This design comes from an exercise in tuning for small area, a short achievable clock period and few clock cycles on the open sky130 flow, not from production work.
Where RTL was checked, it was by simulation tests only, not by an equivalence proof against the original.
Not every run is shown, and edits may drop behaviour that the tests do not exercise.
Function not checked in runs 2 to 10, 16 and 17: the RTL went through the layout flow alone.

[flow/run.sh]
#!/bin/bash
# synth_recipe.tcl (not shown) runs the flow's synth.tcl, then flattens the netlist and writes it again
# the make line also repeats each setting of config.mk as NAME=value (left out here)
make -C /OpenROAD-flow-scripts/flow DESIGN_CONFIG=/design/flow/config.mk WORK_HOME=/design/flow/orfs CLKGATE_MAP_FILE= SYNTH_SCRIPT=/design/flow/synth_recipe.tcl finish
[flow/config.mk]
export PLATFORM = sky130hd
export DESIGN_NAME = lab9
export DESIGN_NICKNAME = lab9
export VERILOG_FILES = /design/flow/design.v
export SDC_FILE = /design/flow/constraint.sdc
export NUM_CORES = 4
export LEC_CHECK = 0
export CAP_MARGIN = 20
export CORE_MARGIN = 2
export CORE_UTILIZATION = 40
export SLEW_MARGIN = 20
[flow/constraint.sdc]
create_clock -name core_clock -period 5.0 [get_ports {clk}]
set_input_delay 1.0000 -clock core_clock [delete_from_list [all_inputs] [get_ports {clk}]]
set_output_delay 1.0000 -clock core_clock [all_outputs]
set_load 0.01 [all_outputs]
[flow/design.v]
module lab9(x,y,z,clk,reset,start,done);
input [7:0]x,y;
input clk,reset;
input start;
output reg [7:0]z;
output reg done;
reg [7:0]xr,yr,tmp;
reg busy;
always@(posedge clk)
begin
	if(reset)
	begin
		busy<=0;
		done<=0;
		z<=0; 
	end
	else if(start && !busy)
	begin
		xr<=x;
		yr<=y;
		busy<=1;
		done<=0;
	end
	else if(!busy)
	begin
		done<=0;
	end
	else 
	begin
		if(xr>0)
		begin
			if(yr==0)
			begin
				yr=xr;
				xr=0;
			end
			else
			begin
			if(xr<=yr)
			begin
				tmp=xr;
				xr = yr;
				yr=tmp;
			end
			xr = xr - yr;
			end
		end
		else
		begin
			z=yr;
			busy<=0;
			done<=1;
		end
	end
end
endmodule
### I/O pins on the die edge, run 1

Pins as bars across the die edge, other pins in grey.
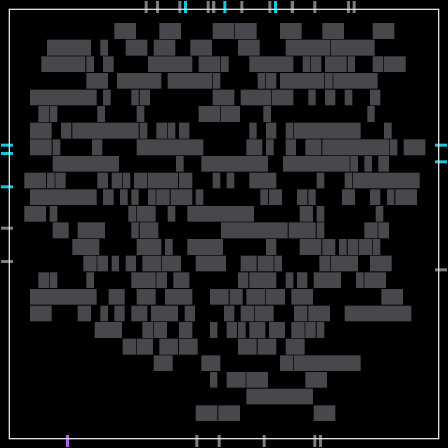
y: in cyan, pins 8, direction input, edge 3 left, 3 top, 2 right. clk: in purple, pins 1, direction input, edge bottom.
All pins by edge: 14 top, 6 bottom, 5 left, 3 right.
Die H: 70.1 µm
Buffers on Ports: 27
die width: 70.1 µm

### Signal wires by layer, run 1

Only two layers are drawn.
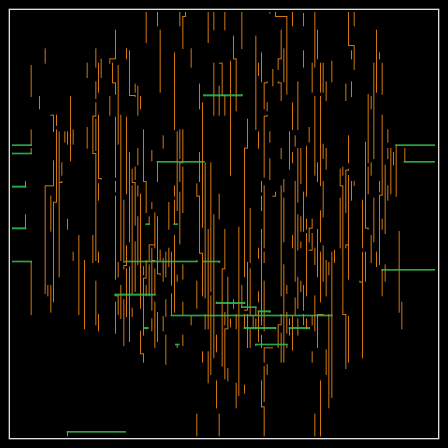
metal 2: in orange, wire length 1980 µm. metal 3: in green, wire length 126 µm.
via count: 1562
GRT Util Overall: 18.4%
aggregate routed wire length: 4240 µm
routed len/inst: 15.2 µm

==> results.cfg, run 1 <==
[detailed_routing]
firstDrtPassIters = 4
drt_iter0_markers = 69

[global_route]
overflow = 0
grt_max_degree = 22

[worst_setup_path]
crit_top_cell = ha_1
start_kind = flip-flop
cp_slowest_stage_delay_ps = 460
path_buf_inv = 1

[clock_network]
postCtsHoldBufs = 0
post_cts.repair.setup_buffers = 0
cts-root-buf = clkbuf_8
clk_pin_slew_worst_paths_ps = 90
clkLatencyLatePin_ps = 280
cts_buffers = 3

[placement]
place_area_um2 = 2060
gp_congestion = 0.812
hpwl_um = 3300

[synthesis]
synth_nets = 231
syn_avg_cell_area_um2 = 8.60
post-synth-top-area-cell = edfxtp_1
synthFlopType = edfxtp_1
synthTopCellsByArea = edfxtp_1 28%, dfxtp_1 11%, ha_1 6.4%
synth-edff-count = 16

[finish]
final_nets = 256
syn_to_final_growth_pct = 20.1
final_common_cell = clkdlybuf4s50_1

[outcome]
status = no timing/DRC/antenna violations

[sta]
slew_headroom_pct = 48.1
final_max_slew_viol_count = 0
hold_violations = 0
clock.fmax_mhz = 267
period_minus_slack_ps = 3750
final.setup.tns_ps = 0
skew_ps = 7.88

[die]
floorplan.initialDensity_pct = 40.7

[run]
maxCapViolations = 0
Testbench counts for the RTL of run 1, summed over its fixed seeds: cycles 70,623.
### PDN straps and rails, run 1

The bar under the picture is 20 µm long. Pins as bars on the die edge. Tap cells in grey.
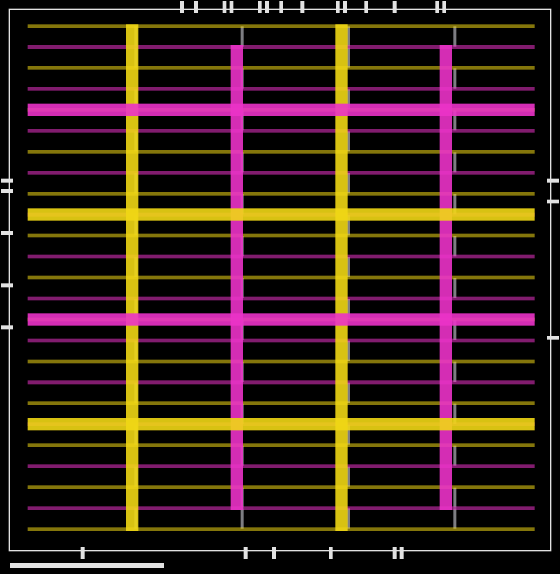
VSS: in yellow. VDD: in magenta.
The core has 24 rows. 4 straps on met5.
Core Region: 4290 µm²

==> run 1: per-stage QoR <==
step / std cells / hold WS [ps] / utilization, % / worst slack [ps]
6_report: 278 / 494 / 48.9 / 1250
5_1_grt: 278 / 531 / 48.9 / 1070
4_1_cts: 278 / 501 / 48.9 / 1300
3_5_place_dp: 275 / 482 / 47.9 / 1310
3_3_place_gp: 275 / 472 / 47.9 / 1300
2_1_floorplan: 203 / 468 / - / 1680
==> run 1: sequential cells by signal, indices dropped and copies added, names as in the netlist, named ones only <==
name	cells
yr	7
done	1
z	8
xr	8
busy	1
==> run 1: logic make-up after synthesis <==
kind of cell | Yosys count | share of synthesized area, %
and+or+nand+nor | 79 | 21.8
AOI/OAI and AO/OA | 62 | 24.4
DFF | 26 | 39.0
buffers and inverters | 20 | 4.58
adders and majority gates | 9 | 6.45
muxes | 4 | 2.29
xor gates and xnor gates | 3 | 1.50
==> run 1: per-layer routing <==
metal  track usage (%)  vias to the layer above  routed length [µm]
li1                  -                      794                   -
met3              2.45                        9                 125
met5                 0                        -                   0
met4              6.62                        0                  91
met2              29.8                       33                1980
met1              25.2                      726                2040
==> run 1: path summary, 6_finish.rpt <==
| kind | startpoint | end | slack (ps) | depth (start not counted) |
|---|---|---|---|---|
| hold / removal | z[4]$_SDFFE_PP0P_ | z[4]$_SDFFE_PP0P_ | 490 | 2 |
| setup / recovery | yr[3]$_DFFE_PP_ | xr[4]$_DFFE_PP_ | 1250 | 12 |
| hold reg to reg | z[4]$_SDFFE_PP0P_ | z[4]$_SDFFE_PP0P_ | 490 | 2 |
| setup reg to reg | yr[3]$_DFFE_PP_ | xr[4]$_DFFE_PP_ | 1250 | 12 |
==> run 1: tightest hold or removal path, stage by stage, from the launching register on <==
cell     delay (ps)
dfxtp_1         330
a21oi_1          60
nor2_1           70
==> run 1: final cells by class <==
class,count,area (µm²)
fillers,452,2200
multi-input cells,157,988
repair buffers,28,278
flip-flops and latches,26,681
inverters,12,45.0
well taps,52,65.1
clock buffers,3,41.3
==> run 2, diff against run 1 <==
==> flow/design.v (replaced) <==
module lab9(x,y,z,clk,reset,start,done);
input [7:0]x,y;
input clk,reset;
input start;
output [7:0]z;
output done;
reg [7:0] a, b;
reg busy;
wire [7:0] o = a | b;
wire [7:0] m = o & ~(o - 8'd1);           
wire a_even = ~|(a & m);
wire b_even = ~|(b & m);
wire fin = (a == b) | ~|a | ~|b;
wire [8:0] dab = {1'b0, a} - {1'b0, b};
wire [7:0] dba = b - a;
wire a_ge = ~dab[8];
assign done = busy & fin;
assign z = a | b;
always @(posedge clk) begin
	if (reset) begin
		busy <= 1'b0;
	end else if (start && (!busy || fin)) begin
		a <= x;
		b <= y;
		busy <= 1'b1;
	end else if (busy) begin
		if (fin) begin
			busy <= 1'b0;
		end else if (a_even) begin
			a <= a >> 1;
		end else if (b_even) begin
			b <= b >> 1;
		end else if (a_ge) begin
			a <= dab[7:1];
		end else begin
			a <= dba[7:1];
			b <= a;
		end
	end
end
endmodule
### I/O pins on the die edge, run 2

Pins as bars across the die edge, other pins in grey.
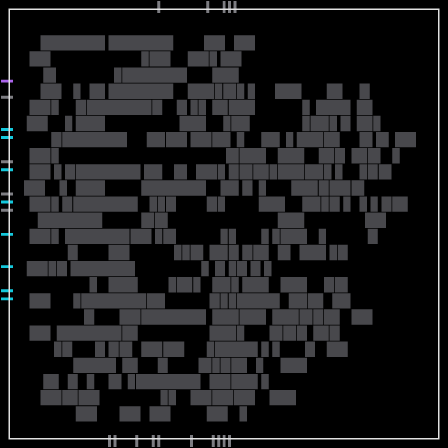
y: in cyan, pins 8, direction input, edge left. clk: in purple, pins 1, direction input, edge left.
Die H: 72.2 µm
die width: 72.2 µm

### PDN straps and rails, run 2

The bar under the picture is 20 µm long. Pins as bars on the die edge. Tap cells in grey.
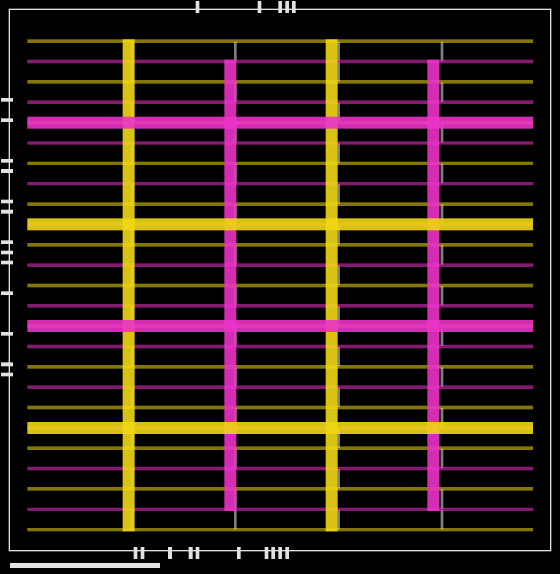
VDD: in magenta. VSS: in yellow.
25 met1 rails follow the rows. The core has 24 rows. 52 tap cells. 28 signal pins sit on the boundary. 4 straps on met4.
Core Region: 4410 µm²

==> run 2 against run 1 <==
Effect of this change:
- area after synthesis rose by 6.4%
- setup slack improved by 160 ps
- critical path depth fell by 6
- clock-buffer cell count rose by 1
- critical path type is now reg2out
- largest cell class unchanged
==> results.cfg, run 2 <==
[sta]
slew_headroom_pct = 41.2
hold_violations = 0
clock.fmax_mhz = 279
skew_ps = 1.27
final.setup.tns_ps = 0
period_minus_slack_ps = 3590

[clock_network]
cts_buffers = 3
clk_pin_slew_worst_paths_ps = 60
clkLatencyLatePin_ps = 250

[detailed_routing]
met2_length_um = 2320
firstDrtPassIters = 4
vias = 1676
wl_met3_um = 177
drt_iter0_markers = 100
routed.top_layer = met4

[finish]
reg_top3 = a (8), b (8), busy (1)
final_common_cell = inv_1
fillers = 420
syn_to_final_growth_pct = 19.4

[outcome]
status = no timing/DRC/antenna violations

[synthesis]
synth_nets = 268
synth-edff-count = 16
synthFlopType = edfxtp_1

[worst_setup_path]
reg2reg_depth = 9
crit-reg2reg-launch = a[1]$_DFFE_PP_
start_kind = flip-flop

[placement]
gp_congestion = 0.868
hpwl_um = 4020

[worst_hold_path]
hp-start = busy$_SDFF_PP0_
min_path_cells = 2

[run]
maxCapViolations = 0
## run 2: final cells by class
| class | instances | area, µm² | area share (%) |
|---|---|---|---|
| clock buffers | 4 | 45.0 | 2.03 |
| inverters | 30 | 113 | 5.07 |
| multi-input cells | 171 | 1210 | 54.6 |
| flip-flops and latches | 17 | 500 | 22.5 |
| well taps | 52 | 65.1 | 2.93 |
| repair buffers | 29 | 285 | 12.9 |
## run 2: per-layer routing
layer  vias up  track usage [%]
met3         4            0.833
met5         -                0
met2        43             33.6
met1       776             27.8
li1        853                -
met4         0             3.77
## run 2: stage by stage
stage | setup WS [ps] | util (%) | hold WS (ps) | instances | cell area [µm²]
3_5_place_dp | 1590 | 49.3 | 571 | 299 | 2170
6_report | 1410 | 50.3 | 580 | 303 | 2220
3_3_place_gp | 1630 | 49.3 | 570 | 299 | 2170
5_1_grt | 1280 | 50.3 | 611 | 303 | 2220
2_1_floorplan | 2200 | - | 523 | 224 | 1860
4_1_cts | 1400 | 50.3 | 575 | 303 | 2220
## run 2: worst max-delay path by stage
stage                   start              to  cells past startpoint
6_report       a[1]$_DFFE_PP_            done                      6
5_1_grt        a[1]$_DFFE_PP_            done                      6
4_1_cts        a[1]$_DFFE_PP_            done                      6
3_5_place_dp   a[1]$_DFFE_PP_  b[7]$_DFFE_PP_                      9
3_3_place_gp   a[2]$_DFFE_PP_  b[7]$_DFFE_PP_                      8
2_1_floorplan  a[2]$_DFFE_PP_  b[0]$_DFFE_PP_                     10
## run 2: cells by family after synthesis
kind of cell,after synthesis,synth area share (%)
simple gates,71,18.2
compound gates,59,21.1
buf+inv,36,7.94
fa+ha+maj,25,17.6
flops,17,26.9
mux,10,5.38
xor+xnor,6,2.83
## run 2: critical path, cell delays in order (launching register included)
cell	delay [ps]
edfxtp_1	510
inv_1	160
ha_1	360
nor4_1	330
a31oi_1	270
nor2b_1	170
clkdlybuf4s50_1	540
### Local utilization, run 2

7 x 7 tiles, from white (low) to dark blue (high), 0 to 100% covered.
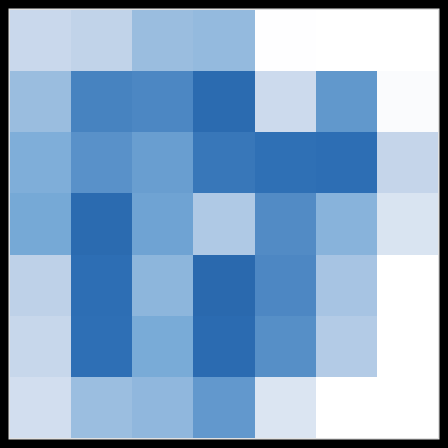

==> run 3, diff against run 2 <==
--- a/flow/config.mk
+++ b/flow/config.mk
@@ -8,4 +8,5 @@
 export CAP_MARGIN = 20
 export CORE_MARGIN = 2
 export CORE_UTILIZATION = 40
+export SETUP_SLACK_MARGIN = 1.5
 export SLEW_MARGIN = 20
### Local utilization, run 3

7 x 7 tiles, from white (low) to dark blue (high), 0 to 100% covered.
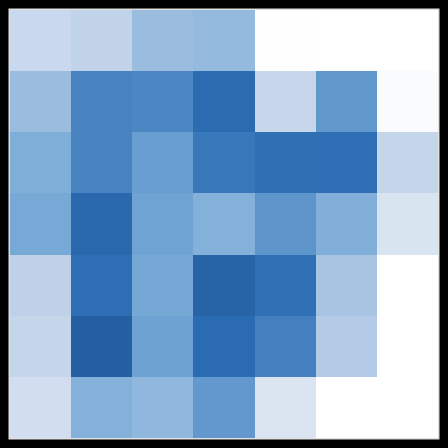
10% of the tiles are over 75% full. 14% of the tiles are nearly empty. The fullest tile reaches 81%.
fin util: 51.8%
Initial Util: 42.1%

==> run 3 against run 2 <==
Effect of this change:
- area after synthesis unchanged
- critical path depth unchanged
- register-to-register slack better by 320 ps
- clock skew about the same
- wire length up 2.6%
- clock-buffer cell count unchanged
- global-route usage up 0.23 points
- non-clock buffer count up 5
- first-iteration DRC count up 24%
- critical endpoint unchanged
- highest routed layer unchanged
==> results.cfg, run 3 <==
[outcome]
status = no timing/DRC/antenna violations

[finish]
syn_to_final_growth_pct = 23.1
stdcell_count = 308
reg_top3 = a (8), b (8), busy (1)
final_nets = 301
finalInstanceArea_um2 = 2290
final_common_cell = inv_1

[global_route]
grt_usage_pct = 19.9
overflow = 0
grt_max_degree = 24

[sta]
slew_headroom_pct = 57.4
skew_ps = 1.44
hold_violations = 0
whs_ps = 578
final_max_slew_viol_count = 0
period_minus_slack_ps = 3370
setup_ws_ps = 1630
clock.fmax_mhz = 297
final.setup.tns_ps = 0

[placement]
gp_congestion = 0.868
place_area_um2 = 2170
place_inst = 299
pre_cts_slack_ps = 1590
port_buffers = 27
hpwl_um = 4020

[synthesis]
synthTopCellsByArea = edfxtp_1 26%, ha_1 15%, inv_1 6.1%
post-synth-top-area-cell = edfxtp_1
synth_nets = 268
syn_avg_cell_area_um2 = 8.30
synthFlopType = edfxtp_1
synth-async-reset-ratio_pct = 0
synth-edff-count = 16

[clock_network]
clock-sinks = 17
clk_pin_slew_worst_paths_ps = 60
cts-root-buf = clkbuf_8
clkLatencyLatePin_ps = 250
cts_buffers = 3

[worst_setup_path]
slowest_stage = clkdlybuf4s50_1
critPathTopFamily = buffers and inverters
crit_chain = inv_1 -> ha_1 -> nor4_2 -> a31oi_2 -> nor2b_1 -> clkdlybuf4s50_1
start_kind = flip-flop
cp_slowest_stage_delay_ps = 540
path_buf_inv = 2

[die]
die_h_um = 72.2
die_w_um = 72.2
fp.coreArea_um2 = 4410

[detailed_routing]
drt_wl_total_um = 5000
drt_iter0_markers = 124

[run]
maxCapViolations = 0
### Signal wires by layer, run 3

Only two layers are drawn.
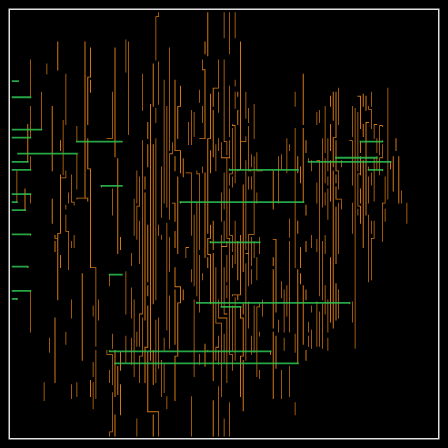
metal 3: in green, wire length 209 µm. metal 2: in orange, wire length 2400 µm.
via count: 1699
routed len/inst: 16.2 µm

## run 3: cell counts after synthesis
No cell type changed its count.
## run 3: per-layer routing
| metal | global-route usage (%) | vias to the layer above | routed length, µm | part of all wire (%) |
|---|---|---|---|---|
| li1 | - | 865 | - | - |
| met1 | 28.1 | 789 | 2350 | 47 |
| met2 | 34.1 | 40 | 2400 | 48 |
| met3 | 0.833 | 5 | 209 | 4.2 |
| met4 | 3.77 | 0 | 34 | 0.68 |
| met5 | 0 | - | 0 | 0 |
## run 3: timing repair
action                     CTS  global route
hold buffers                 0             0
gates resized for setup      2             5
buffers inserted             2             3
setup endpoints to repair    1             9
pin swaps                    0             2
## run 3: cells by family after synthesis
family          count (synthesis)  share of synthesized area, %
xor+xnor                        6                          2.83
buf+inv                        36                          7.94
flops                          17                          26.9
compound gates                 59                          21.1
fa+ha+maj                      25                          17.6
mux                            10                          5.38
simple gates                   71                          18.2
## run 3: path summary, 6_finish.rpt
path                            slack, ps       startpoint         endpoint  cells past startpoint
worst max-delay path                 1630   b[1]$_DFFE_PP_             done                      6
worst max register to register       1940   a[0]$_DFFE_PP_   b[3]$_DFFE_PP_                      9
worst min register to register        580  busy$_SDFF_PP0_  busy$_SDFF_PP0_                      2
worst min-delay path                  580  busy$_SDFF_PP0_  busy$_SDFF_PP0_                      2
## run 3: layout make-up
type	count	area (µm²)
Inverter	30	113
Multi-Input combinational cell	171	1240
Timing Repair Buffer	34	323
Tap cell	52	65.1
Fill cell	414	2130
Clock buffer	4	45.0
Sequential cell	17	500
## run 3: worst register-to-register path, delay by kind of cell, from the launching register on
family / cells / cell delay [ps]
AND/OR/NAND/NOR: 2 / 620
adder cells (fa/ha/maj): 2 / 430
buffers and inverters: 2 / 270
AO/OA/AOI/OAI: 3 / 910
flip-flops: 1 / 470
### I/O pins on the die edge, run 3

Pins as bars across the die edge, other pins in grey.
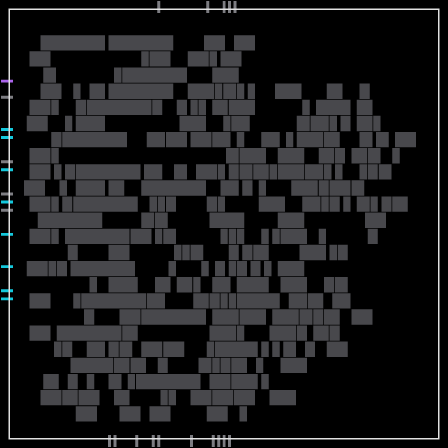

==> run 4, diff against run 3 <==
--- a/flow/config.mk
+++ b/flow/config.mk
@@ -8,5 +8,5 @@
 export CAP_MARGIN = 20
 export CORE_MARGIN = 2
 export CORE_UTILIZATION = 40
-export SETUP_SLACK_MARGIN = 1.5
+export SETUP_SLACK_MARGIN = 2.5
 export SLEW_MARGIN = 20
### I/O pins on the die edge, run 4

Pins as bars across the die edge, other pins in grey.
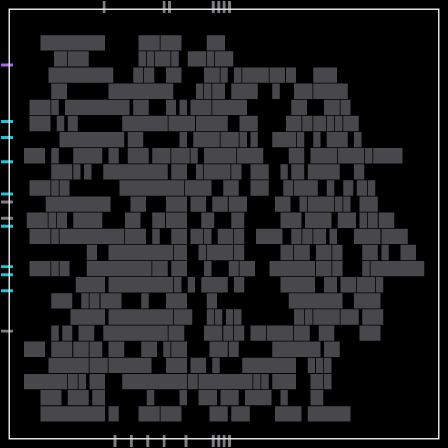
y: in cyan, pins 8, direction input, edge left. clk: in purple, pins 1, direction input, edge left.
All pins by edge: 12 left, 9 bottom, 7 top.

### Local utilization, run 4

7 x 7 tiles, from white (low) to dark blue (high), 0 to 100% covered.
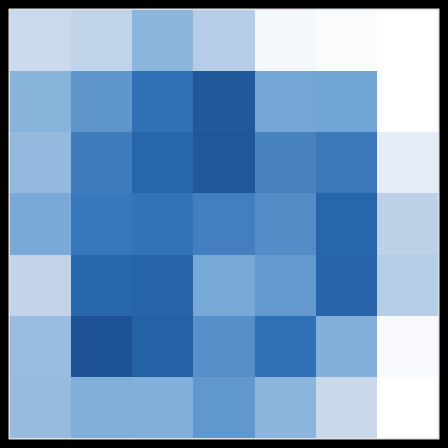
The fullest tile reaches 86%. The emptiest ninth of the die: top right. 6.1% of the tiles are nearly empty. The mean over all tiles is 49%. 18% of the tiles are over 75% full. The densest ninth of the die: middle.
fin util: 59.3%

==> run 4 against run 3 <==
Effect of this change:
- still clean
- first-iteration DRC count rose by 18%
- cell area is 14% higher
- flip-flop and latch count did not move
- area after synthesis unchanged
- critical path type unchanged
==> results.cfg, run 4 <==
[placement]
pre_cts_slack_ps = 1800
place_area_um2 = 2210
port_buffers = 27
place_inst = 299
gp_congestion = 0.859

[global_route]
use_met2_pct = 36.2
overflow = 0
grt_usage_pct = 22.8
met3_usage_pct = 3.33
grt_max_degree = 24

[worst_setup_path]
critPathTopFamily = flip-flops
slowest_stage = edfxtp_1
cp_slowest_stage_delay_ps = 470
path_buf_inv = 2
start_kind = flip-flop
crit_chain = inv_2 -> ha_4 -> nor4_4 -> a31oi_2 -> nor2b_1 -> buf_2

[synthesis]
syn_avg_cell_area_um2 = 8.30
synthTopCellsByArea = edfxtp_1 26%, ha_1 15%, inv_1 6.1%
synth_nets = 268
synth-async-reset-ratio_pct = 0
synth_top_family_by_area = compound AO/OA/AOI/OAI gates
synth-xor-area-share_pct = 2.83
synthFlopType = edfxtp_1
post-synth-top-area-cell = edfxtp_1
synth-adder-area-share_pct = 17.6
yosys.area_share.simple_pct = 18.2
synth_compound_area_share_pct = 21.1

[detailed_routing]
drt_iter0_markers = 146
firstDrtPassIters = 4
vias = 1832
drt_wl_total_um = 5730

[clock_network]
cts-root-buf = clkbuf_8
clock-sinks = 17
cts_buffers = 3
clkLatencyLatePin_ps = 240

[finish]
final_nets = 323
reg_top3 = a (8), b (8), busy (1)
syn_to_final_growth_pct = 40.8
finalInstanceArea_um2 = 2620
final_common_cell = buf_4

[sta]
clock.fmax_mhz = 366
period_minus_slack_ps = 2740
skew_ps = 0.759
final_max_slew_viol_count = 0

[die]
floorplan.initialDensity_pct = 42.1
die_w_um = 72.2
fp.coreArea_um2 = 4410

[run]
maxCapViolations = 0

[outcome]
status = no timing/DRC/antenna violations
==> run 4: worst paths after layout <==
| check | to | startpoint | depth (start not counted) |
|---|---|---|---|
| worst max register to register | a[2]$_DFFE_PP_ | a[3]$_DFFE_PP_ | 10 |
| worst min-delay path | busy$_SDFF_PP0_ | busy$_SDFF_PP0_ | 2 |
| worst min register to register | busy$_SDFF_PP0_ | busy$_SDFF_PP0_ | 2 |
| worst max-delay path | done | a[3]$_DFFE_PP_ | 6 |
==> run 4: layout make-up <==
class,count,area [µm²]
Fill cell,396,1800
Multi-Input combinational cell,171,1400
Sequential cell,17,500
Timing Repair Buffer,56,489
Inverter,30,115
Tap cell,52,65.1
Clock buffer,4,45.0
==> run 4: stage by stage <==
| stage | hold WS, ps | utilization, % |
|---|---|---|
| after floorplan | 523 | - |
| after global placement | 569 | 50.0 |
| after detailed placement | 560 | 50.0 |
| after CTS | 572 | 57.9 |
| after global routing | 611 | 59.3 |
| final | 570 | 59.3 |
==> run 4: kinds of logic (layout without fill, tap and decap cells) <==
logic type	after synthesis	count (layout)
AO/OA/AOI/OAI	59	59
XOR/XNOR	6	6
adder cells (fa/ha/maj)	25	25
buffers and inverters	36	90
flip-flops	17	17
multiplexers	10	10
AND/OR/NAND/NOR	71	71
==> run 4: per-layer routing <==
| layer | routed length (µm) | share of wire (%) | up-vias |
|---|---|---|---|
| met2 | 2660 | 46 | 50 |
| met5 | 0 | 0 | - |
| met3 | 264 | 4.6 | 6 |
| met4 | 78 | 1.4 | 0 |
| met1 | 2720 | 48 | 866 |
| li1 | - | - | 910 |
==> run 4: tightest hold or removal path, cell delays in order, from the launching register on <==
cell and delay [ps]:
dfxtp_1 340, a21oi_1 130, nor2_1 60
==> run 4: what timing repair did <==
item                       in CTS  in global routing
pin swaps                      15                  5
gates resized for setup        42                  8
setup buffers                  25                  2
hold buffers                    0                  0
setup endpoints to repair      36                 24
### PDN straps and rails, run 4

The bar under the picture is 20 µm long. Pins as bars on the die edge. Tap cells in grey.
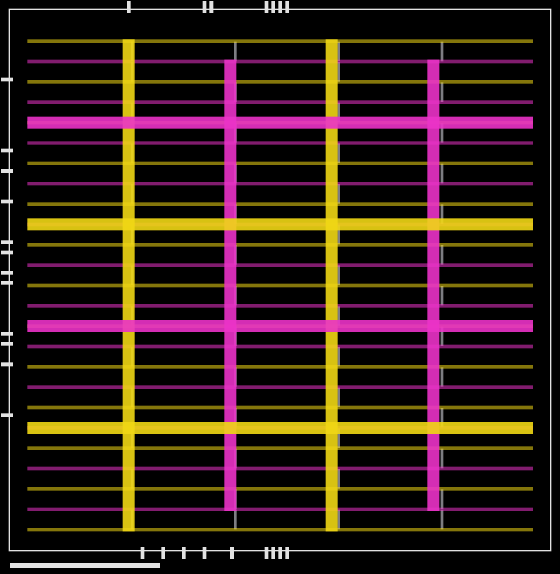

==> run 5, diff against run 4 <==
==> flow/design.v (replaced) <==
module lab9(x,y,z,clk,reset,start,done);
input [7:0]x,y;
input clk,reset;
input start;
output [7:0]z;
output done;
reg [7:0] a, b;
reg busy;
wire [7:0] o = a | b;
wire [7:0] lo = {|o[6:0], |o[5:0], |o[4:0], |o[3:0], |o[2:0], |o[1:0], o[0], 1'b0};
wire a_odd = |(a & ~lo);
wire b_odd = |(b & ~lo);
wire fin = (a == b) | ~|a | ~|b;
wire [7:0] pr = ~(a ^ b);                 
wire [7:0] gn = a & ~b;                   
wire [8:0] c;                             
wire [8:0] c1;                            
assign c[0] = 1'b0;
assign c1[0] = 1'b1;
genvar i;
generate for (i = 0; i < 8; i = i + 1) begin : add
	assign c[i+1] = gn[i] | (pr[i] & c[i]);
	assign c1[i+1] = c[i+1] | (&pr[i:0]);
end endgenerate
wire [7:0] s = pr ^ c[7:0];
wire [7:0] dab = pr ^ c1[7:0];            
wire [7:0] dba = ~s;                      
wire a_ge = c1[8];
assign done = busy & fin;
assign z = o;
always @(posedge clk) begin
	if (reset)
		busy <= 1'b0;
	else if (start)
		busy <= 1'b1;
	else if (fin)
		busy <= 1'b0;
end
always @(posedge clk) begin
	if (start) begin
		a <= x;
		b <= y;
	end else if (!a_odd) begin
		a <= a >> 1;
	end else if (!b_odd) begin
		b <= b >> 1;
	end else if (a_ge) begin
		a <= dab[7:1];
	end else begin
		a <= dba[7:1];
		b <= a;
	end
end
endmodule
### PDN straps and rails, run 5

The bar under the picture is 20 µm long. Pins as bars on the die edge. Tap cells in grey.
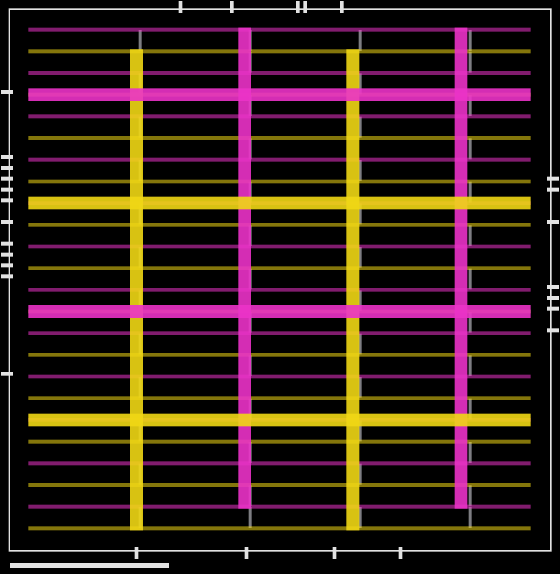
VDD: in magenta. VSS: in yellow.
24 met1 rails follow the rows. 4 straps on met4. 28 signal pins sit on the boundary.
Die H: 67.7 µm
Core Region: 3940 µm²

### Local utilization, run 5

7 x 7 tiles, from white (low) to dark blue (high), 0 to 100% covered.
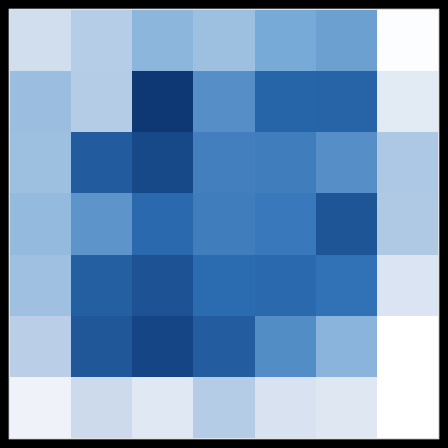
The mean over all tiles is 50%. 29% of the tiles are over 75% full. The fullest tile reaches 97%. 6.1% of the tiles are nearly empty. The densest ninth of the die: middle. The emptiest ninth of the die: bottom right.
Initial Util: 41.2%
fin util: 60.2%

==> run 5 against run 4 <==
Effect of this change:
- first-iteration DRC count decreased by 40%
- critical path type is now reg2reg
- setup slack got worse by 1300 ps
- wire length decreased by 9.2%
- largest cell class unchanged
- critical endpoint is now a[0]$_DFFE_PP_
- synthesized cell count decreased by 22%
- via count decreased by 13%
- flip-flop and latch count unchanged
- sequential share of layout area increased by 2.0 points
- clock skew increased by 6.3 ps
==> results.cfg, run 5 <==
[outcome]
status = no timing/DRC/antenna violations

[sta]
slew_headroom_pct = 37.9
skew_ps = 7.03
period_minus_slack_ps = 4040

[synthesis]
synth-async-reset-ratio_pct = 0
synth_nets = 210

[clock_network]
clock-sinks = 17
cts_buffers = 3
clkLatencyLatePin_ps = 260

[finish]
syn_to_final_growth_pct = 46.1
stdcell_count = 281
fillers = 319
finalInstanceArea_um2 = 2370
reg_top3 = a (8), b (8), busy (1)

[placement]
place_area_um2 = 1990
gp_congestion = 0.873
place_inst = 247

[die]
die_w_um = 67.7

[detailed_routing]
drt_iter0_markers = 87
drt_wl_total_um = 5200

[worst_setup_path]
crit_chain = inv_2 -> ha_2 -> fa_2 -> fa_2 -> fa_2 -> fa_2 -> fa_2 -> fa_2 -> fa_2 -> a21oi_4 -> nand2_1 -> o211ai_1 -> o221ai_1
slowest_stage = fa_2
start_kind = flip-flop
cp_slowest_stage_delay_ps = 440

[worst_hold_path]
whs_endpoint = busy$_SDFFE_PP0P_
run 5: changes by cell type in the layout (fill, tap and decap cells not counted), moves of 4 or more:
cell           previous run  this run
inv_2                     8         4
nor2_1                   15         9
mux2_2                    0         5
fa_2                      1         7
nand2_1                  22        12
ha_1                     16         5
o211ai_1                  0         6
mux2i_1                   9         4
dlygate4sd2_1             8         4
o21ai_1                   6         0
run 5: worst max-delay path: cells and delay by family (launching register included):
family	cells	cell delay (ps)
flops	1	390
compound gates	3	430
buf+inv	1	70
simple gates	1	80
fa+ha+maj	8	2790
run 5: final cells by class:
type / count / area (µm²) / area share [%]
flip-flops and latches: 17 / 500 / 21.1
clock buffers: 3 / 41.3 / 1.74
multi-input cells: 126 / 1160 / 48.9
well taps: 50 / 62.6 / 2.63
inverters: 28 / 110 / 4.64
repair buffers: 56 / 494 / 20.8
clock inverters: 1 / 5.00 / 0.211
run 5: cells by family (layout without fill, tap and decap cells):
family | Yosys count | in the layout | share of synthesized area, %
fa+ha+maj | 17 | 17 | 16.3
flops | 17 | 17 | 30.8
compound gates | 46 | 48 | 20.6
xor+xnor | 5 | 5 | 2.69
simple gates | 47 | 47 | 14.5
buf+inv | 33 | 88 | 9.16
mux | 9 | 9 | 5.93
run 5: worst max-delay path by stage:
stage | depth (start not counted) | slack (ps) | endpoint | startpoint
after floorplan | 12 | 840 | b[0]$_DFFE_PP_ | b[0]$_DFFE_PP_
after global placement | 12 | 650 | b[4]$_DFFE_PP_ | b[0]$_DFFE_PP_
after detailed placement | 12 | 540 | b[6]$_DFFE_PP_ | b[0]$_DFFE_PP_
after CTS | 12 | 1000 | a[0]$_DFFE_PP_ | a[0]$_DFFE_PP_
after global routing | 13 | 820 | a[0]$_DFFE_PP_ | b[0]$_DFFE_PP_
final | 13 | 960 | a[0]$_DFFE_PP_ | b[0]$_DFFE_PP_
run 5: repair_timing:
| item | 4_1_cts | 5_1_grt |
|---|---|---|
| cloned | 1 | 1 |
| endpoints found under the setup margin | 34 | 36 |
| gates resized for setup | 31 | 19 |
| pin swaps | 10 | 12 |
| setup buffers | 17 | 11 |
run 5: per-layer routing:
| metal | track usage, % | up-vias | share of wire (%) |
|---|---|---|---|
| li1 | - | 747 | - |
| met1 | 28.3 | 764 | 43 |
| met2 | 39.6 | 64 | 49 |
| met3 | 4.17 | 18 | 5.2 |
| met4 | 10.5 | 0 | 2.9 |
| met5 | 0 | - | 0 |
### I/O pins on the die edge, run 5

Pins as bars across the die edge, other pins in grey.
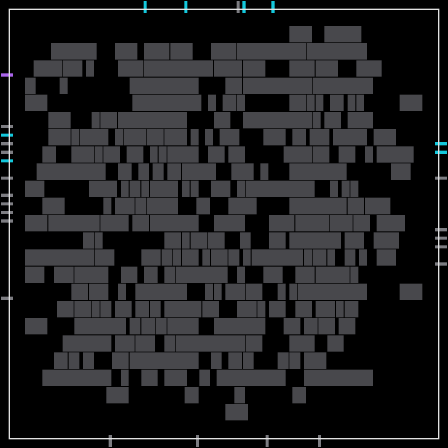

==> run 6, diff against run 5 <==
--- a/flow/config.mk
+++ b/flow/config.mk
@@ -8,5 +8,5 @@
 export CAP_MARGIN = 20
 export CORE_MARGIN = 2
 export CORE_UTILIZATION = 40
-export SETUP_SLACK_MARGIN = 2.5
+export SETUP_SLACK_MARGIN = 3.0
 export SLEW_MARGIN = 20
### I/O pins on the die edge, run 6

Pins as bars across the die edge, other pins in grey.
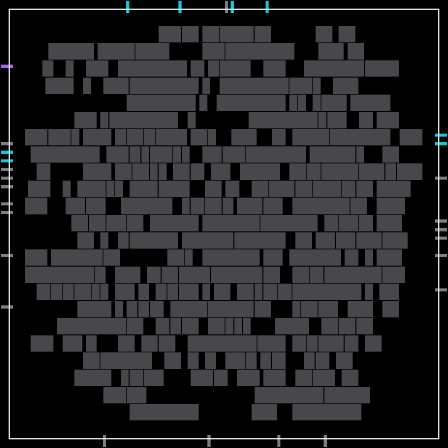
clk: in purple, pins 1, direction input, edge left. y: in cyan, pins 8, direction input, edge 4 top, 2 right, 2 left.
All pins by edge: 11 left, 8 right, 5 top, 4 bottom.
die width: 67.7 µm

### Signal wires by layer, run 6

Only two layers are drawn.
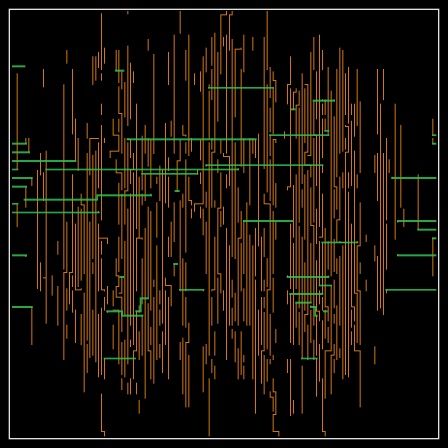
metal 3: in green, wire length 247 µm. metal 2: in orange, wire length 3190 µm.
aggregate routed wire length: 5880 µm
via count: 1733
GRT Util Overall: 26.1%
routed len/inst: 19.2 µm

==> run 6 against run 5 <==
Effect of this change:
- still clean
- global-route usage grew 2.9 points
- clock skew shrank 3.6 ps
- cell count grew 9.3%
- largest cell class unchanged
==> results.cfg, run 6 <==
[worst_setup_path]
cp_slowest_stage_delay_ps = 420
slowest_stage = fa_2
path_buf_inv = 3
start_kind = flip-flop
crit_top_cell = fa_2
crit_chain = inv_2 -> ha_2 -> fa_2 -> fa_2 -> fa_2 -> fa_2 -> fa_2 -> fa_2 -> fa_2 -> buf_4 -> buf_4 -> a2111oi_2 -> a211o_1

[placement]
place_inst = 248
gp_congestion = 0.947
place_area_um2 = 2010
port_buffers = 27

[synthesis]
syn_avg_cell_area_um2 = 9.34
synthFlopType = edfxtp_1
post-synth-top-area-cell = edfxtp_1
synth-async-reset-ratio_pct = 0
synthTopCellsByArea = edfxtp_1 30%, fa_1 8.6%, ha_1 7.7%
synth-edff-count = 16

[finish]
syn_to_final_growth_pct = 70.3
final_util_pct = 70.2
finalInstanceArea_um2 = 2770
final_common_cell = buf_4
fillers = 270
final_nets = 294
reg_top3 = a (8), b (8), busy (1)

[die]
floorplan.initialDensity_pct = 41.2

[clock_network]
clk_pin_slew_worst_paths_ps = 70
clock-sinks = 17
clkLatencyLatePin_ps = 260
cts-root-buf = clkbuf_8
cts_buffers = 3

[sta]
period_minus_slack_ps = 4140
setup_ws_ps = 858
final_max_slew_viol_count = 0
hold_violations = 0

[outcome]
status = no timing/DRC/antenna violations

[detailed_routing]
drt_iter0_markers = 99
routedLengthMet1_um = 2320

[run]
maxCapViolations = 0

[global_route]
grt_max_degree = 29
## run 6: worst reg2reg max path, stage by stage (launching register included)
cell and delay (ps):
edfxtp_1 410, inv_2 80, ha_2 180, fa_2 350, fa_2 360, fa_2 360, fa_2 360, fa_2 380
fa_2 380, fa_2 420, buf_4 170, buf_4 130, a2111oi_2 290, a211o_1 130
## run 6: through the flow
stage                     hold WS [ps]
final                              525
after global routing               554
after CTS                          551
after detailed placement           544
after global placement             525
after floorplan                    501
## run 6: cell families after synthesis
logic type      after synthesis  synth area share, %
simple gates                 47                 14.5
compound gates               46                 20.6
buf+inv                      33                 9.16
fa+ha+maj                    17                 16.3
flops                        17                 30.8
mux                           9                 5.93
xor+xnor                      5                 2.69
## run 6: repair_timing
action,in CTS,in global routing
buffers inserted,35,18
gates resized for setup,70,39
pin swaps,20,6
hold buffers,0,0
setup endpoints to repair,41,41
gates cloned,2,0
## run 6: area by class of cell
| class | instances | area (µm²) | share of cell area, % |
|---|---|---|---|
| clock buffer | 3 | 41.3 | 1.49 |
| clock inverter | 1 | 5.00 | 0.181 |
| inverter | 28 | 120 | 4.34 |
| multi-input combinational | 126 | 1300 | 47.1 |
| sequential | 17 | 500 | 18.1 |
| tap | 50 | 62.6 | 2.26 |
| timing repair buffer | 82 | 734 | 26.5 |
## run 6: final timing paths
check                                  startpoint                 to  cells after the start
worst min register to register  busy$_SDFFE_PP0P_  busy$_SDFFE_PP0P_                      2
worst max register to register     b[0]$_DFFE_PP_     a[5]$_DFFE_PP_                     13
worst min-delay path            busy$_SDFFE_PP0P_  busy$_SDFFE_PP0P_                      2
worst max-delay path               b[0]$_DFFE_PP_     a[5]$_DFFE_PP_                     13
## run 6: metal layers
metal / track usage [%] / vias to the layer above
met5: 0 / -
met4: 10.2 / 0
met3: 3.50 / 11
met2: 44.5 / 64
met1: 33.4 / 850
li1: - / 808
### PDN straps and rails, run 6

The bar under the picture is 20 µm long. Pins as bars on the die edge. Tap cells in grey.
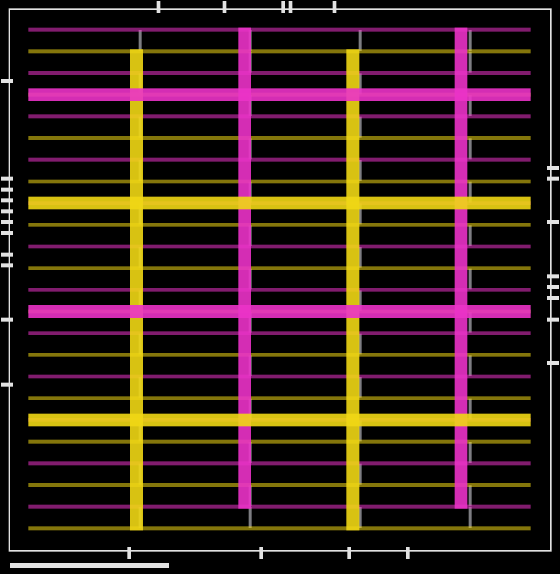

==> run 7, diff against run 6 <==
==> flow/design.v (replaced) <==
module lab9(x,y,z,clk,reset,start,done);
input [7:0]x,y;
input clk,reset;
input start;
output [7:0]z;
output done;
reg [7:0] a, b;
reg busy;
wire [7:0] o = a | b;
wire [7:0] lo = {|o[6:0], |o[5:0], |o[4:0], |o[3:0], |o[2:0], |o[1:0], o[0], 1'b0};
wire a_odd = |(a & ~lo);
wire b_odd = |(b & ~lo);
wire [7:0] pr = ~(a ^ b);                 
wire [7:0] g = a & ~b;
wire [7:0] t = a | ~b;
wire [7:0] G, T;
wire g10 = g[1] | (t[1] & g[0]),  t10 = t[1] & t[0];
wire g32 = g[3] | (t[3] & g[2]),  t32 = t[3] & t[2];
wire g54 = g[5] | (t[5] & g[4]),  t54 = t[5] & t[4];
wire g76 = g[7] | (t[7] & g[6]),  t76 = t[7] & t[6];
wire g20 = g[2] | (t[2] & g10),   t20 = t[2] & t10;
wire g30 = g32 | (t32 & g10),     t30 = t32 & t10;
wire g64 = g[6] | (t[6] & g54),   t64 = t[6] & t54;
wire g74 = g76 | (t76 & g54),     t74 = t76 & t54;
assign G[0] = g[0];              assign T[0] = t[0];
assign G[1] = g10;               assign T[1] = t10;
assign G[2] = g20;               assign T[2] = t20;
assign G[3] = g30;               assign T[3] = t30;
assign G[4] = g[4] | (t[4] & g30); assign T[4] = t[4] & t30;
assign G[5] = g54 | (t54 & g30);   assign T[5] = t54 & t30;
assign G[6] = g64 | (t64 & g30);   assign T[6] = t64 & t30;
assign G[7] = g74 | (t74 & g30);   assign T[7] = t74 & t30;
wire [7:0] c  = {G[6:0], 1'b0};           
wire [7:0] c1 = {G[6:0] | T[6:0], 1'b1};  
wire [7:0] dab = pr ^ c1;                 
wire [7:0] dba = ~(pr ^ c);               
wire a_ge = G[7] | T[7];                  
wire fin = &pr | ~|a | ~|b;
assign done = busy & fin;
assign z = o;
always @(posedge clk) begin
	if (reset)
		busy <= 1'b0;
	else if (start)
		busy <= 1'b1;
	else if (fin)
		busy <= 1'b0;
end
always @(posedge clk) begin
	if (start) begin
		a <= x;
		b <= y;
	end else if (!a_odd) begin
		a <= a >> 1;
	end else if (!b_odd) begin
		b <= b >> 1;
	end else if (a_ge) begin
		a <= dab[7:1];
	end else begin
		a <= dba[7:1];
		b <= a;
	end
end
endmodule
--- a/flow/config.mk
+++ b/flow/config.mk
@@ -8,5 +8,5 @@
 export CAP_MARGIN = 20
 export CORE_MARGIN = 2
 export CORE_UTILIZATION = 40
-export SETUP_SLACK_MARGIN = 3.0
+export SETUP_SLACK_MARGIN = 2.5
 export SLEW_MARGIN = 20
### PDN straps and rails, run 7

The bar under the picture is 20 µm long. Pins as bars on the die edge. Tap cells in grey.
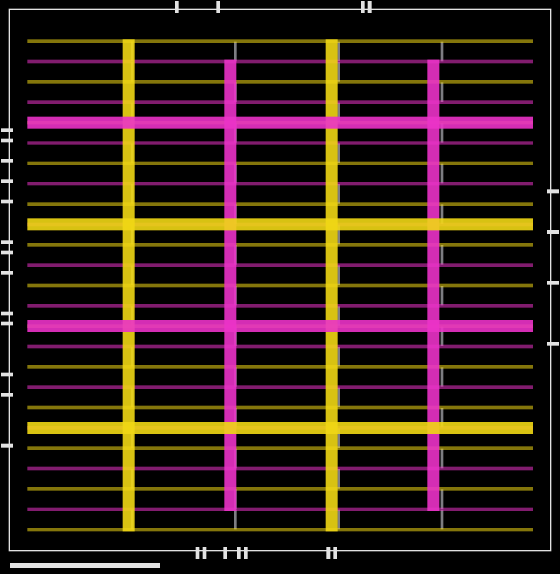
VSS: in yellow. VDD: in magenta.
28 signal pins sit on the boundary. 4 straps on met4.
Die H: 72.2 µm
Core Region: 4410 µm²
die width: 72.2 µm

==> run 7 against run 6 <==
Effect of this change:
- critical path depth decreased by 7
- fmax increased by 51%
- cell area increased by 3.5%
- via count increased by 10%
- flip-flop and latch count unchanged
- register-to-register slack improved by 1400 ps
- clock-buffer cell count unchanged
- synthesized cell count increased by 22%
- sequential share of layout area decreased by 0.62 points
- highest routed layer unchanged
- worst hold slack improved by 62 ps
==> results.cfg, run 7 <==
[detailed_routing]
met2_length_um = 2910
wl_per_cell_um = 17.8
wl_met3_um = 362

[synthesis]
synth-async-reset-ratio_pct = 0
syn_avg_cell_area_um2 = 8.77
post-synth-top-area-cell = edfxtp_1
synthTopCellsByArea = edfxtp_1 26%, ha_1 16%, inv_1 5.7%

[finish]
syn_to_final_growth_pct = 54.1
stdcell_count = 337
multiInputGateArea_um2 = 1490

[clock_network]
cts_buffers = 3
cts-root-buf = clkbuf_8
clkLatencyLatePin_ps = 250

[placement]
gp_congestion = 0.885

[worst_setup_path]
reg2reg_depth = 16
critPathTopFamily = flip-flops
cp_slowest_stage_delay_ps = 460
start_kind = flip-flop

[global_route]
grt_usage_pct = 22.9
overflow = 0
grt_max_degree = 25

[run]
maxCapViolations = 0

[sta]
final_max_slew_viol_count = 0
clock.fmax_mhz = 365

[outcome]
status = no timing/DRC/antenna violations
### Local utilization, run 7

7 x 7 tiles, from white (low) to dark blue (high), 0 to 100% covered.
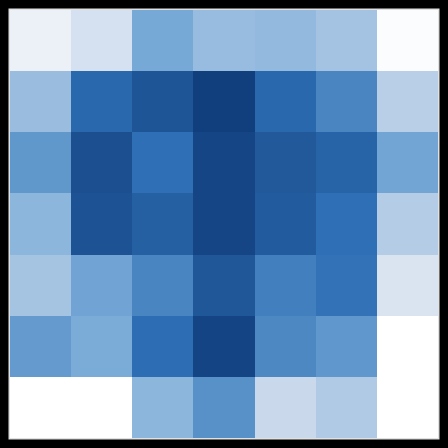
The densest ninth of the die: middle. The mean over all tiles is 54%. The fullest tile reaches 94%. The emptiest ninth of the die: bottom right. 31% of the tiles are over 75% full.
fin util: 64.9%
Initial Util: 42.1%

## run 7: changes by cell type in the layout (fill, tap and decap cells not counted), sizes merged, moves of 3 or more
cell          change
ha               +14
buf              -12
o21ai             +7
nand3             +6
dlymetal6s2s      +5
mux2              -5
fa                -4
nor3              +4
nor3b             +4
a21oi             -3
a221o             -3
mux2i             +3
nor2              +3
o221ai            -3
## run 7: repair_timing
| item | CTS | global route |
|---|---|---|
| setup buffers | 39 | 7 |
| cloned | 0 | 0 |
| endpoints found under the hold margin | 0 | 0 |
| resized for setup | 43 | 25 |
| setup endpoints to repair | 38 | 32 |
| pin swaps | 19 | 16 |
## run 7: metal layers
layer	track usage, %	vias up
met4	6.29	0
met2	38.4	85
met3	1.53	7
li1	-	912
met1	32.0	910
met5	0	-
## run 7: layout make-up
cell class	count	area share (%)
Multi-Input combinational cell	162	52.1
Timing Repair Buffer	74	22.8
Sequential cell	17	17.5
Inverter	28	3.67
Tap cell	52	2.27
Clock buffer	3	1.44
Clock inverter	1	0.175
## run 7: worst max path at each step
stage / start / slack, ps / to
final: a[2]$_DFFE_PP_ / 2260 / done
after global placement: a[7]$_SDFFCE_PN0P_ / 1920 / done
after floorplan: a[0]$_DFFE_PP_ / 2440 / a[4]$_DFFE_PP_
after global routing: a[2]$_DFFE_PP_ / 2210 / busy$_SDFFE_PP0P_
after detailed placement: a[4]$_DFFE_PP_ / 1910 / done
after CTS: a[1]$_DFFE_PP_ / 2320 / done
## run 7: stage by stage
stage	area, µm²	hold WS, ps	worst slack [ps]
6_report	2870	587	2260
5_1_grt	2870	627	2210
4_1_cts	2690	561	2320
3_5_place_dp	2190	599	1910
3_3_place_gp	2190	569	1920
2_1_floorplan	1870	501	2440
## run 7: tightest hold or removal path, delay by kind of cell (launching register included)
kind	cells	cell delay [ps]
AOI/OAI and AO/OA	1	170
and+or+nand+nor	1	50
DFF	1	330
## run 7: logic make-up (layout without fill, tap and decap cells)
family                     Yosys count  in the layout  synth area share [%]
AOI/OAI and AO/OA                   52             52                  20.5
xor gates and xnor gates             3              3                  1.41
adders and majority gates           27             27                  19.4
buffers and inverters               33            106                  6.73
DFF                                 17             17                  26.9
muxes                                7              7                  3.77
and+or+nand+nor                     73             73                  21.3
### Signal wires by layer, run 7

Only two layers are drawn.
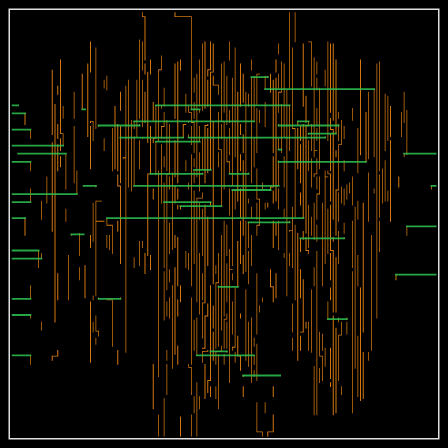

==> run 8, diff against run 7 <==
==> flow/flow/run.sh (new file) <==
#!/bin/bash
# The standard layout, with the smallest buffer on every input and output port
# instead of the one buffer_ports picks by default.
set -euo pipefail
bash standard.sh "BUFFER_PORTS_ARGS=-buffer_cell sky130_fd_sc_hd__buf_1" finish > standard.log 2>&1
==> flow/standard.sh (new file) <==
#!/bin/bash
# synth_recipe.tcl (not shown) runs the flow's synth.tcl, then flattens the netlist and writes it again
# the make line also repeats each setting of config.mk as NAME=value (left out here)
make -C /OpenROAD-flow-scripts/flow DESIGN_CONFIG=/design/flow/config.mk WORK_HOME=/design/flow/orfs CLKGATE_MAP_FILE= SYNTH_SCRIPT=/design/flow/synth_recipe.tcl "${@:-finish}"
removed: flow/run.sh
### Signal wires by layer, run 8

Only two layers are drawn.
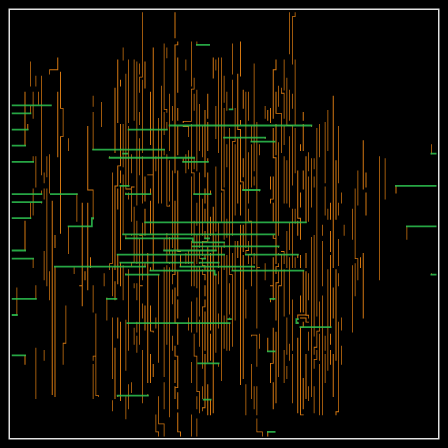
metal 2: in orange, wire length 2940 µm. metal 3: in green, wire length 382 µm.
via count: 1891
GRT Util Overall: 24.0%
aggregate routed wire length: 6230 µm
routed len/inst: 19.0 µm

### I/O pins on the die edge, run 8

Pins as bars across the die edge, other pins in grey.
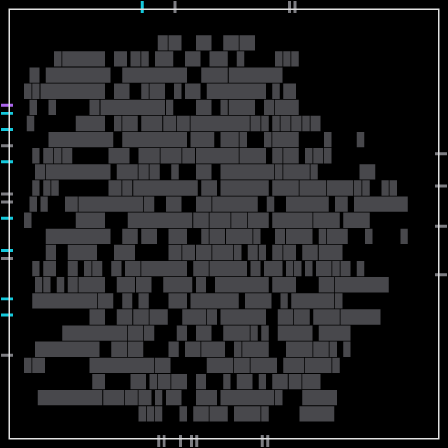
clk: in purple, pins 1, direction input, edge left. y: in cyan, pins 8, direction input, edge 7 left, 1 top.
All pins by edge: 13 left, 7 bottom, 4 top, 4 right.

==> run 8 against run 7 <==
Effect of this change:
- largest cell class unchanged
- wire length grew 3.8%
- critical endpoint unchanged
- synthesized cell count is the same
- register-to-register slack worse by 50 ps
- clock-buffer cell count did not move
- setup slack worse by 45 ps
==> results.cfg, run 8 <==
[synthesis]
synthTopCellsByArea = edfxtp_1 26%, ha_1 16%, inv_1 5.7%
syn_avg_cell_area_um2 = 8.77
post-synth-top-area-cell = edfxtp_1
synth_nets = 258

[outcome]
status = no timing/DRC/antenna violations

[worst_setup_path]
reg2reg_depth = 12
rr_endpoint = a[5]$_DFFE_PP_
crit-reg2reg-launch = a[0]$_DFFE_PP_
slowest_stage = edfxtp_1
worstSetupEndpoint = done
path_buf_inv = 2
cp_slowest_stage_delay_ps = 450
critPathTopFamily = flip-flops

[placement]
hpwl_um = 3910

[die]
fp.coreArea_um2 = 4410
die_h_um = 72.2
floorplan.initialDensity_pct = 42.1

[clock_network]
clock-sinks = 17
cts_buffers = 3
clkLatencyLatePin_ps = 250
clk_pin_slew_worst_paths_ps = 70

[finish]
syn_to_final_growth_pct = 40.8
reg_top3 = a (8), b (8), busy (1)
final_nets = 322

[global_route]
grt_max_degree = 43

[run]
maxCapViolations = 0

[sta]
skew_ps = 2.65
slew_headroom_pct = 56.3
[run 8: cell counts after synthesis]
Identical to the previous run, type by type.
[run 8: cells by family after synthesis]
| logic type | synth area share (%) |
|---|---|
| flops | 26.9 |
| fa+ha+maj | 19.4 |
| buf+inv | 6.73 |
| compound gates | 20.5 |
| simple gates | 21.3 |
| mux | 3.77 |
| xor+xnor | 1.41 |
[run 8: worst min path at each step]
| stage | slack (ps) | cells after the start | end |
|---|---|---|---|
| after floorplan | 500 | 2 | busy$_SDFFE_PP0P_ |
| after global placement | 550 | 2 | busy$_SDFFE_PP0P_ |
| after detailed placement | 570 | 2 | busy$_SDFFE_PP0P_ |
| after CTS | 590 | 2 | busy$_SDFFE_PP0P_ |
| after global routing | 640 | 2 | busy$_SDFFE_PP0P_ |
| final | 600 | 2 | busy$_SDFFE_PP0P_ |
[run 8: through the flow]
| stage | area (µm²) | setup WS, ps | hold WS [ps] | utilization [%] |
|---|---|---|---|---|
| global placement | 2020 | 2170 | 549 | 45.8 |
| floorplan | 1870 | 2440 | 501 | - |
| finish | 2620 | 2220 | 600 | 59.3 |
| global route | 2620 | 2100 | 641 | 59.3 |
| detailed placement | 2020 | 2140 | 573 | 45.8 |
| CTS | 2350 | 2270 | 591 | 53.2 |
[run 8: cell type report]
cell class | count | share of cell area [%]
clock buffer | 3 | 1.58
timing repair buffer | 64 | 15.9
tap | 52 | 2.48
multi-input combinational | 162 | 56.7
clock inverter | 1 | 0.191
inverter | 28 | 4.01
sequential | 17 | 19.1
[run 8: what timing repair did]
item | in CTS | in global routing
setup buffers | 23 | 13
pin swaps | 14 | 20
setup endpoints to repair | 30 | 31
gates resized for setup | 29 | 26
[run 8: layer usage]
metal / vias up / track usage (%) / share of wire, %
li1: 889 / - / -
met1: 894 / 31.9 / 43
met2: 87 / 40.8 / 47
met3: 21 / 2.64 / 6.1
met4: 0 / 7.97 / 3.7
met5: - / 0 / 0
### Local utilization, run 8

7 x 7 tiles, from white (low) to dark blue (high), 0 to 100% covered.
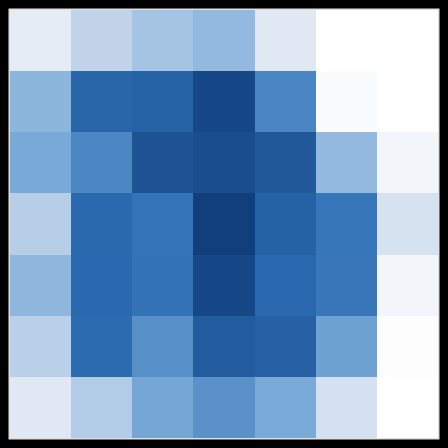

==> run 9, diff against run 8 <==
--- a/flow/design.v
+++ b/flow/design.v
@@ -8,8 +8,11 @@
 reg busy;
 wire [7:0] o = a | b;
 wire [7:0] lo = {|o[6:0], |o[5:0], |o[4:0], |o[3:0], |o[2:0], |o[1:0], o[0], 1'b0};
-wire a_odd = |(a & ~lo);
-wire b_odd = |(b & ~lo);
+wire [7:0] m0 = ~lo;                      
+wire [7:0] m1 = lo & ~{lo[6:0], 1'b0};       
+wire a_odd = |(a & m0);
+wire b_odd = |(b & m0);
+wire d_2 = ~|((a ^ b) & m1);              
 wire [7:0] pr = ~(a ^ b);                 
 wire [7:0] g = a & ~b;
 wire [7:0] t = a | ~b;
@@ -54,11 +57,13 @@
 		a <= a >> 1;
 	end else if (!b_odd) begin
 		b <= b >> 1;
-	end else if (a_ge) begin
-		a <= dab[7:1];
 	end else begin
-		a <= dba[7:1];
-		b <= a;
+		if (a_ge)
+			a <= d_2 ? dab[7:2] : dab[7:1];
+		else
+			a <= d_2 ? dba[7:2] : dba[7:1];
+		if (!a_ge)
+			b <= a;
 	end
 end
 endmodule
--- a/flow/config.mk
+++ b/flow/config.mk
@@ -8,5 +8,5 @@
 export CAP_MARGIN = 20
 export CORE_MARGIN = 2
 export CORE_UTILIZATION = 40
-export SETUP_SLACK_MARGIN = 2.5
+export SETUP_SLACK_MARGIN = 2.0
 export SLEW_MARGIN = 20
### Local utilization, run 9

7 x 7 tiles, from white (low) to dark blue (high), 0 to 100% covered.
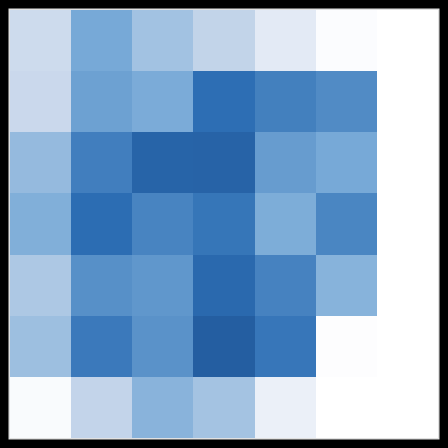
The fullest tile reaches 81%. The densest ninth of the die: middle. 20% of the tiles are nearly empty.
fin util: 50.0%
Initial Util: 42.1%

==> run 9 against run 8 <==
Effect of this change:
- register-to-register slack got worse by 96 ps
- via count decreased by 8.9%
- worst hold slack got worse by 44 ps
- setup slack got worse by 120 ps
- still clean
- first-iteration DRC count decreased by 36%
- largest cell class unchanged
- cell area decreased by 16%
- non-clock buffer count decreased by 19
- fmax decreased by 4.1%
- die area about the same
- critical path type unchanged
==> results.cfg, run 9 <==
[sta]
hold_violations = 0
period_minus_slack_ps = 2900
skew_ps = 7.67
setup_ws_ps = 2100

[synthesis]
synth_nets = 253
syn_avg_cell_area_um2 = 8.98
post-synth-top-area-cell = edfxtp_1

[global_route]
use_met2_pct = 34.4
grt_usage_pct = 21.6
met3_usage_pct = 2.92
met1_usage_pct = 29.2
grt_max_degree = 21

[placement]
hpwl_um = 4070
pre_cts_slack_ps = 1850
place_inst = 281
gp_congestion = 0.889
port_buffers = 27
place_area_um2 = 2000

[outcome]
status = no timing/DRC/antenna violations

[worst_setup_path]
r2r_setup_slack_ps = 2120
crit-reg2reg-launch = b[0]$_DFFE_PP_
reg2reg_depth = 10

[finish]
multiInputGateArea_um2 = 1250
final_nets = 296
stdcell_count = 301
regArea_um2 = 500

[clock_network]
clk_pin_slew_worst_paths_ps = 70
clkLatencyLatePin_ps = 260

[detailed_routing]
wl_per_cell_um = 18.0
drt_iter0_markers = 109
vias = 1722
wl_met3_um = 252
### I/O pins on the die edge, run 9

Pins as bars across the die edge, other pins in grey.
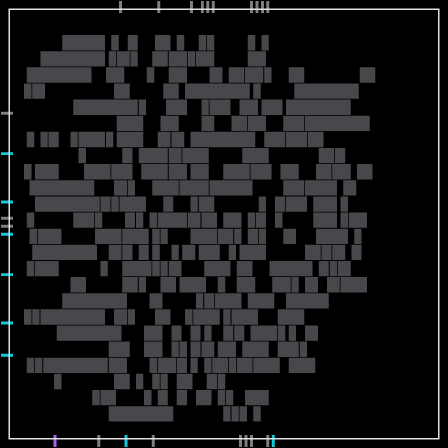
clk: in purple, pins 1, direction input, edge bottom. y: in cyan, pins 8, direction input, edge 6 left, 2 bottom.
die width: 72.2 µm
Die H: 72.2 µm

[run 9: cell types whose count changed in the layout (fill, tap and decap cells not counted), moves of 7 or more]
| cell | delta |
|---|---|
| inv_1 | +8 |
| buf_4 | -14 |
| o21ai_1 | -8 |
| a22o_1 | +7 |
| inv_2 | -8 |
[run 9: worst min path at each step]
stage / startpoint / endpoint / slack (ps) / cells after the start
after CTS: busy$_SDFFE_PP0P_ / busy$_SDFFE_PP0P_ / 560 / 2
after global placement: busy$_SDFFE_PP0P_ / busy$_SDFFE_PP0P_ / 520 / 2
after global routing: busy$_SDFFE_PP0P_ / busy$_SDFFE_PP0P_ / 600 / 2
after floorplan: busy$_SDFFE_PP0P_ / busy$_SDFFE_PP0P_ / 500 / 2
after detailed placement: busy$_SDFFE_PP0P_ / busy$_SDFFE_PP0P_ / 540 / 2
final: busy$_SDFFE_PP0P_ / busy$_SDFFE_PP0P_ / 560 / 2
[run 9: cell families (layout without fill, tap and decap cells)]
kind of cell	count (synthesis)	in the layout	synth area share, %
simple gates	56	56	15.2
fa+ha+maj	27	27	19.4
compound gates	53	53	20.9
mux	12	12	6.73
buf+inv	35	77	7.54
flops	17	17	26.9
xor+xnor	7	7	3.30
[run 9: repair_timing]
action / 4_1_cts / 5_1_grt
hold buffers: 0 / 0
pin swaps: 0 / 2
resized for setup: 2 / 8
buffers inserted: 2 / 14
endpoints found under the setup margin: 12 / 6
[run 9: critical path, stage by stage, from the launching register on]
cell and delay [ps]:
edfxtp_1 460, inv_1 100, ha_1 360, nor4_1 280, nand2_1 140, a31oi_1 150
clkbuf_2 150
[run 9: final cells by class]
class | count | share of cell area, %
tap | 52 | 2.95
clock buffer | 3 | 1.87
sequential | 17 | 22.7
timing repair buffer | 45 | 10.8
inverter | 28 | 4.76
multi-input combinational | 155 | 56.7
clock inverter | 1 | 0.227
### PDN straps and rails, run 9

The bar under the picture is 20 µm long. Pins as bars on the die edge. Tap cells in grey.
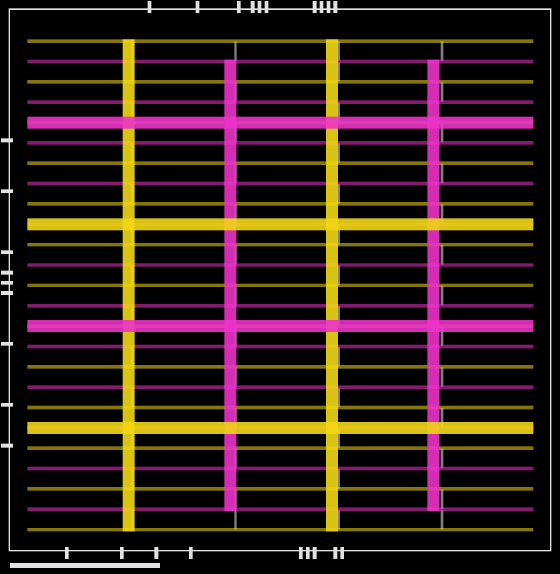

==> run 10, diff against run 9 <==
--- a/flow/config.mk
+++ b/flow/config.mk
@@ -8,5 +8,5 @@
 export CAP_MARGIN = 20
 export CORE_MARGIN = 2
 export CORE_UTILIZATION = 40
-export SETUP_SLACK_MARGIN = 2.0
+export SETUP_SLACK_MARGIN = 2.5
 export SLEW_MARGIN = 20
### PDN straps and rails, run 10

The bar under the picture is 20 µm long. Pins as bars on the die edge. Tap cells in grey.
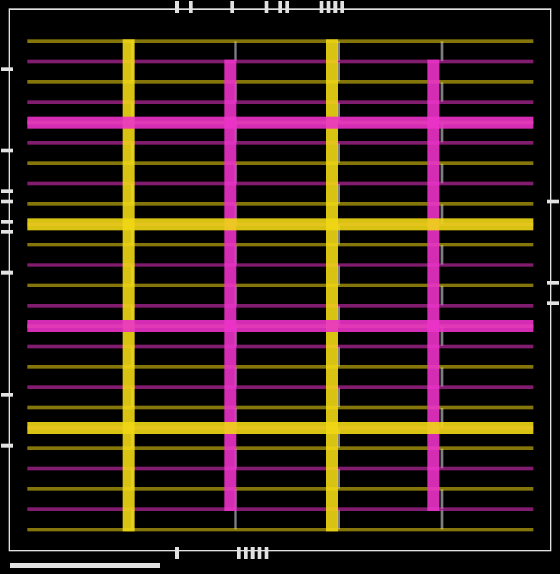
VDD: in magenta. VSS: in yellow.
4 straps on met5. 25 met1 rails follow the rows. 28 signal pins sit on the boundary.

==> run 10 against run 9 <==
Effect of this change:
- non-clock buffer count increased by 24
- critical endpoint is now a[1]$_DFFE_PP_
- worst hold slack got worse by 11 ps
==> results.cfg, run 10 <==
[synthesis]
synth-edff-count = 16
synth-async-reset-ratio_pct = 0
synthFlopType = edfxtp_1
syn_avg_cell_area_um2 = 8.98
post-synth-top-area-cell = edfxtp_1
synthTopCellsByArea = edfxtp_1 26%, ha_1 16%, inv_1 5.7%

[worst_setup_path]
slowest_stage = edfxtp_1
cp_slowest_stage_delay_ps = 520
start_kind = flip-flop
critPathTopFamily = compound AO/OA/AOI/OAI gates
crit-reg2reg-launch = a[0]$_DFFE_PP_
rr_endpoint = a[1]$_DFFE_PP_
crit_chain = inv_2 -> buf_4 -> ha_4 -> or3_4 -> a311oi_2 -> or3_4 -> mux2i_1 -> xnor2_1 -> a221o_1

[sta]
final.setup.tns_ps = 0
whs_ps = 545
hold_violations = 0
clock.fmax_mhz = 343

[outcome]
status = no timing/DRC/antenna violations

[placement]
hpwl_um = 4070
place_inst = 280
port_buffers = 27

[worst_hold_path]
whs_endpoint = busy$_SDFFE_PP0P_

[detailed_routing]
wl_per_cell_um = 19.9
drt_wl_total_um = 6470
drt_iter0_markers = 228
vias = 1938

[clock_network]
cts_buffers = 3

[run]
maxCapViolations = 0

[global_route]
grt_usage_pct = 25.2

[finish]
syn_to_final_growth_pct = 44.7
final_nets = 320
stdcell_count = 325

[die]
die_w_um = 72.2
fp.coreArea_um2 = 4410
### Local utilization, run 10

7 x 7 tiles, from white (low) to dark blue (high), 0 to 100% covered.
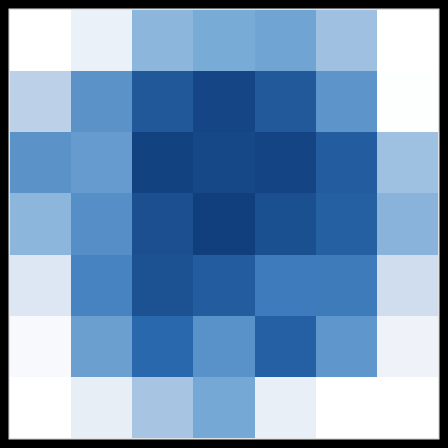
The mean over all tiles is 50%. 31% of the tiles are over 75% full. The densest ninth of the die: middle. The fullest tile reaches 94%.
fin util: 60.9%

run 10: cell types whose count changed in the layout (fill, tap and decap cells not counted), moves of 4 or more:
cell / before / now
inv_1: 26 / 15
buf_6: 0 / 7
ha_4: 0 / 9
inv_2: 2 / 13
ha_1: 24 / 14
buf_4: 18 / 35
nor4_1: 7 / 3
run 10: logic make-up after synthesis:
logic type,share of synthesized area [%]
AO/OA/AOI/OAI,20.9
XOR/XNOR,3.30
adder cells (fa/ha/maj),19.4
buffers and inverters,7.54
flip-flops,26.9
multiplexers,6.73
AND/OR/NAND/NOR,15.2
run 10: how the worst max path moves through the flow:
| stage | depth (start not counted) | from | end | slack (ps) |
|---|---|---|---|---|
| floorplan | 9 | b[0]$_DFFE_PP_ | a[4]$_DFFE_PP_ | 2430 |
| global placement | 4 | start | b[1]$_DFFE_PP_ | 1820 |
| detailed placement | 4 | start | b[0]$_DFFE_PP_ | 1850 |
| CTS | 6 | a[0]$_DFFE_PP_ | done | 2240 |
| global route | 9 | a[0]$_DFFE_PP_ | a[1]$_DFFE_PP_ | 2050 |
| finish | 9 | a[0]$_DFFE_PP_ | a[1]$_DFFE_PP_ | 2090 |
run 10: per-layer routing:
layer	track usage, %	vias to the layer above	part of all wire [%]
met5	0	-	0
met4	11.3	0	4.9
li1	-	895	-
met1	31.2	908	38
met3	5.00	27	7.5
met2	42.3	108	49
run 10: timing repair:
item / in CTS / in global routing
pin swaps: 15 / 22
buffers inserted: 28 / 13
resized for setup: 43 / 24
endpoints found under the setup margin: 32 / 29
hold buffers: 0 / 0
run 10: stage by stage:
stage | cell area, µm² | worst slack (ps)
final | 2690 | 2090
after CTS | 2450 | 2240
after global routing | 2690 | 2050
after detailed placement | 2020 | 1850
after global placement | 2020 | 1820
after floorplan | 1880 | 2430
run 10: area by class of cell:
type | count | area, µm²
Tap cell | 52 | 65.1
Sequential cell | 17 | 500
Multi-Input combinational cell | 155 | 1530
Fill cell | 362 | 1730
Clock buffer | 3 | 41.3
Inverter | 28 | 105
Clock inverter | 1 | 5.00
Timing Repair Buffer | 69 | 445
### Signal wires by layer, run 10

Only two layers are drawn.
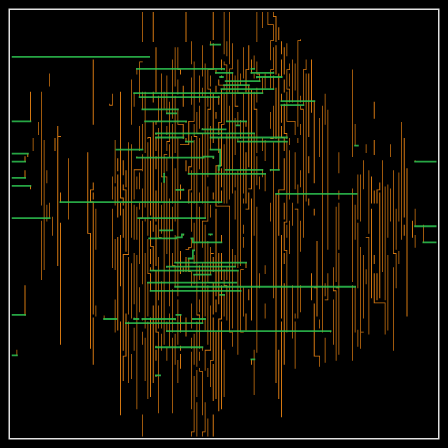

==> run 11, diff against run 10 <==
--- a/flow/design.v
+++ b/flow/design.v
@@ -49,21 +49,15 @@
 	else if (fin)
 		busy <= 1'b0;
 end
+wire sh_a  = ~start & ~a_odd;             
+wire sh_b  = ~start & a_odd & ~b_odd;     
+wire sub   = ~start & a_odd & b_odd;      
+wire [7:0] dsel = a_ge ? (d_2 ? dab[7:2] : dab[7:1]) : (d_2 ? dba[7:2] : dba[7:1]);
+wire [7:0] a_nx = ({8{start}} & x) | ({8{sh_a}} & (a >> 1)) | ({8{sub}} & dsel) | ({8{sh_b}} & a);
+wire [7:0] b_nx = ({8{start}} & y) | ({8{sh_b}} & (b >> 1)) | ({8{sub & ~a_ge}} & a)
+                | ({8{sh_a | (sub & a_ge)}} & b);
 always @(posedge clk) begin
-	if (start) begin
-		a <= x;
-		b <= y;
-	end else if (!a_odd) begin
-		a <= a >> 1;
-	end else if (!b_odd) begin
-		b <= b >> 1;
-	end else begin
-		if (a_ge)
-			a <= d_2 ? dab[7:2] : dab[7:1];
-		else
-			a <= d_2 ? dba[7:2] : dba[7:1];
-		if (!a_ge)
-			b <= a;
-	end
+	a <= a_nx;
+	b <= b_nx;
 end
 endmodule
--- a/flow/config.mk
+++ b/flow/config.mk
@@ -8,5 +8,5 @@
 export CAP_MARGIN = 20
 export CORE_MARGIN = 2
 export CORE_UTILIZATION = 40
-export SETUP_SLACK_MARGIN = 2.5
+export SETUP_SLACK_MARGIN = 1.5
 export SLEW_MARGIN = 20
### Signal wires by layer, run 11

Only two layers are drawn.
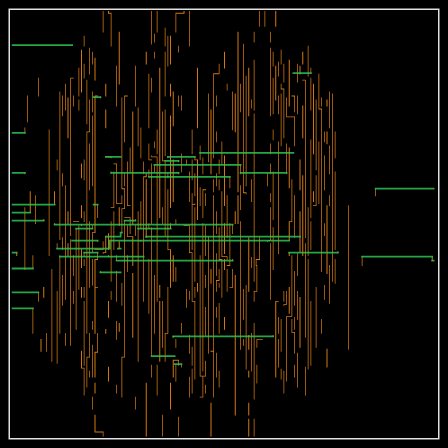
metal 3: in green, wire length 328 µm. metal 2: in orange, wire length 2480 µm.
aggregate routed wire length: 5400 µm
via count: 1855

### I/O pins on the die edge, run 11

Pins as bars across the die edge, other pins in grey.
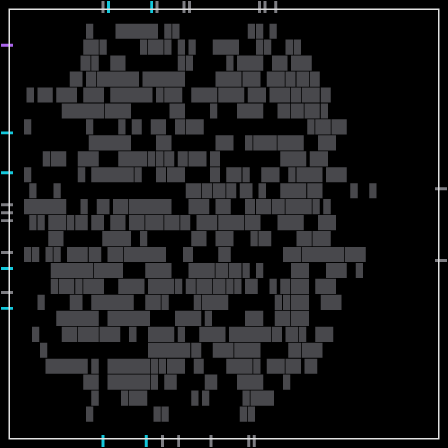
clk: in purple, pins 1, direction input, edge left. y: in cyan, pins 8, direction input, edge 4 left, 2 bottom, 2 top.
All pins by edge: 10 left, 9 top, 7 bottom, 2 right.
Die H: 73.0 µm
die width: 73.0 µm

==> run 11 against run 10 <==
Effect of this change:
- setup slack got worse by 200 ps
- non-clock buffer count down 39
- cell area decreased by 22%
- die area is 2.3% higher
- sequential share of layout area down 2.4 points
- area after synthesis grew 2.4%
- clock-buffer cell count increased by 1
- via count shrank 4.3%
- critical path depth is the same
- register-to-register slack got worse by 200 ps
- first-iteration DRC count down 39%
- fmax down 6.5%
- critical endpoint is now a[2]$_DFF_P_
==> results.cfg, run 11 <==
[outcome]
status = no timing/DRC/antenna violations

[worst_setup_path]
startpoint = a[0]$_DFF_P_
r2r_setup_slack_ps = 1880
crit_chain = ha_1 -> inv_1 -> fa_1 -> or2_2 -> a32oi_1 -> a221o_1 -> nand4b_1 -> o22a_1 -> o211ai_1
cp_slowest_stage_delay_ps = 460

[synthesis]
post-synth-top-area-cell = dfxtp_1
synth-edff-count = 0
synthTopCellsByArea = dfxtp_1 18%, ha_1 15%, inv_1 6.5%

[finish]
finalInstanceArea_um2 = 2100
fillers = 466
syn_to_final_growth_pct = 10.5
final_common_cell = inv_1
final_nets = 309

[clock_network]
cts_buffers = 3
clock-sinks = 17
cts_resized = 0
post_cts.repair.setup_buffers = 0

[global_route]
grt_max_degree = 38
overflow = 0

[sta]
hold_violations = 0
slew_headroom_pct = 49.9
period_minus_slack_ps = 3120
final_max_slew_viol_count = 0
setup_ws_ps = 1880
skew_ps = 5.08

[detailed_routing]
drt_iter0_markers = 138
firstDrtPassIters = 4

[die]
fp.coreArea_um2 = 4660

[worst_hold_path]
whs_endpoint = busy$_SDFFE_PP0P_

[placement]
hpwl_um = 4250
gp_congestion = 0.851
Testbench counts for the RTL of run 11, summed over its fixed seeds: cycles 24,549.
[run 11: worst max path at each step]
stage	end	slack, ps	depth (start not counted)
final	a[2]$_DFF_P_	1880	9
after global routing	a[2]$_DFF_P_	1760	9
after CTS	a[2]$_DFF_P_	1920	9
after detailed placement	a[2]$_DFF_P_	1960	9
after global placement	a[2]$_DFF_P_	1880	9
after floorplan	a[0]$_DFF_P_	2440	10
[run 11: metrics by stage]
stage	utilization, %	cells
2_1_floorplan	-	238
3_3_place_gp	44.1	313
3_5_place_dp	44.1	313
4_1_cts	45.1	317
5_1_grt	45.1	317
6_report	45.1	317
[run 11: metal layers]
| layer | GRT usage [%] | wire, µm | up-vias |
|---|---|---|---|
| met3 | 1.93 | 327 | 11 |
| met5 | 0 | 0 | - |
| li1 | - | - | 922 |
| met2 | 32.1 | 2480 | 66 |
| met4 | 5.97 | 86 | 0 |
| met1 | 30.9 | 2510 | 856 |
[run 11: kinds of logic after synthesis]
kind of cell,count (synthesis),synth area share [%]
AOI/OAI and AO/OA,69,27.0
and+or+nand+nor,62,17.4
buffers and inverters,42,8.48
adders and majority gates,26,18.3
DFF,17,17.9
xor gates and xnor gates,12,5.52
muxes,10,5.39
[run 11: worst max-delay path: cells and delay by family, from the launching register on]
family	cells	cell delay (ps)
AND/OR/NAND/NOR	2	630
AO/OA/AOI/OAI	4	1240
flip-flops	1	460
adder cells (fa/ha/maj)	2	630
buffers and inverters	1	50
[run 11: layout make-up]
| type | instances | area [µm²] | share of cell area (%) |
|---|---|---|---|
| multi-input cells | 179 | 1400 | 66.7 |
| flip-flops and latches | 17 | 340 | 16.2 |
| repair buffers | 30 | 124 | 5.89 |
| inverters | 33 | 124 | 5.89 |
| well taps | 54 | 67.6 | 3.21 |
| clock buffers | 4 | 45.0 | 2.14 |
### Local utilization, run 11

7 x 7 tiles, from white (low) to dark blue (high), 0 to 100% covered.
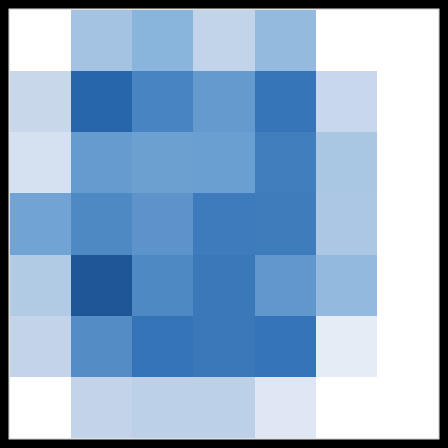

==> run 12, diff against run 11 <==
--- a/flow/config.mk
+++ b/flow/config.mk
@@ -8,5 +8,5 @@
 export CAP_MARGIN = 20
 export CORE_MARGIN = 2
 export CORE_UTILIZATION = 40
-export SETUP_SLACK_MARGIN = 1.5
+export SETUP_SLACK_MARGIN = 2.0
 export SLEW_MARGIN = 20
### Local utilization, run 12

7 x 7 tiles, from white (low) to dark blue (high), 0 to 100% covered.
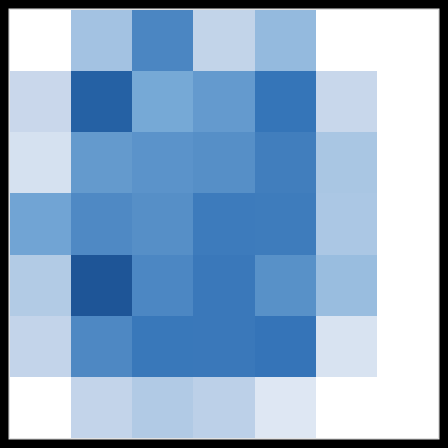
4.1% of the tiles are over 75% full. The emptiest ninth of the die: bottom right. The densest ninth of the die: middle. 22% of the tiles are nearly empty. The mean over all tiles is 39%.
Core Region: 4660 µm²
fin util: 45.9%
Initial Util: 40.8%

### I/O pins on the die edge, run 12

Pins as bars across the die edge, other pins in grey.
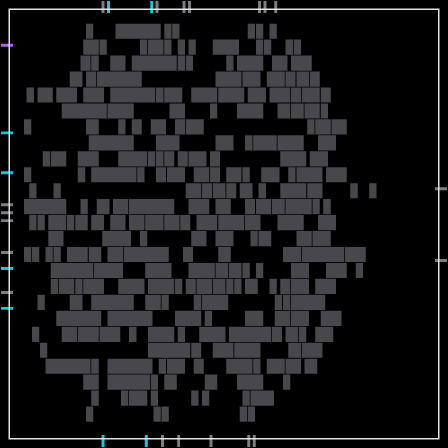
clk: in purple, pins 1, direction input, edge left. y: in cyan, pins 8, direction input, edge 4 left, 2 bottom, 2 top.
All pins by edge: 10 left, 9 top, 7 bottom, 2 right.

==> run 12 against run 11 <==
Effect of this change:
- wire length fell by 0.15%
- global-route usage rose by 0.057 points
- worst hold slack got worse by 0.57 ps
- clock-buffer cell count did not move
- clock skew fell by 1.9 ps
- non-clock buffer count rose by 1
- cell count rose by 0.32%
- register-to-register slack improved by 260 ps
- first-iteration DRC count fell by 17%
- critical path type is now reg2out
- largest cell class unchanged
==> results.cfg, run 12 <==
[detailed_routing]
vias = 1840
drt_wl_total_um = 5390
wl_per_cell_um = 17.0

[placement]
pre_cts_slack_ps = 1960
gp_congestion = 0.851
place_area_um2 = 2060

[synthesis]
synth-edff-count = 0
syn_avg_cell_area_um2 = 8.00
synthTopCellsByArea = dfxtp_1 18%, ha_1 15%, inv_1 6.5%
synth_nets = 283
post-synth-top-area-cell = dfxtp_1

[clock_network]
cts-root-buf = clkbuf_8
cts_buffers = 3
clock-sinks = 17

[sta]
period_minus_slack_ps = 2950
clock.fmax_mhz = 339
setup_ws_ps = 2050
slew_headroom_pct = 48.8
skew_ps = 3.21
final.setup.tns_ps = 0

[global_route]
grt_usage_pct = 20.9
grt_max_degree = 38
overflow = 0

[finish]
fillers = 457
reg_top3 = a (8), b (8), busy (1)
final_nets = 310
final_common_cell = inv_1
syn_to_final_growth_pct = 12.4

[outcome]
status = no timing/DRC/antenna violations

[die]
die_h_um = 73.0
die_w_um = 73.0

[worst_setup_path]
start_kind = flip-flop
[run 12: cell counts after synthesis]
Identical to the previous run, type by type.
[run 12: per-stage QoR]
step | utilization (%) | cells
final | 45.9 | 318
after global routing | 45.9 | 318
after CTS | 45.4 | 317
after detailed placement | 44.1 | 313
after global placement | 44.1 | 313
after floorplan | - | 238
[run 12: critical path, stage by stage, from the launching register on]
cell and delay [ps]:
dfxtp_2 430, inv_1 140, ha_1 340, nor4_1 270, nand2_1 140, a31oi_1 200, buf_1 170
[run 12: timing repair]
action	4_1_cts	5_1_grt
setup buffers	0	1
pin swaps	0	1
resized for setup	5	11
endpoints found under the setup margin	12	12
[run 12: final timing paths]
kind | start | end | slack, ps | depth (start not counted)
worst max-delay path | b[4]$_DFF_P_ | done | 2050 | 6
worst min-delay path | busy$_SDFFE_PP0P_ | busy$_SDFFE_PP0P_ | 540 | 2
worst max register to register | a[0]$_DFF_P_ | a[2]$_DFF_P_ | 2140 | 10
worst min register to register | busy$_SDFFE_PP0P_ | busy$_SDFFE_PP0P_ | 540 | 2
[run 12: area by class of cell]
class	instances	area (µm²)	share of cell area, %
inverter	33	124	5.79
timing repair buffer	31	131	6.14
clock buffer	4	45.0	2.11
sequential	17	357	16.7
tap	54	67.6	3.16
multi-input combinational	179	1420	66.1
[run 12: logic make-up (layout without fill, tap and decap cells)]
kind of cell             Yosys count  in the layout  synth area share, %
flip-flops                        17             17                 17.9
AND/OR/NAND/NOR                   62             62                 17.4
AO/OA/AOI/OAI                     69             69                 27.0
buffers and inverters             42             68                 8.48
multiplexers                      10             10                 5.39
adder cells (fa/ha/maj)           26             26                 18.3
XOR/XNOR                          12             12                 5.52
[run 12: routing by layer]
layer	GRT usage [%]	share of wire [%]
met1	30.9	48
met2	32.3	46
met3	1.93	4.5
met4	5.97	1.6
met5	0	0
### PDN straps and rails, run 12

The bar under the picture is 20 µm long. Pins as bars on the die edge. Tap cells in grey.
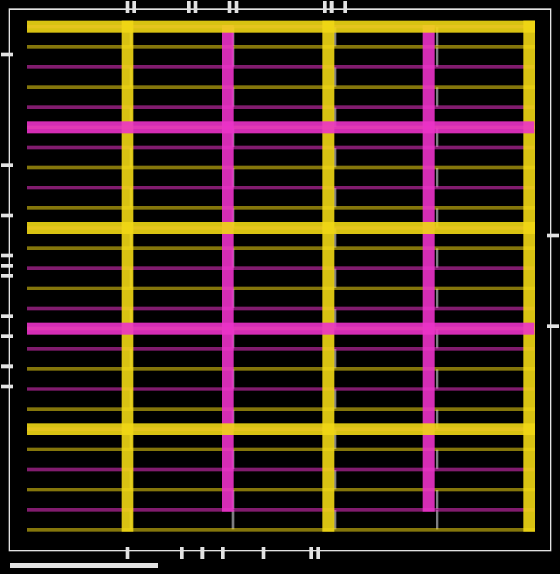

==> run 13, diff against run 12 <==
==> flow/design.v (replaced) <==
module lab9(x,y,z,clk,reset,start,done);
input [7:0]x,y;
input clk,reset;
input start;
output [7:0]z;
output done;
reg [7:0] a, b;
reg busy;
wire [7:0] o = a | b;
wire [7:0] lo = {|o[6:0], |o[5:0], |o[4:0], |o[3:0], |o[2:0], |o[1:0], o[0], 1'b0};
wire [7:0] m0 = ~lo;                      
wire [7:0] m1 = lo & ~{lo[6:0], 1'b0};       
wire a_odd = |(a & m0);
wire b_odd = |(b & m0);
wire d_2 = ~|((a ^ b) & m1);              
wire [6:0] u = a[7:1], v = b[7:1];
wire [6:0] pr = ~(u ^ v);                 
wire [6:0] g = u & ~v;
wire [6:0] t = u | ~v;
wire [6:0] G, T;
wire g10 = g[1] | (t[1] & g[0]),  t10 = t[1] & t[0];
wire g32 = g[3] | (t[3] & g[2]),  t32 = t[3] & t[2];
wire g54 = g[5] | (t[5] & g[4]),  t54 = t[5] & t[4];
wire g20 = g[2] | (t[2] & g10),   t20 = t[2] & t10;
wire g30 = g32 | (t32 & g10),     t30 = t32 & t10;
wire g64 = g[6] | (t[6] & g54),   t64 = t[6] & t54;
assign G[0] = g[0];              assign T[0] = t[0];
assign G[1] = g10;               assign T[1] = t10;
assign G[2] = g20;               assign T[2] = t20;
assign G[3] = g30;               assign T[3] = t30;
assign G[4] = g[4] | (t[4] & g30); assign T[4] = t[4] & t30;
assign G[5] = g54 | (t54 & g30);   assign T[5] = t54 & t30;
assign G[6] = g64 | (t64 & g30);   assign T[6] = t64 & t30;
wire [6:0] c  = {G[5:0], 1'b0};           
wire [6:0] c1 = {G[5:0] | T[5:0], 1'b1};  
wire [6:0] dab = pr ^ c1;                 
wire [6:0] dba = ~(pr ^ c);               
wire a_ge = G[6] | T[6];                  
wire fin = (a == b) | ~|a | ~|b;
assign done = busy & fin;
assign z = o;
always @(posedge clk) begin
	if (reset)
		busy <= 1'b0;
	else if (start)
		busy <= 1'b1;
	else if (fin)
		busy <= 1'b0;
end
wire sh_a  = ~start & ~a_odd;             
wire sh_b  = ~start & a_odd & ~b_odd;     
wire sub   = ~start & a_odd & b_odd;      
wire [7:0] dsel = a_ge ? (d_2 ? dab[6:1] : dab) : (d_2 ? dba[6:1] : dba);
wire [7:0] a_nx = ({8{start}} & x) | ({8{sh_a}} & (a >> 1)) | ({8{sub}} & dsel) | ({8{sh_b}} & a);
wire [7:0] b_nx = ({8{start}} & y) | ({8{sh_b}} & (b >> 1)) | ({8{sub & ~a_ge}} & a)
                | ({8{sh_a | (sub & a_ge)}} & b);
always @(posedge clk) begin
	a <= a_nx;
	b <= b_nx;
end
endmodule
--- a/flow/config.mk
+++ b/flow/config.mk
@@ -8,5 +8,5 @@
 export CAP_MARGIN = 20
 export CORE_MARGIN = 2
 export CORE_UTILIZATION = 40
-export SETUP_SLACK_MARGIN = 2.0
+export SETUP_SLACK_MARGIN = 2.5
 export SLEW_MARGIN = 20
### PDN straps and rails, run 13

The bar under the picture is 20 µm long. Pins as bars on the die edge. Tap cells in grey.
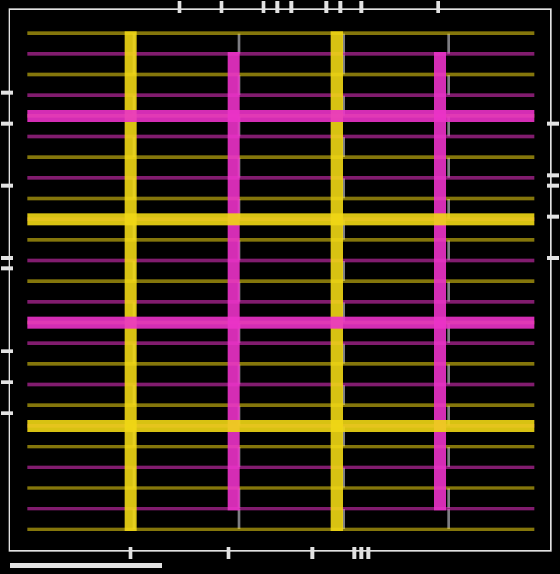
VSS: in yellow. VDD: in magenta.
4 straps on met5. 4 straps on met4. 25 met1 rails follow the rows. 52 tap cells.
Core Region: 4350 µm²
die width: 71.1 µm
Die H: 71.1 µm

==> run 13 against run 12 <==
Effect of this change:
- worst hold slack lost 58 ps
- still clean on timing, DRC and antenna
- highest routed layer unchanged
- core utilization grew 14 points
- global-route usage grew 5.3 points
- sequential share of layout area shrank 1.5 points
- first-iteration DRC count grew 76%
- synthesized cell count shrank 8.4%
- cell area grew 21%
- area after synthesis shrank 5.5%
==> results.cfg, run 13 <==
[finish]
syn_to_final_growth_pct = 44.3
stdcell_count = 336
final_nets = 329
reg_top3 = a (8), b (8), busy (1)
fillers = 380

[clock_network]
post_cts.repair.setup_buffers = 29
clkLatencyLatePin_ps = 270
postCtsHoldBufs = 0
clock-sinks = 17
cts_resized = 65
cts_buffers = 3

[worst_hold_path]
min_path_cells = 2
whs_endpoint = busy$_SDFFE_PP0P_
hp-start = busy$_SDFFE_PP0P_

[sta]
period_minus_slack_ps = 2810
skew_ps = 8.35
slew_headroom_pct = 50.4
setup_ws_ps = 2190
final_max_slew_viol_count = 0
final.setup.tns_ps = 0

[synthesis]
synth-edff-count = 0
post-synth-top-area-cell = dfxtp_1
syn_avg_cell_area_um2 = 8.25
synthTopCellsByArea = dfxtp_1 19%, ha_1 15%, inv_1 6.5%
synth-async-reset-ratio_pct = 0
synthFlopType = dfxtp_1
synth_nets = 262

[detailed_routing]
vias = 2054
drt_wl_total_um = 6920
firstDrtPassIters = 5
wl_per_cell_um = 20.6

[worst_setup_path]
cp_slowest_stage_delay_ps = 370
start_kind = flip-flop
path_buf_inv = 2
crit_chain = clkinvlp_4 -> ha_4 -> nor4_4 -> nand2_1 -> a31oi_1 -> buf_2
slowest_stage = dfxtp_4
critPathTopFamily = simple AND/OR/NAND/NOR gates

[outcome]
status = no timing/DRC/antenna violations

[placement]
hpwl_um = 4340
port_buffers = 27

[run]
maxCapViolations = 0

[global_route]
met1_usage_pct = 32.8
use_met2_pct = 43.5
overflow = 0
grt_max_degree = 16
grt_usage_pct = 26.2
met3_usage_pct = 4.56

[power_and_ir_drop]
Testbench counts for the RTL of run 13, summed over its fixed seeds: cycles 24,549.
### I/O pins on the die edge, run 13

Pins as bars across the die edge, other pins in grey.
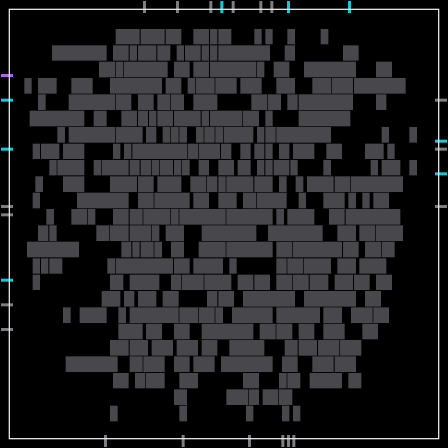
y: in cyan, pins 8, direction input, edge 3 top, 3 left, 2 right. clk: in purple, pins 1, direction input, edge left.
All pins by edge: 9 top, 8 left, 6 bottom, 5 right.

==> run 13: cell count changes in the layout (fill, tap and decap cells not counted), sizes merged, moves of 5 or more <==
cell / change
o22ai: +6
buf: +37
a22oi: -6
nand2: -7
o21ai: +5
a22o: +5
o31ai: -7
==> run 13: layer usage <==
metal  up-vias  routed length [µm]  share of wire, %
met5         -                   0                 0
li1        934                   -                 -
met2       123                3510                51
met4         0                 249               3.6
met1       965                2630                38
met3        32                 529               7.6
==> run 13: how the worst max path moves through the flow <==
| stage | start | endpoint | slack, ps |
|---|---|---|---|
| after floorplan | b[1]$_DFF_P_ | b[0]$_DFF_P_ | 2550 |
| after global placement | a[3]$_DFF_P_ | a[6]$_DFF_P_ | 2110 |
| after detailed placement | a[3]$_DFF_P_ | a[6]$_DFF_P_ | 2140 |
| after CTS | b[3]$_DFF_P_ | done | 2380 |
| after global routing | b[5]$_DFF_P_ | done | 2150 |
| final | b[5]$_DFF_P_ | done | 2190 |
==> run 13: logic make-up after synthesis <==
group,count (synthesis),share of synthesized area (%)
adder cells (fa/ha/maj),25,18.6
AO/OA/AOI/OAI,67,28.4
XOR/XNOR,9,4.38
multiplexers,11,6.12
buffers and inverters,38,8.41
flip-flops,17,18.9
AND/OR/NAND/NOR,51,15.1
==> run 13: layout make-up <==
| cell class | count | area [µm²] | share of cell area (%) |
|---|---|---|---|
| clock buffers | 3 | 41.3 | 1.59 |
| clock inverters | 1 | 5.00 | 0.193 |
| inverters | 31 | 139 | 5.35 |
| multi-input cells | 163 | 1520 | 58.5 |
| flip-flops and latches | 17 | 393 | 15.1 |
| well taps | 52 | 65.1 | 2.51 |
| repair buffers | 69 | 434 | 16.7 |
==> run 13: through the flow <==
step / area, µm² / hold slack (ps) / util, %
floorplan: 1800 / 445 / -
global placement: 1950 / 460 / 44.7
detailed placement: 1950 / 460 / 44.7
CTS: 2410 / 469 / 55.3
global route: 2600 / 517 / 59.6
finish: 2600 / 478 / 59.6
### Signal wires by layer, run 13

Only two layers are drawn.
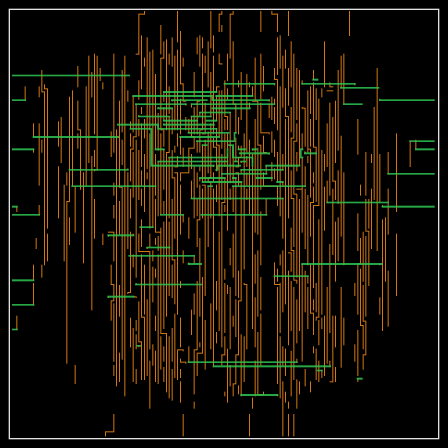

==> run 14, diff against run 13 <==
--- a/flow/config.mk
+++ b/flow/config.mk
@@ -8,5 +8,5 @@
 export CAP_MARGIN = 20
 export CORE_MARGIN = 2
 export CORE_UTILIZATION = 40
-export SETUP_SLACK_MARGIN = 2.5
+export SETUP_SLACK_MARGIN = 2.25
 export SLEW_MARGIN = 20
### Signal wires by layer, run 14

Only two layers are drawn.
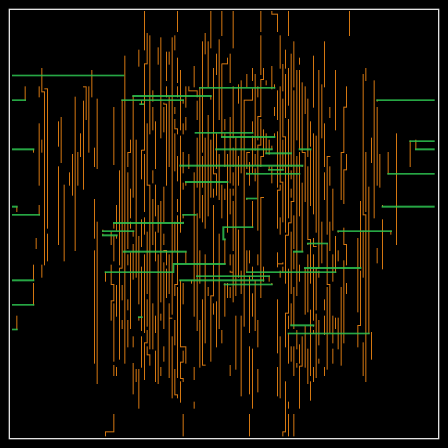
metal 2: in orange, wire length 2900 µm. metal 3: in green, wire length 325 µm.
aggregate routed wire length: 5860 µm
GRT Util Overall: 23.2%
routed len/inst: 19.1 µm

==> run 14 against run 13 <==
Effect of this change:
- still clean
- sequential share of layout area rose by 1.9 points
- register-to-register slack improved by 60 ps
- wire length fell by 15%
- global-route usage decreased by 3.0 points
- via count decreased by 12%
- cell area decreased by 14%
- highest routed layer unchanged
==> results.cfg, run 14 <==
[outcome]
status = no timing/DRC/antenna violations

[finish]
finalInstanceArea_um2 = 2240
final_nets = 299
final_common_cell = buf_1
multiInputGateArea_um2 = 1440
syn_to_final_growth_pct = 24.8
fillers = 434
regArea_um2 = 383

[worst_hold_path]
hp-start = busy$_SDFFE_PP0P_

[die]
die_h_um = 71.1
floorplan.initialDensity_pct = 41.3
fp.coreArea_um2 = 4350
die_w_um = 71.1

[worst_setup_path]
path_buf_inv = 2
crit_chain = clkinvlp_4 -> ha_4 -> nor4_2 -> nand2_1 -> a31oi_1 -> buf_2
critPathTopFamily = flip-flops
start_kind = flip-flop
startpoint = b[5]$_DFF_P_
slowest_stage = dfxtp_4
cp_slowest_stage_delay_ps = 410
crit_type = reg2out
crit-reg2reg-launch = a[1]$_DFF_P_

[synthesis]
synth-edff-count = 0
synthFlopType = dfxtp_1
synth_nets = 262
post-synth-top-area-cell = dfxtp_1
synth_top_area_share_pct = 18.9

[clock_network]
clkLatencyLatePin_ps = 270
cts-root-buf = clkbuf_8
clk_pin_slew_worst_paths_ps = 70
clock-sinks = 17
cts_buffers = 3

[detailed_routing]
firstDrtPassIters = 5
drt_iter0_markers = 169
vias = 1813

[sta]
period_minus_slack_ps = 2690
skew_ps = 6.65
final_max_slew_viol_count = 0
clock.fmax_mhz = 372
final.setup.tns_ps = 0
slew_headroom_pct = 50.7

[global_route]
overflow = 0
met3_usage_pct = 3.42
busiest_layer = met2
grt_max_degree = 16

[run]
maxCapViolations = 0

[placement]
place_area_um2 = 1950
gp_congestion = 0.974
hpwl_um = 4340
port_buffers = 27
### I/O pins on the die edge, run 14

Pins as bars across the die edge, other pins in grey.
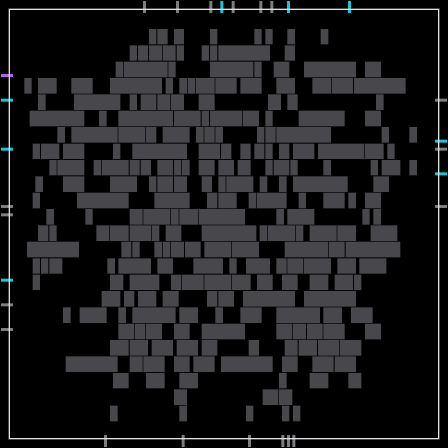
clk: in purple, pins 1, direction input, edge left. y: in cyan, pins 8, direction input, edge 3 top, 3 left, 2 right.
All pins by edge: 9 top, 8 left, 6 bottom, 5 right.

## run 14: path summary, 6_finish.rpt
| kind | to | slack (ps) | depth (start not counted) |
|---|---|---|---|
| worst max-delay path | done | 2310 | 6 |
| worst min-delay path | busy$_SDFFE_PP0P_ | 480 | 2 |
| worst max register to register | a[3]$_DFF_P_ | 2350 | 9 |
| worst min register to register | busy$_SDFFE_PP0P_ | 480 | 2 |
## run 14: timing repair
| action | CTS | global route |
|---|---|---|
| setup buffers | 0 | 10 |
| pin swaps | 1 | 3 |
| endpoints found under the setup margin | 12 | 14 |
| resized for setup | 27 | 26 |
| hold buffers | 0 | 0 |
## run 14: area by class of cell
cell class              count  area share [%]
multi-input cells         163            63.9
repair buffers             39            8.58
clock inverters             1           0.223
clock buffers               3            1.84
well taps                  52            2.90
flip-flops and latches     17            17.1
inverters                  31            5.46
## run 14: routing by layer
layer	vias up	wire length, µm
met5	-	0
met4	0	99
li1	878	-
met3	9	325
met2	76	2900
met1	850	2530
## run 14: cell families (layout without fill, tap and decap cells)
logic type / count (synthesis) / after routing / share of synthesized area [%]
buf+inv: 38 / 74 / 8.41
compound gates: 67 / 67 / 28.4
simple gates: 51 / 51 / 15.1
fa+ha+maj: 25 / 25 / 18.6
xor+xnor: 9 / 9 / 4.38
flops: 17 / 17 / 18.9
mux: 11 / 11 / 6.12
## run 14: stage by stage
step / setup slack (ps) / hold WS, ps / std cells / util [%]
2_1_floorplan: 2550 / 445 / 218 / -
3_3_place_gp: 2110 / 460 / 292 / 44.7
3_5_place_dp: 2140 / 460 / 292 / 44.7
4_1_cts: 2250 / 469 / 296 / 47.4
5_1_grt: 2210 / 519 / 306 / 51.6
6_report: 2310 / 476 / 306 / 51.6
## run 14: worst min-delay path: cells and delay by family (launching register included)
| family | cells | cell delay [ps] |
|---|---|---|
| flops | 1 | 320 |
| simple gates | 1 | 60 |
| compound gates | 1 | 60 |
### Local utilization, run 14

7 x 7 tiles, from white (low) to dark blue (high), 0 to 100% covered.
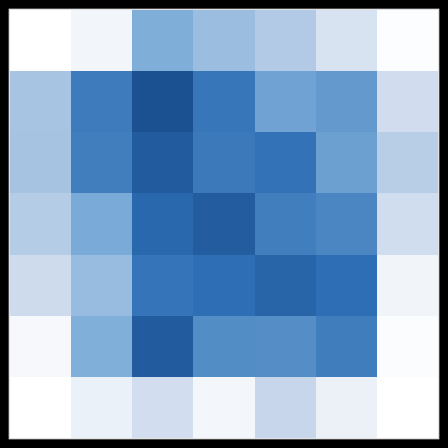

==> run 15, diff against run 14 <==
--- a/flow/config.mk
+++ b/flow/config.mk
@@ -8,5 +8,5 @@
 export CAP_MARGIN = 20
 export CORE_MARGIN = 2
 export CORE_UTILIZATION = 40
-export SETUP_SLACK_MARGIN = 2.25
+export SETUP_SLACK_MARGIN = 2.0
 export SLEW_MARGIN = 20
### Local utilization, run 15

7 x 7 tiles, from white (low) to dark blue (high), 0 to 100% covered.
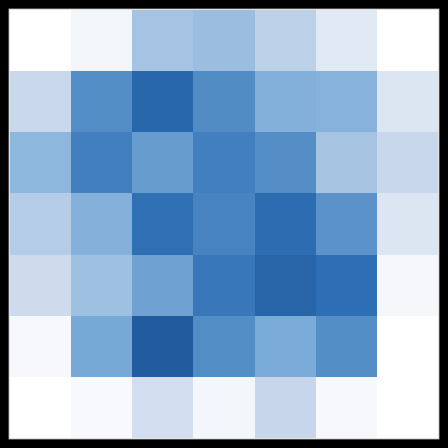
The densest ninth of the die: middle. 8.2% of the tiles are over 75% full. The fullest tile reaches 83%. The mean over all tiles is 39%. 10% of the tiles are nearly empty.
Initial Util: 41.3%
fin util: 46.4%

==> run 15 against run 14 <==
Effect of this change:
- still clean on timing, DRC and antenna
- die area unchanged
- worst hold slack got worse by 6.4 ps
- setup slack got worse by 230 ps
- wire length down 3.5%
- sequential share of layout area increased by 0.58 points
- clock skew fell by 1.0 ps
- non-clock buffer count is 10 lower
- clock-buffer cell count unchanged
- fmax fell by 8.0%
- largest cell class unchanged
==> results.cfg, run 15 <==
[die]
die_w_um = 71.1
die_h_um = 71.1

[sta]
slew_headroom_pct = 50.8
hold_violations = 0
final_max_slew_viol_count = 0
final.setup.tns_ps = 0
skew_ps = 5.64
period_minus_slack_ps = 2920

[synthesis]
synthFlopType = dfxtp_1
synth_compound_area_share_pct = 28.4
syn_avg_cell_area_um2 = 8.25
synth_top_family_by_area = compound AO/OA/AOI/OAI gates
synth-adder-area-share_pct = 18.6
muxShareOfSynthArea_pct = 6.12
yosys.area_share.simple_pct = 15.1
synth-async-reset-ratio_pct = 0
synth-xor-area-share_pct = 4.38

[worst_setup_path]
reg2reg_depth = 10
r2r_setup_slack_ps = 2240
critPathTopFamily = flip-flops
worstSetupEndpoint = done
path_depth = 6
path_buf_inv = 2
crit-reg2reg-launch = b[1]$_DFF_P_
crit_type = reg2out

[detailed_routing]
wl_per_cell_um = 19.1
drt_iter0_markers = 147

[finish]
fillers = 452
regArea_um2 = 357
syn_to_final_growth_pct = 12.4
reg_top3 = a (8), b (8), busy (1)

[clock_network]
post_cts.repair.setup_buffers = 0
clk_pin_slew_worst_paths_ps = 80
cts_buffers = 3
cts-root-buf = clkbuf_8

[placement]
gp_congestion = 0.974
place_area_um2 = 1950

[outcome]
status = no timing/DRC/antenna violations

[global_route]
grt_max_degree = 16
overflow = 0

[run]
maxCapViolations = 0
### I/O pins on the die edge, run 15

Pins as bars across the die edge, other pins in grey.
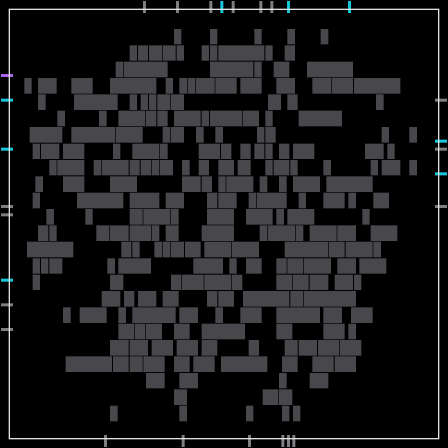
clk: in purple, pins 1, direction input, edge left. y: in cyan, pins 8, direction input, edge 3 top, 3 left, 2 right.

==> run 15: kinds of logic after synthesis <==
family,Yosys count
AOI/OAI and AO/OA,67
and+or+nand+nor,51
buffers and inverters,38
adders and majority gates,25
DFF,17
muxes,11
xor gates and xnor gates,9
==> run 15: layer usage <==
metal,GRT usage [%],routed length [µm],up-vias,share of wire [%]
li1,-,-,854,-
met5,0,0,-,0
met4,6.29,108,0,1.9
met2,37.7,2750,66,49
met3,3.42,274,10,4.8
met1,31.9,2520,874,45
==> run 15: metrics by stage <==
stage	setup WS, ps	std cells	hold slack, ps
after CTS	2010	296	469
after detailed placement	2140	292	460
after global routing	2000	296	519
final	2080	296	470
after global placement	2110	292	460
after floorplan	2550	218	445
==> run 15: layout make-up <==
class,count,area share [%]
inverters,31,5.75
clock inverters,1,0.248
repair buffers,29,5.75
clock buffers,3,2.04
flip-flops and latches,17,17.6
well taps,52,3.22
multi-input cells,163,65.3
==> run 15: how the worst min path moves through the flow <==
stage                 startpoint                 to  cells after the start
2_1_floorplan  busy$_SDFFE_PP0P_  busy$_SDFFE_PP0P_                      2
3_3_place_gp   busy$_SDFFE_PP0P_  busy$_SDFFE_PP0P_                      2
3_5_place_dp   busy$_SDFFE_PP0P_  busy$_SDFFE_PP0P_                      2
4_1_cts        busy$_SDFFE_PP0P_  busy$_SDFFE_PP0P_                      2
5_1_grt        busy$_SDFFE_PP0P_  busy$_SDFFE_PP0P_                      2
6_report       busy$_SDFFE_PP0P_  busy$_SDFFE_PP0P_                      2
==> run 15: repair_timing <==
action                     in CTS  in global routing
pin swaps                       0                  0
resized for setup               3                 13
setup endpoints to repair       1                 10
==> run 15: worst register-to-register path, cell delays in order, from the launching register on <==
cell and delay [ps]:
dfxtp_2 360, inv_1 100, ha_1 150, inv_1 40, fa_1 420, o21bai_1 210, a21oi_1 170, a221oi_2 370
nor2_1 140, and2_1 290, a221o_1 400
### Signal wires by layer, run 15

Only two layers are drawn.
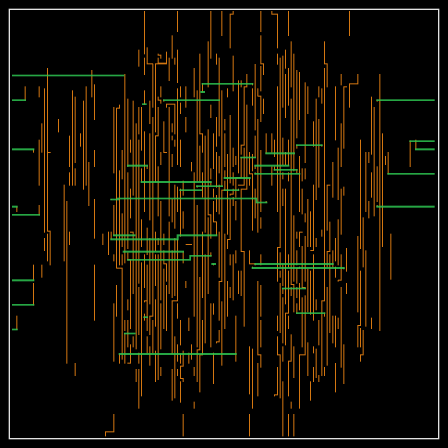

==> run 16, diff against run 15 <==
--- a/flow/design.v
+++ b/flow/design.v
@@ -3,7 +3,7 @@
 input clk,reset;
 input start;
 output [7:0]z;
-output done;
+output reg done;
 reg [7:0] a, b;
 reg busy;
 wire [7:0] o = a | b;
@@ -37,15 +37,18 @@
 wire [6:0] dba = ~(pr ^ c);               
 wire a_ge = G[6] | T[6];                  
 wire fin = (a == b) | ~|a | ~|b;
-assign done = busy & fin;
 assign z = o;
 always @(posedge clk) begin
-	if (reset)
+	if (reset) begin
 		busy <= 1'b0;
-	else if (start)
-		busy <= 1'b1;
-	else if (fin)
-		busy <= 1'b0;
+		done <= 1'b0;
+	end else begin
+		done <= busy & fin & ~start;
+		if (start)
+			busy <= 1'b1;
+		else if (fin)
+			busy <= 1'b0;
+	end
 end
 wire sh_a  = ~start & ~a_odd;             
 wire sh_b  = ~start & a_odd & ~b_odd;     
--- a/flow/config.mk
+++ b/flow/config.mk
@@ -8,5 +8,5 @@
 export CAP_MARGIN = 20
 export CORE_MARGIN = 2
 export CORE_UTILIZATION = 40
-export SETUP_SLACK_MARGIN = 2.0
+export SETUP_SLACK_MARGIN = 3.0
 export SLEW_MARGIN = 20
### Signal wires by layer, run 16

Only two layers are drawn.
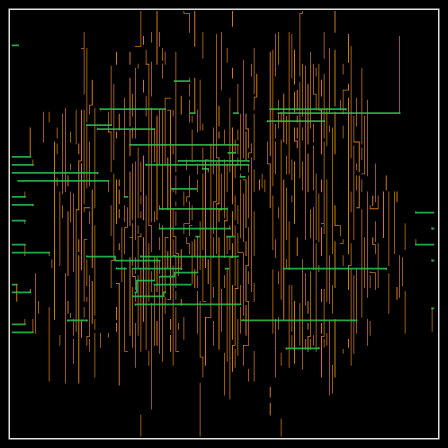
metal 2: in orange, wire length 3090 µm. metal 3: in green, wire length 349 µm.
aggregate routed wire length: 6550 µm
GRT Util Overall: 23.3%
via count: 2101

### Local utilization, run 16

7 x 7 tiles, from white (low) to dark blue (high), 0 to 100% covered.
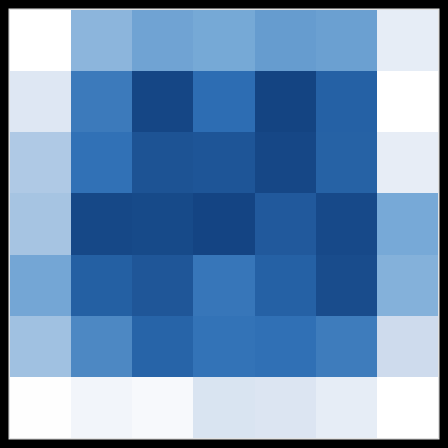
8.2% of the tiles are nearly empty. 37% of the tiles are over 75% full. The mean over all tiles is 54%. The fullest tile reaches 92%.
Initial Util: 40.9%
Core Region: 4660 µm²
fin util: 63.5%

==> run 16 against run 15 <==
Effect of this change:
- area after synthesis increased by 5.8%
- clock-buffer cell count increased by 1
- highest routed layer unchanged
- clock skew increased by 4.5 ps
- worst hold slack improved by 16 ps
- first-iteration DRC count increased by 30%
- register-to-register slack improved by 260 ps
- cell area increased by 46%
- cell count increased by 23%
- setup slack improved by 420 ps
- critical path depth increased by 5
==> results.cfg, run 16 <==
[sta]
period_minus_slack_ps = 2500
slew_headroom_pct = 66.6
final_max_slew_viol_count = 0

[outcome]
status = no timing/DRC/antenna violations

[die]
die_h_um = 73

[worst_setup_path]
crit_chain = inv_4 -> buf_4 -> buf_6 -> ha_4 -> and3_4 -> a221o_1 -> a22oi_2 -> buf_4 -> nor4_4 -> buf_6 -> a221o_1
start_kind = flip-flop
cp_slowest_stage_delay_ps = 390

[synthesis]
synth_nets = 273
synth_top_area_share_pct = 18.9
synth-edff-count = 0
synthTopCellsByArea = dfxtp_1 19%, ha_1 14%, inv_1 5.9%

[finish]
syn_to_final_growth_pct = 55.5
reg_top3 = a (8), b (8)

[placement]
gp_congestion = 0.815

[clock_network]
clkLatencyLatePin_ps = 260
clock-sinks = 18

[global_route]
overflow = 0
met3_usage_pct = 1.52

[detailed_routing]
firstDrtPassIters = 4
wl_per_cell_um = 18.0
wl_met3_um = 348
met2_length_um = 3090

[worst_hold_path]
min_path_cells = 1
## run 16: cell types whose count changed in the layout (fill, tap and decap cells not counted), moves of 6 or more
cell,before,now
buf_6,0,14
nand3_1,5,12
a22o_1,7,1
buf_1,27,21
o22ai_1,7,0
dfxtp_4,1,13
inv_2,0,9
buf_4,2,44
ha_1,20,12
inv_1,31,11
dfxtp_2,10,3
nor2_1,13,6
ha_4,0,8
## run 16: repair_timing
action,4_1_cts,5_1_grt
setup buffers,39,15
endpoints found under the setup margin,24,24
pin swaps,22,21
hold buffers,0,0
cloned,1,1
gates resized for setup,85,34
hold endpoints to repair,0,0
## run 16: through the flow
step | cell area [µm²] | setup WS (ps) | hold slack, ps
after global placement | 2050 | 1980 | 475
after global routing | 2960 | 2420 | 493
after floorplan | 1940 | 2650 | 448
after CTS | 2690 | 2600 | 485
final | 2960 | 2500 | 486
after detailed placement | 2060 | 2270 | 472
## run 16: final timing paths
path,startpoint,endpoint,slack (ps)
setup / recovery,b[1]$_DFF_P_,b[1]$_DFF_P_,2500
hold / removal,busy$_SDFFE_PP0P_,done$_SDFF_PP0_,490
setup reg to reg,b[1]$_DFF_P_,b[1]$_DFF_P_,2500
hold reg to reg,busy$_SDFFE_PP0P_,done$_SDFF_PP0_,490
## run 16: logic make-up after synthesis
| logic type | after synthesis | share of synthesized area, % |
|---|---|---|
| flops | 18 | 18.9 |
| compound gates | 64 | 26.6 |
| mux | 11 | 5.98 |
| simple gates | 63 | 17.7 |
| buf+inv | 39 | 9.00 |
| fa+ha+maj | 25 | 17.6 |
| xor+xnor | 9 | 4.14 |
## run 16: layout make-up
| type | count | area [µm²] |
|---|---|---|
| Timing Repair Buffer | 84 | 642 |
| Fill cell | 373 | 1700 |
| Inverter | 30 | 145 |
| Clock buffer | 4 | 55.1 |
| Multi-Input combinational cell | 173 | 1640 |
| Tap cell | 54 | 67.6 |
| Sequential cell | 18 | 413 |
## run 16: worst max-delay path: cells and delay by family (launching register included)
kind / cells / cell delay [ps]
and+or+nand+nor: 2 / 190
adders and majority gates: 1 / 170
DFF: 1 / 360
AOI/OAI and AO/OA: 3 / 1050
buffers and inverters: 5 / 600
### PDN straps and rails, run 16

The bar under the picture is 20 µm long. Pins as bars on the die edge. Tap cells in grey.
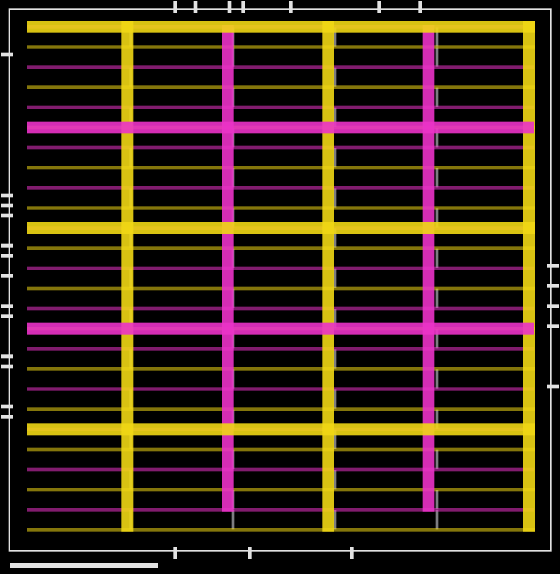

==> run 17, diff against run 16 <==
--- a/flow/config.mk
+++ b/flow/config.mk
@@ -8,5 +8,5 @@
 export CAP_MARGIN = 20
 export CORE_MARGIN = 2
 export CORE_UTILIZATION = 40
-export SETUP_SLACK_MARGIN = 3.0
+export SETUP_SLACK_MARGIN = 2.5
 export SLEW_MARGIN = 20
### PDN straps and rails, run 17

The bar under the picture is 20 µm long. Pins as bars on the die edge. Tap cells in grey.
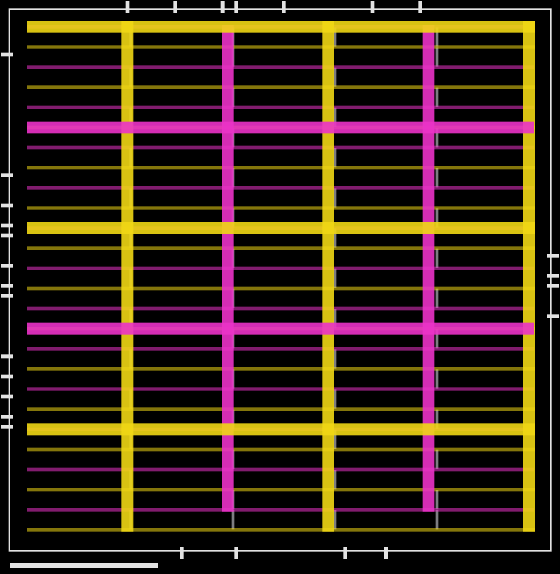
VSS: in yellow. VDD: in magenta.
5 straps on met4. 28 signal pins sit on the boundary.
Die H: 73 µm
die width: 73 µm

==> run 17 against run 16 <==
Effect of this change:
- still clean
- area after synthesis did not move
- worst hold slack got worse by 1.9 ps
- setup slack improved by 61 ps
- largest cell class unchanged
- highest routed layer unchanged
==> results.cfg, run 17 <==
[finish]
fillers = 472
syn_to_final_growth_pct = 21.6
reg_top3 = a (8), b (8)

[synthesis]
syn_avg_cell_area_um2 = 8.32
synth_nets = 273
synthFlopType = dfxtp_1
synth_top_area_share_pct = 18.9
synthTopCellsByArea = dfxtp_1 19%, ha_1 14%, inv_1 5.9%
synth-edff-count = 0

[clock_network]
cts-root-buf = clkbuf_8
clk_pin_slew_worst_paths_ps = 70

[worst_setup_path]
cp_slowest_stage_delay_ps = 370
crit_chain = inv_1 -> ha_1 -> o21bai_4 -> a21oi_4 -> buf_4 -> a221oi_2 -> buf_4 -> or2_2 -> and2_4 -> a221o_1
start_kind = flip-flop
crit_top_cell = buf_4

[die]
fp.coreArea_um2 = 4660
floorplan.initialDensity_pct = 40.9

[sta]
hold_violations = 0
clock.fmax_mhz = 411
skew_ps = 1.92

[placement]
port_buffers = 27
place_area_um2 = 2040
gp_congestion = 0.824
pre_cts_slack_ps = 2200

[global_route]
met3_usage_pct = 2.21
use_met2_pct = 33.6

[outcome]
status = no timing/DRC/antenna violations

[detailed_routing]
drt_iter0_markers = 167
firstDrtPassIters = 4

[run]
maxCapViolations = 0
### Signal wires by layer, run 17

Only two layers are drawn.
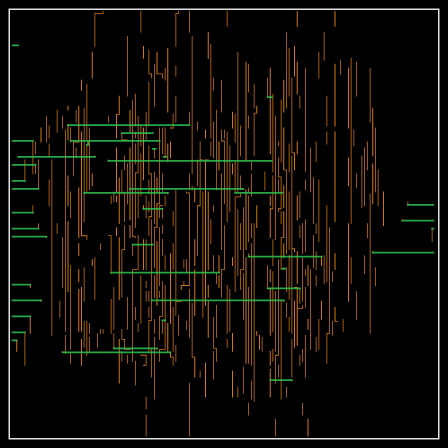
metal 2: in orange, wire length 2390 µm. metal 3: in green, wire length 283 µm.
aggregate routed wire length: 5330 µm
GRT Util Overall: 21.4%
routed len/inst: 16.5 µm
via count: 1831

[run 17: cell families after synthesis]
family	Yosys count	synth area share (%)
AND/OR/NAND/NOR	63	17.7
buffers and inverters	39	9.00
adder cells (fa/ha/maj)	25	17.6
AO/OA/AOI/OAI	64	26.6
multiplexers	11	5.98
XOR/XNOR	9	4.14
flip-flops	18	18.9
[run 17: layout make-up]
class | instances | area [µm²] | share of cell area [%]
Inverter | 30 | 115 | 4.97
Tap cell | 54 | 67.6 | 2.92
Multi-Input combinational cell | 172 | 1450 | 62.6
Sequential cell | 18 | 384 | 16.6
Clock buffer | 4 | 55.1 | 2.38
Timing Repair Buffer | 45 | 244 | 10.5
[run 17: worst paths after layout]
kind | from | endpoint | slack (ps) | depth (start not counted)
hold reg to reg | busy$_SDFFE_PP0P_ | done$_SDFF_PP0_ | 480 | 1
setup / recovery | a[3]$_DFF_P_ | a[5]$_DFF_P_ | 2560 | 10
setup reg to reg | a[3]$_DFF_P_ | a[5]$_DFF_P_ | 2560 | 10
hold / removal | busy$_SDFFE_PP0P_ | done$_SDFF_PP0_ | 480 | 1
[run 17: stage by stage]
stage | hold slack [ps] | std cells
2_1_floorplan | 448 | 229
3_3_place_gp | 469 | 303
3_5_place_dp | 475 | 303
4_1_cts | 486 | 318
5_1_grt | 513 | 323
6_report | 484 | 323
[run 17: worst max-delay path, delay by kind of cell (launching register included)]
family,cells,cell delay [ps]
and+or+nand+nor,2,520
adders and majority gates,1,310
buffers and inverters,3,450
DFF,1,370
AOI/OAI and AO/OA,4,660
[run 17: timing repair]
action                                 CTS  global route
setup endpoints to repair               16            15
setup buffers                           11             5
endpoints found under the hold margin    0             0
resized for setup                       12            22
pin swaps                                7             9
[run 17: metal layers]
metal  vias to the layer above  routed length [µm]
met5                         -                   0
met4                         0                 109
met3                        12                 283
met2                        52                2390
met1                       855                2550
li1                        912                   -

-- afterwards: timing with drivers on the ports --
Ports are ideal in the flow. The routed layouts listed here were re-timed in OpenROAD. Step 1, drivers: a clkbuf_16 drives clk and a buf_2 each remaining input, both assumed. Step 2 moves the port delays by t, midway between the first and last clock arrival at a register: inputs arrive t later, outputs are due t later. That takes back most of the time a late clock gives input paths. Three values: no drivers, after step 1, after step 2; two values: the first two.
run	t (ns)	setup WS [ns]	hold slack, ns	slew at the worst register clock pin (ns)
run 1	0.301	1.251 / 1.251 / 1.251	0.494 / 0.494 / 0.494	0.09 / 0.09
run 2	0.268	1.411 / 1.391 / 1.618	0.580 / 0.580 / 0.580	0.06 / 0.06
run 3	0.271	1.633 / 1.613 / 1.883	0.578 / 0.578 / 0.578	0.06 / 0.06
run 4	0.267	2.264 / 2.241 / 2.313	0.570 / 0.570 / 0.570	0.06 / 0.06
run 5	0.281	0.963 / 0.963 / 0.963	0.548 / 0.548 / 0.548	0.08 / 0.08
run 6	0.279	0.858 / 0.858 / 0.858	0.525 / 0.525 / 0.525	0.07 / 0.07
run 7	0.267	2.261 / 2.241 / 2.270	0.587 / 0.587 / 0.587	0.07 / 0.07
run 8	0.268	2.216 / 2.194 / 2.219	0.600 / 0.600 / 0.600	0.07 / 0.07
run 9	0.279	2.098 / 2.071 / 2.119	0.555 / 0.555 / 0.555	0.07 / 0.07
run 10	0.285	2.088 / 2.088 / 2.088	0.545 / 0.545 / 0.545	0.08 / 0.08
run 11	0.275	1.884 / 1.879 / 1.884	0.537 / 0.537 / 0.537	0.06 / 0.06
run 12	0.275	2.054 / 2.028 / 2.137	0.536 / 0.536 / 0.536	0.06 / 0.06
run 13	0.293	2.194 / 2.164 / 2.290	0.478 / 0.478 / 0.478	0.08 / 0.08
run 14	0.291	2.313 / 2.284 / 2.188	0.476 / 0.476 / 0.476	0.08 / 0.08
run 15	0.291	2.079 / 2.050 / 2.181	0.470 / 0.470 / 0.470	0.08 / 0.08
run 16	0.276	2.503 / 2.503 / 2.287	0.486 / 0.486 / 0.486	0.08 / 0.08
run 17	0.275	2.564 / 2.564 / 2.334	0.484 / 0.484 / 0.484	0.07 / 0.07
After both steps every run listed still meets setup and hold. The setup slack of run 17, which loses most, moves by 0.000 ns with the drivers and by -0.230 ns with both steps.
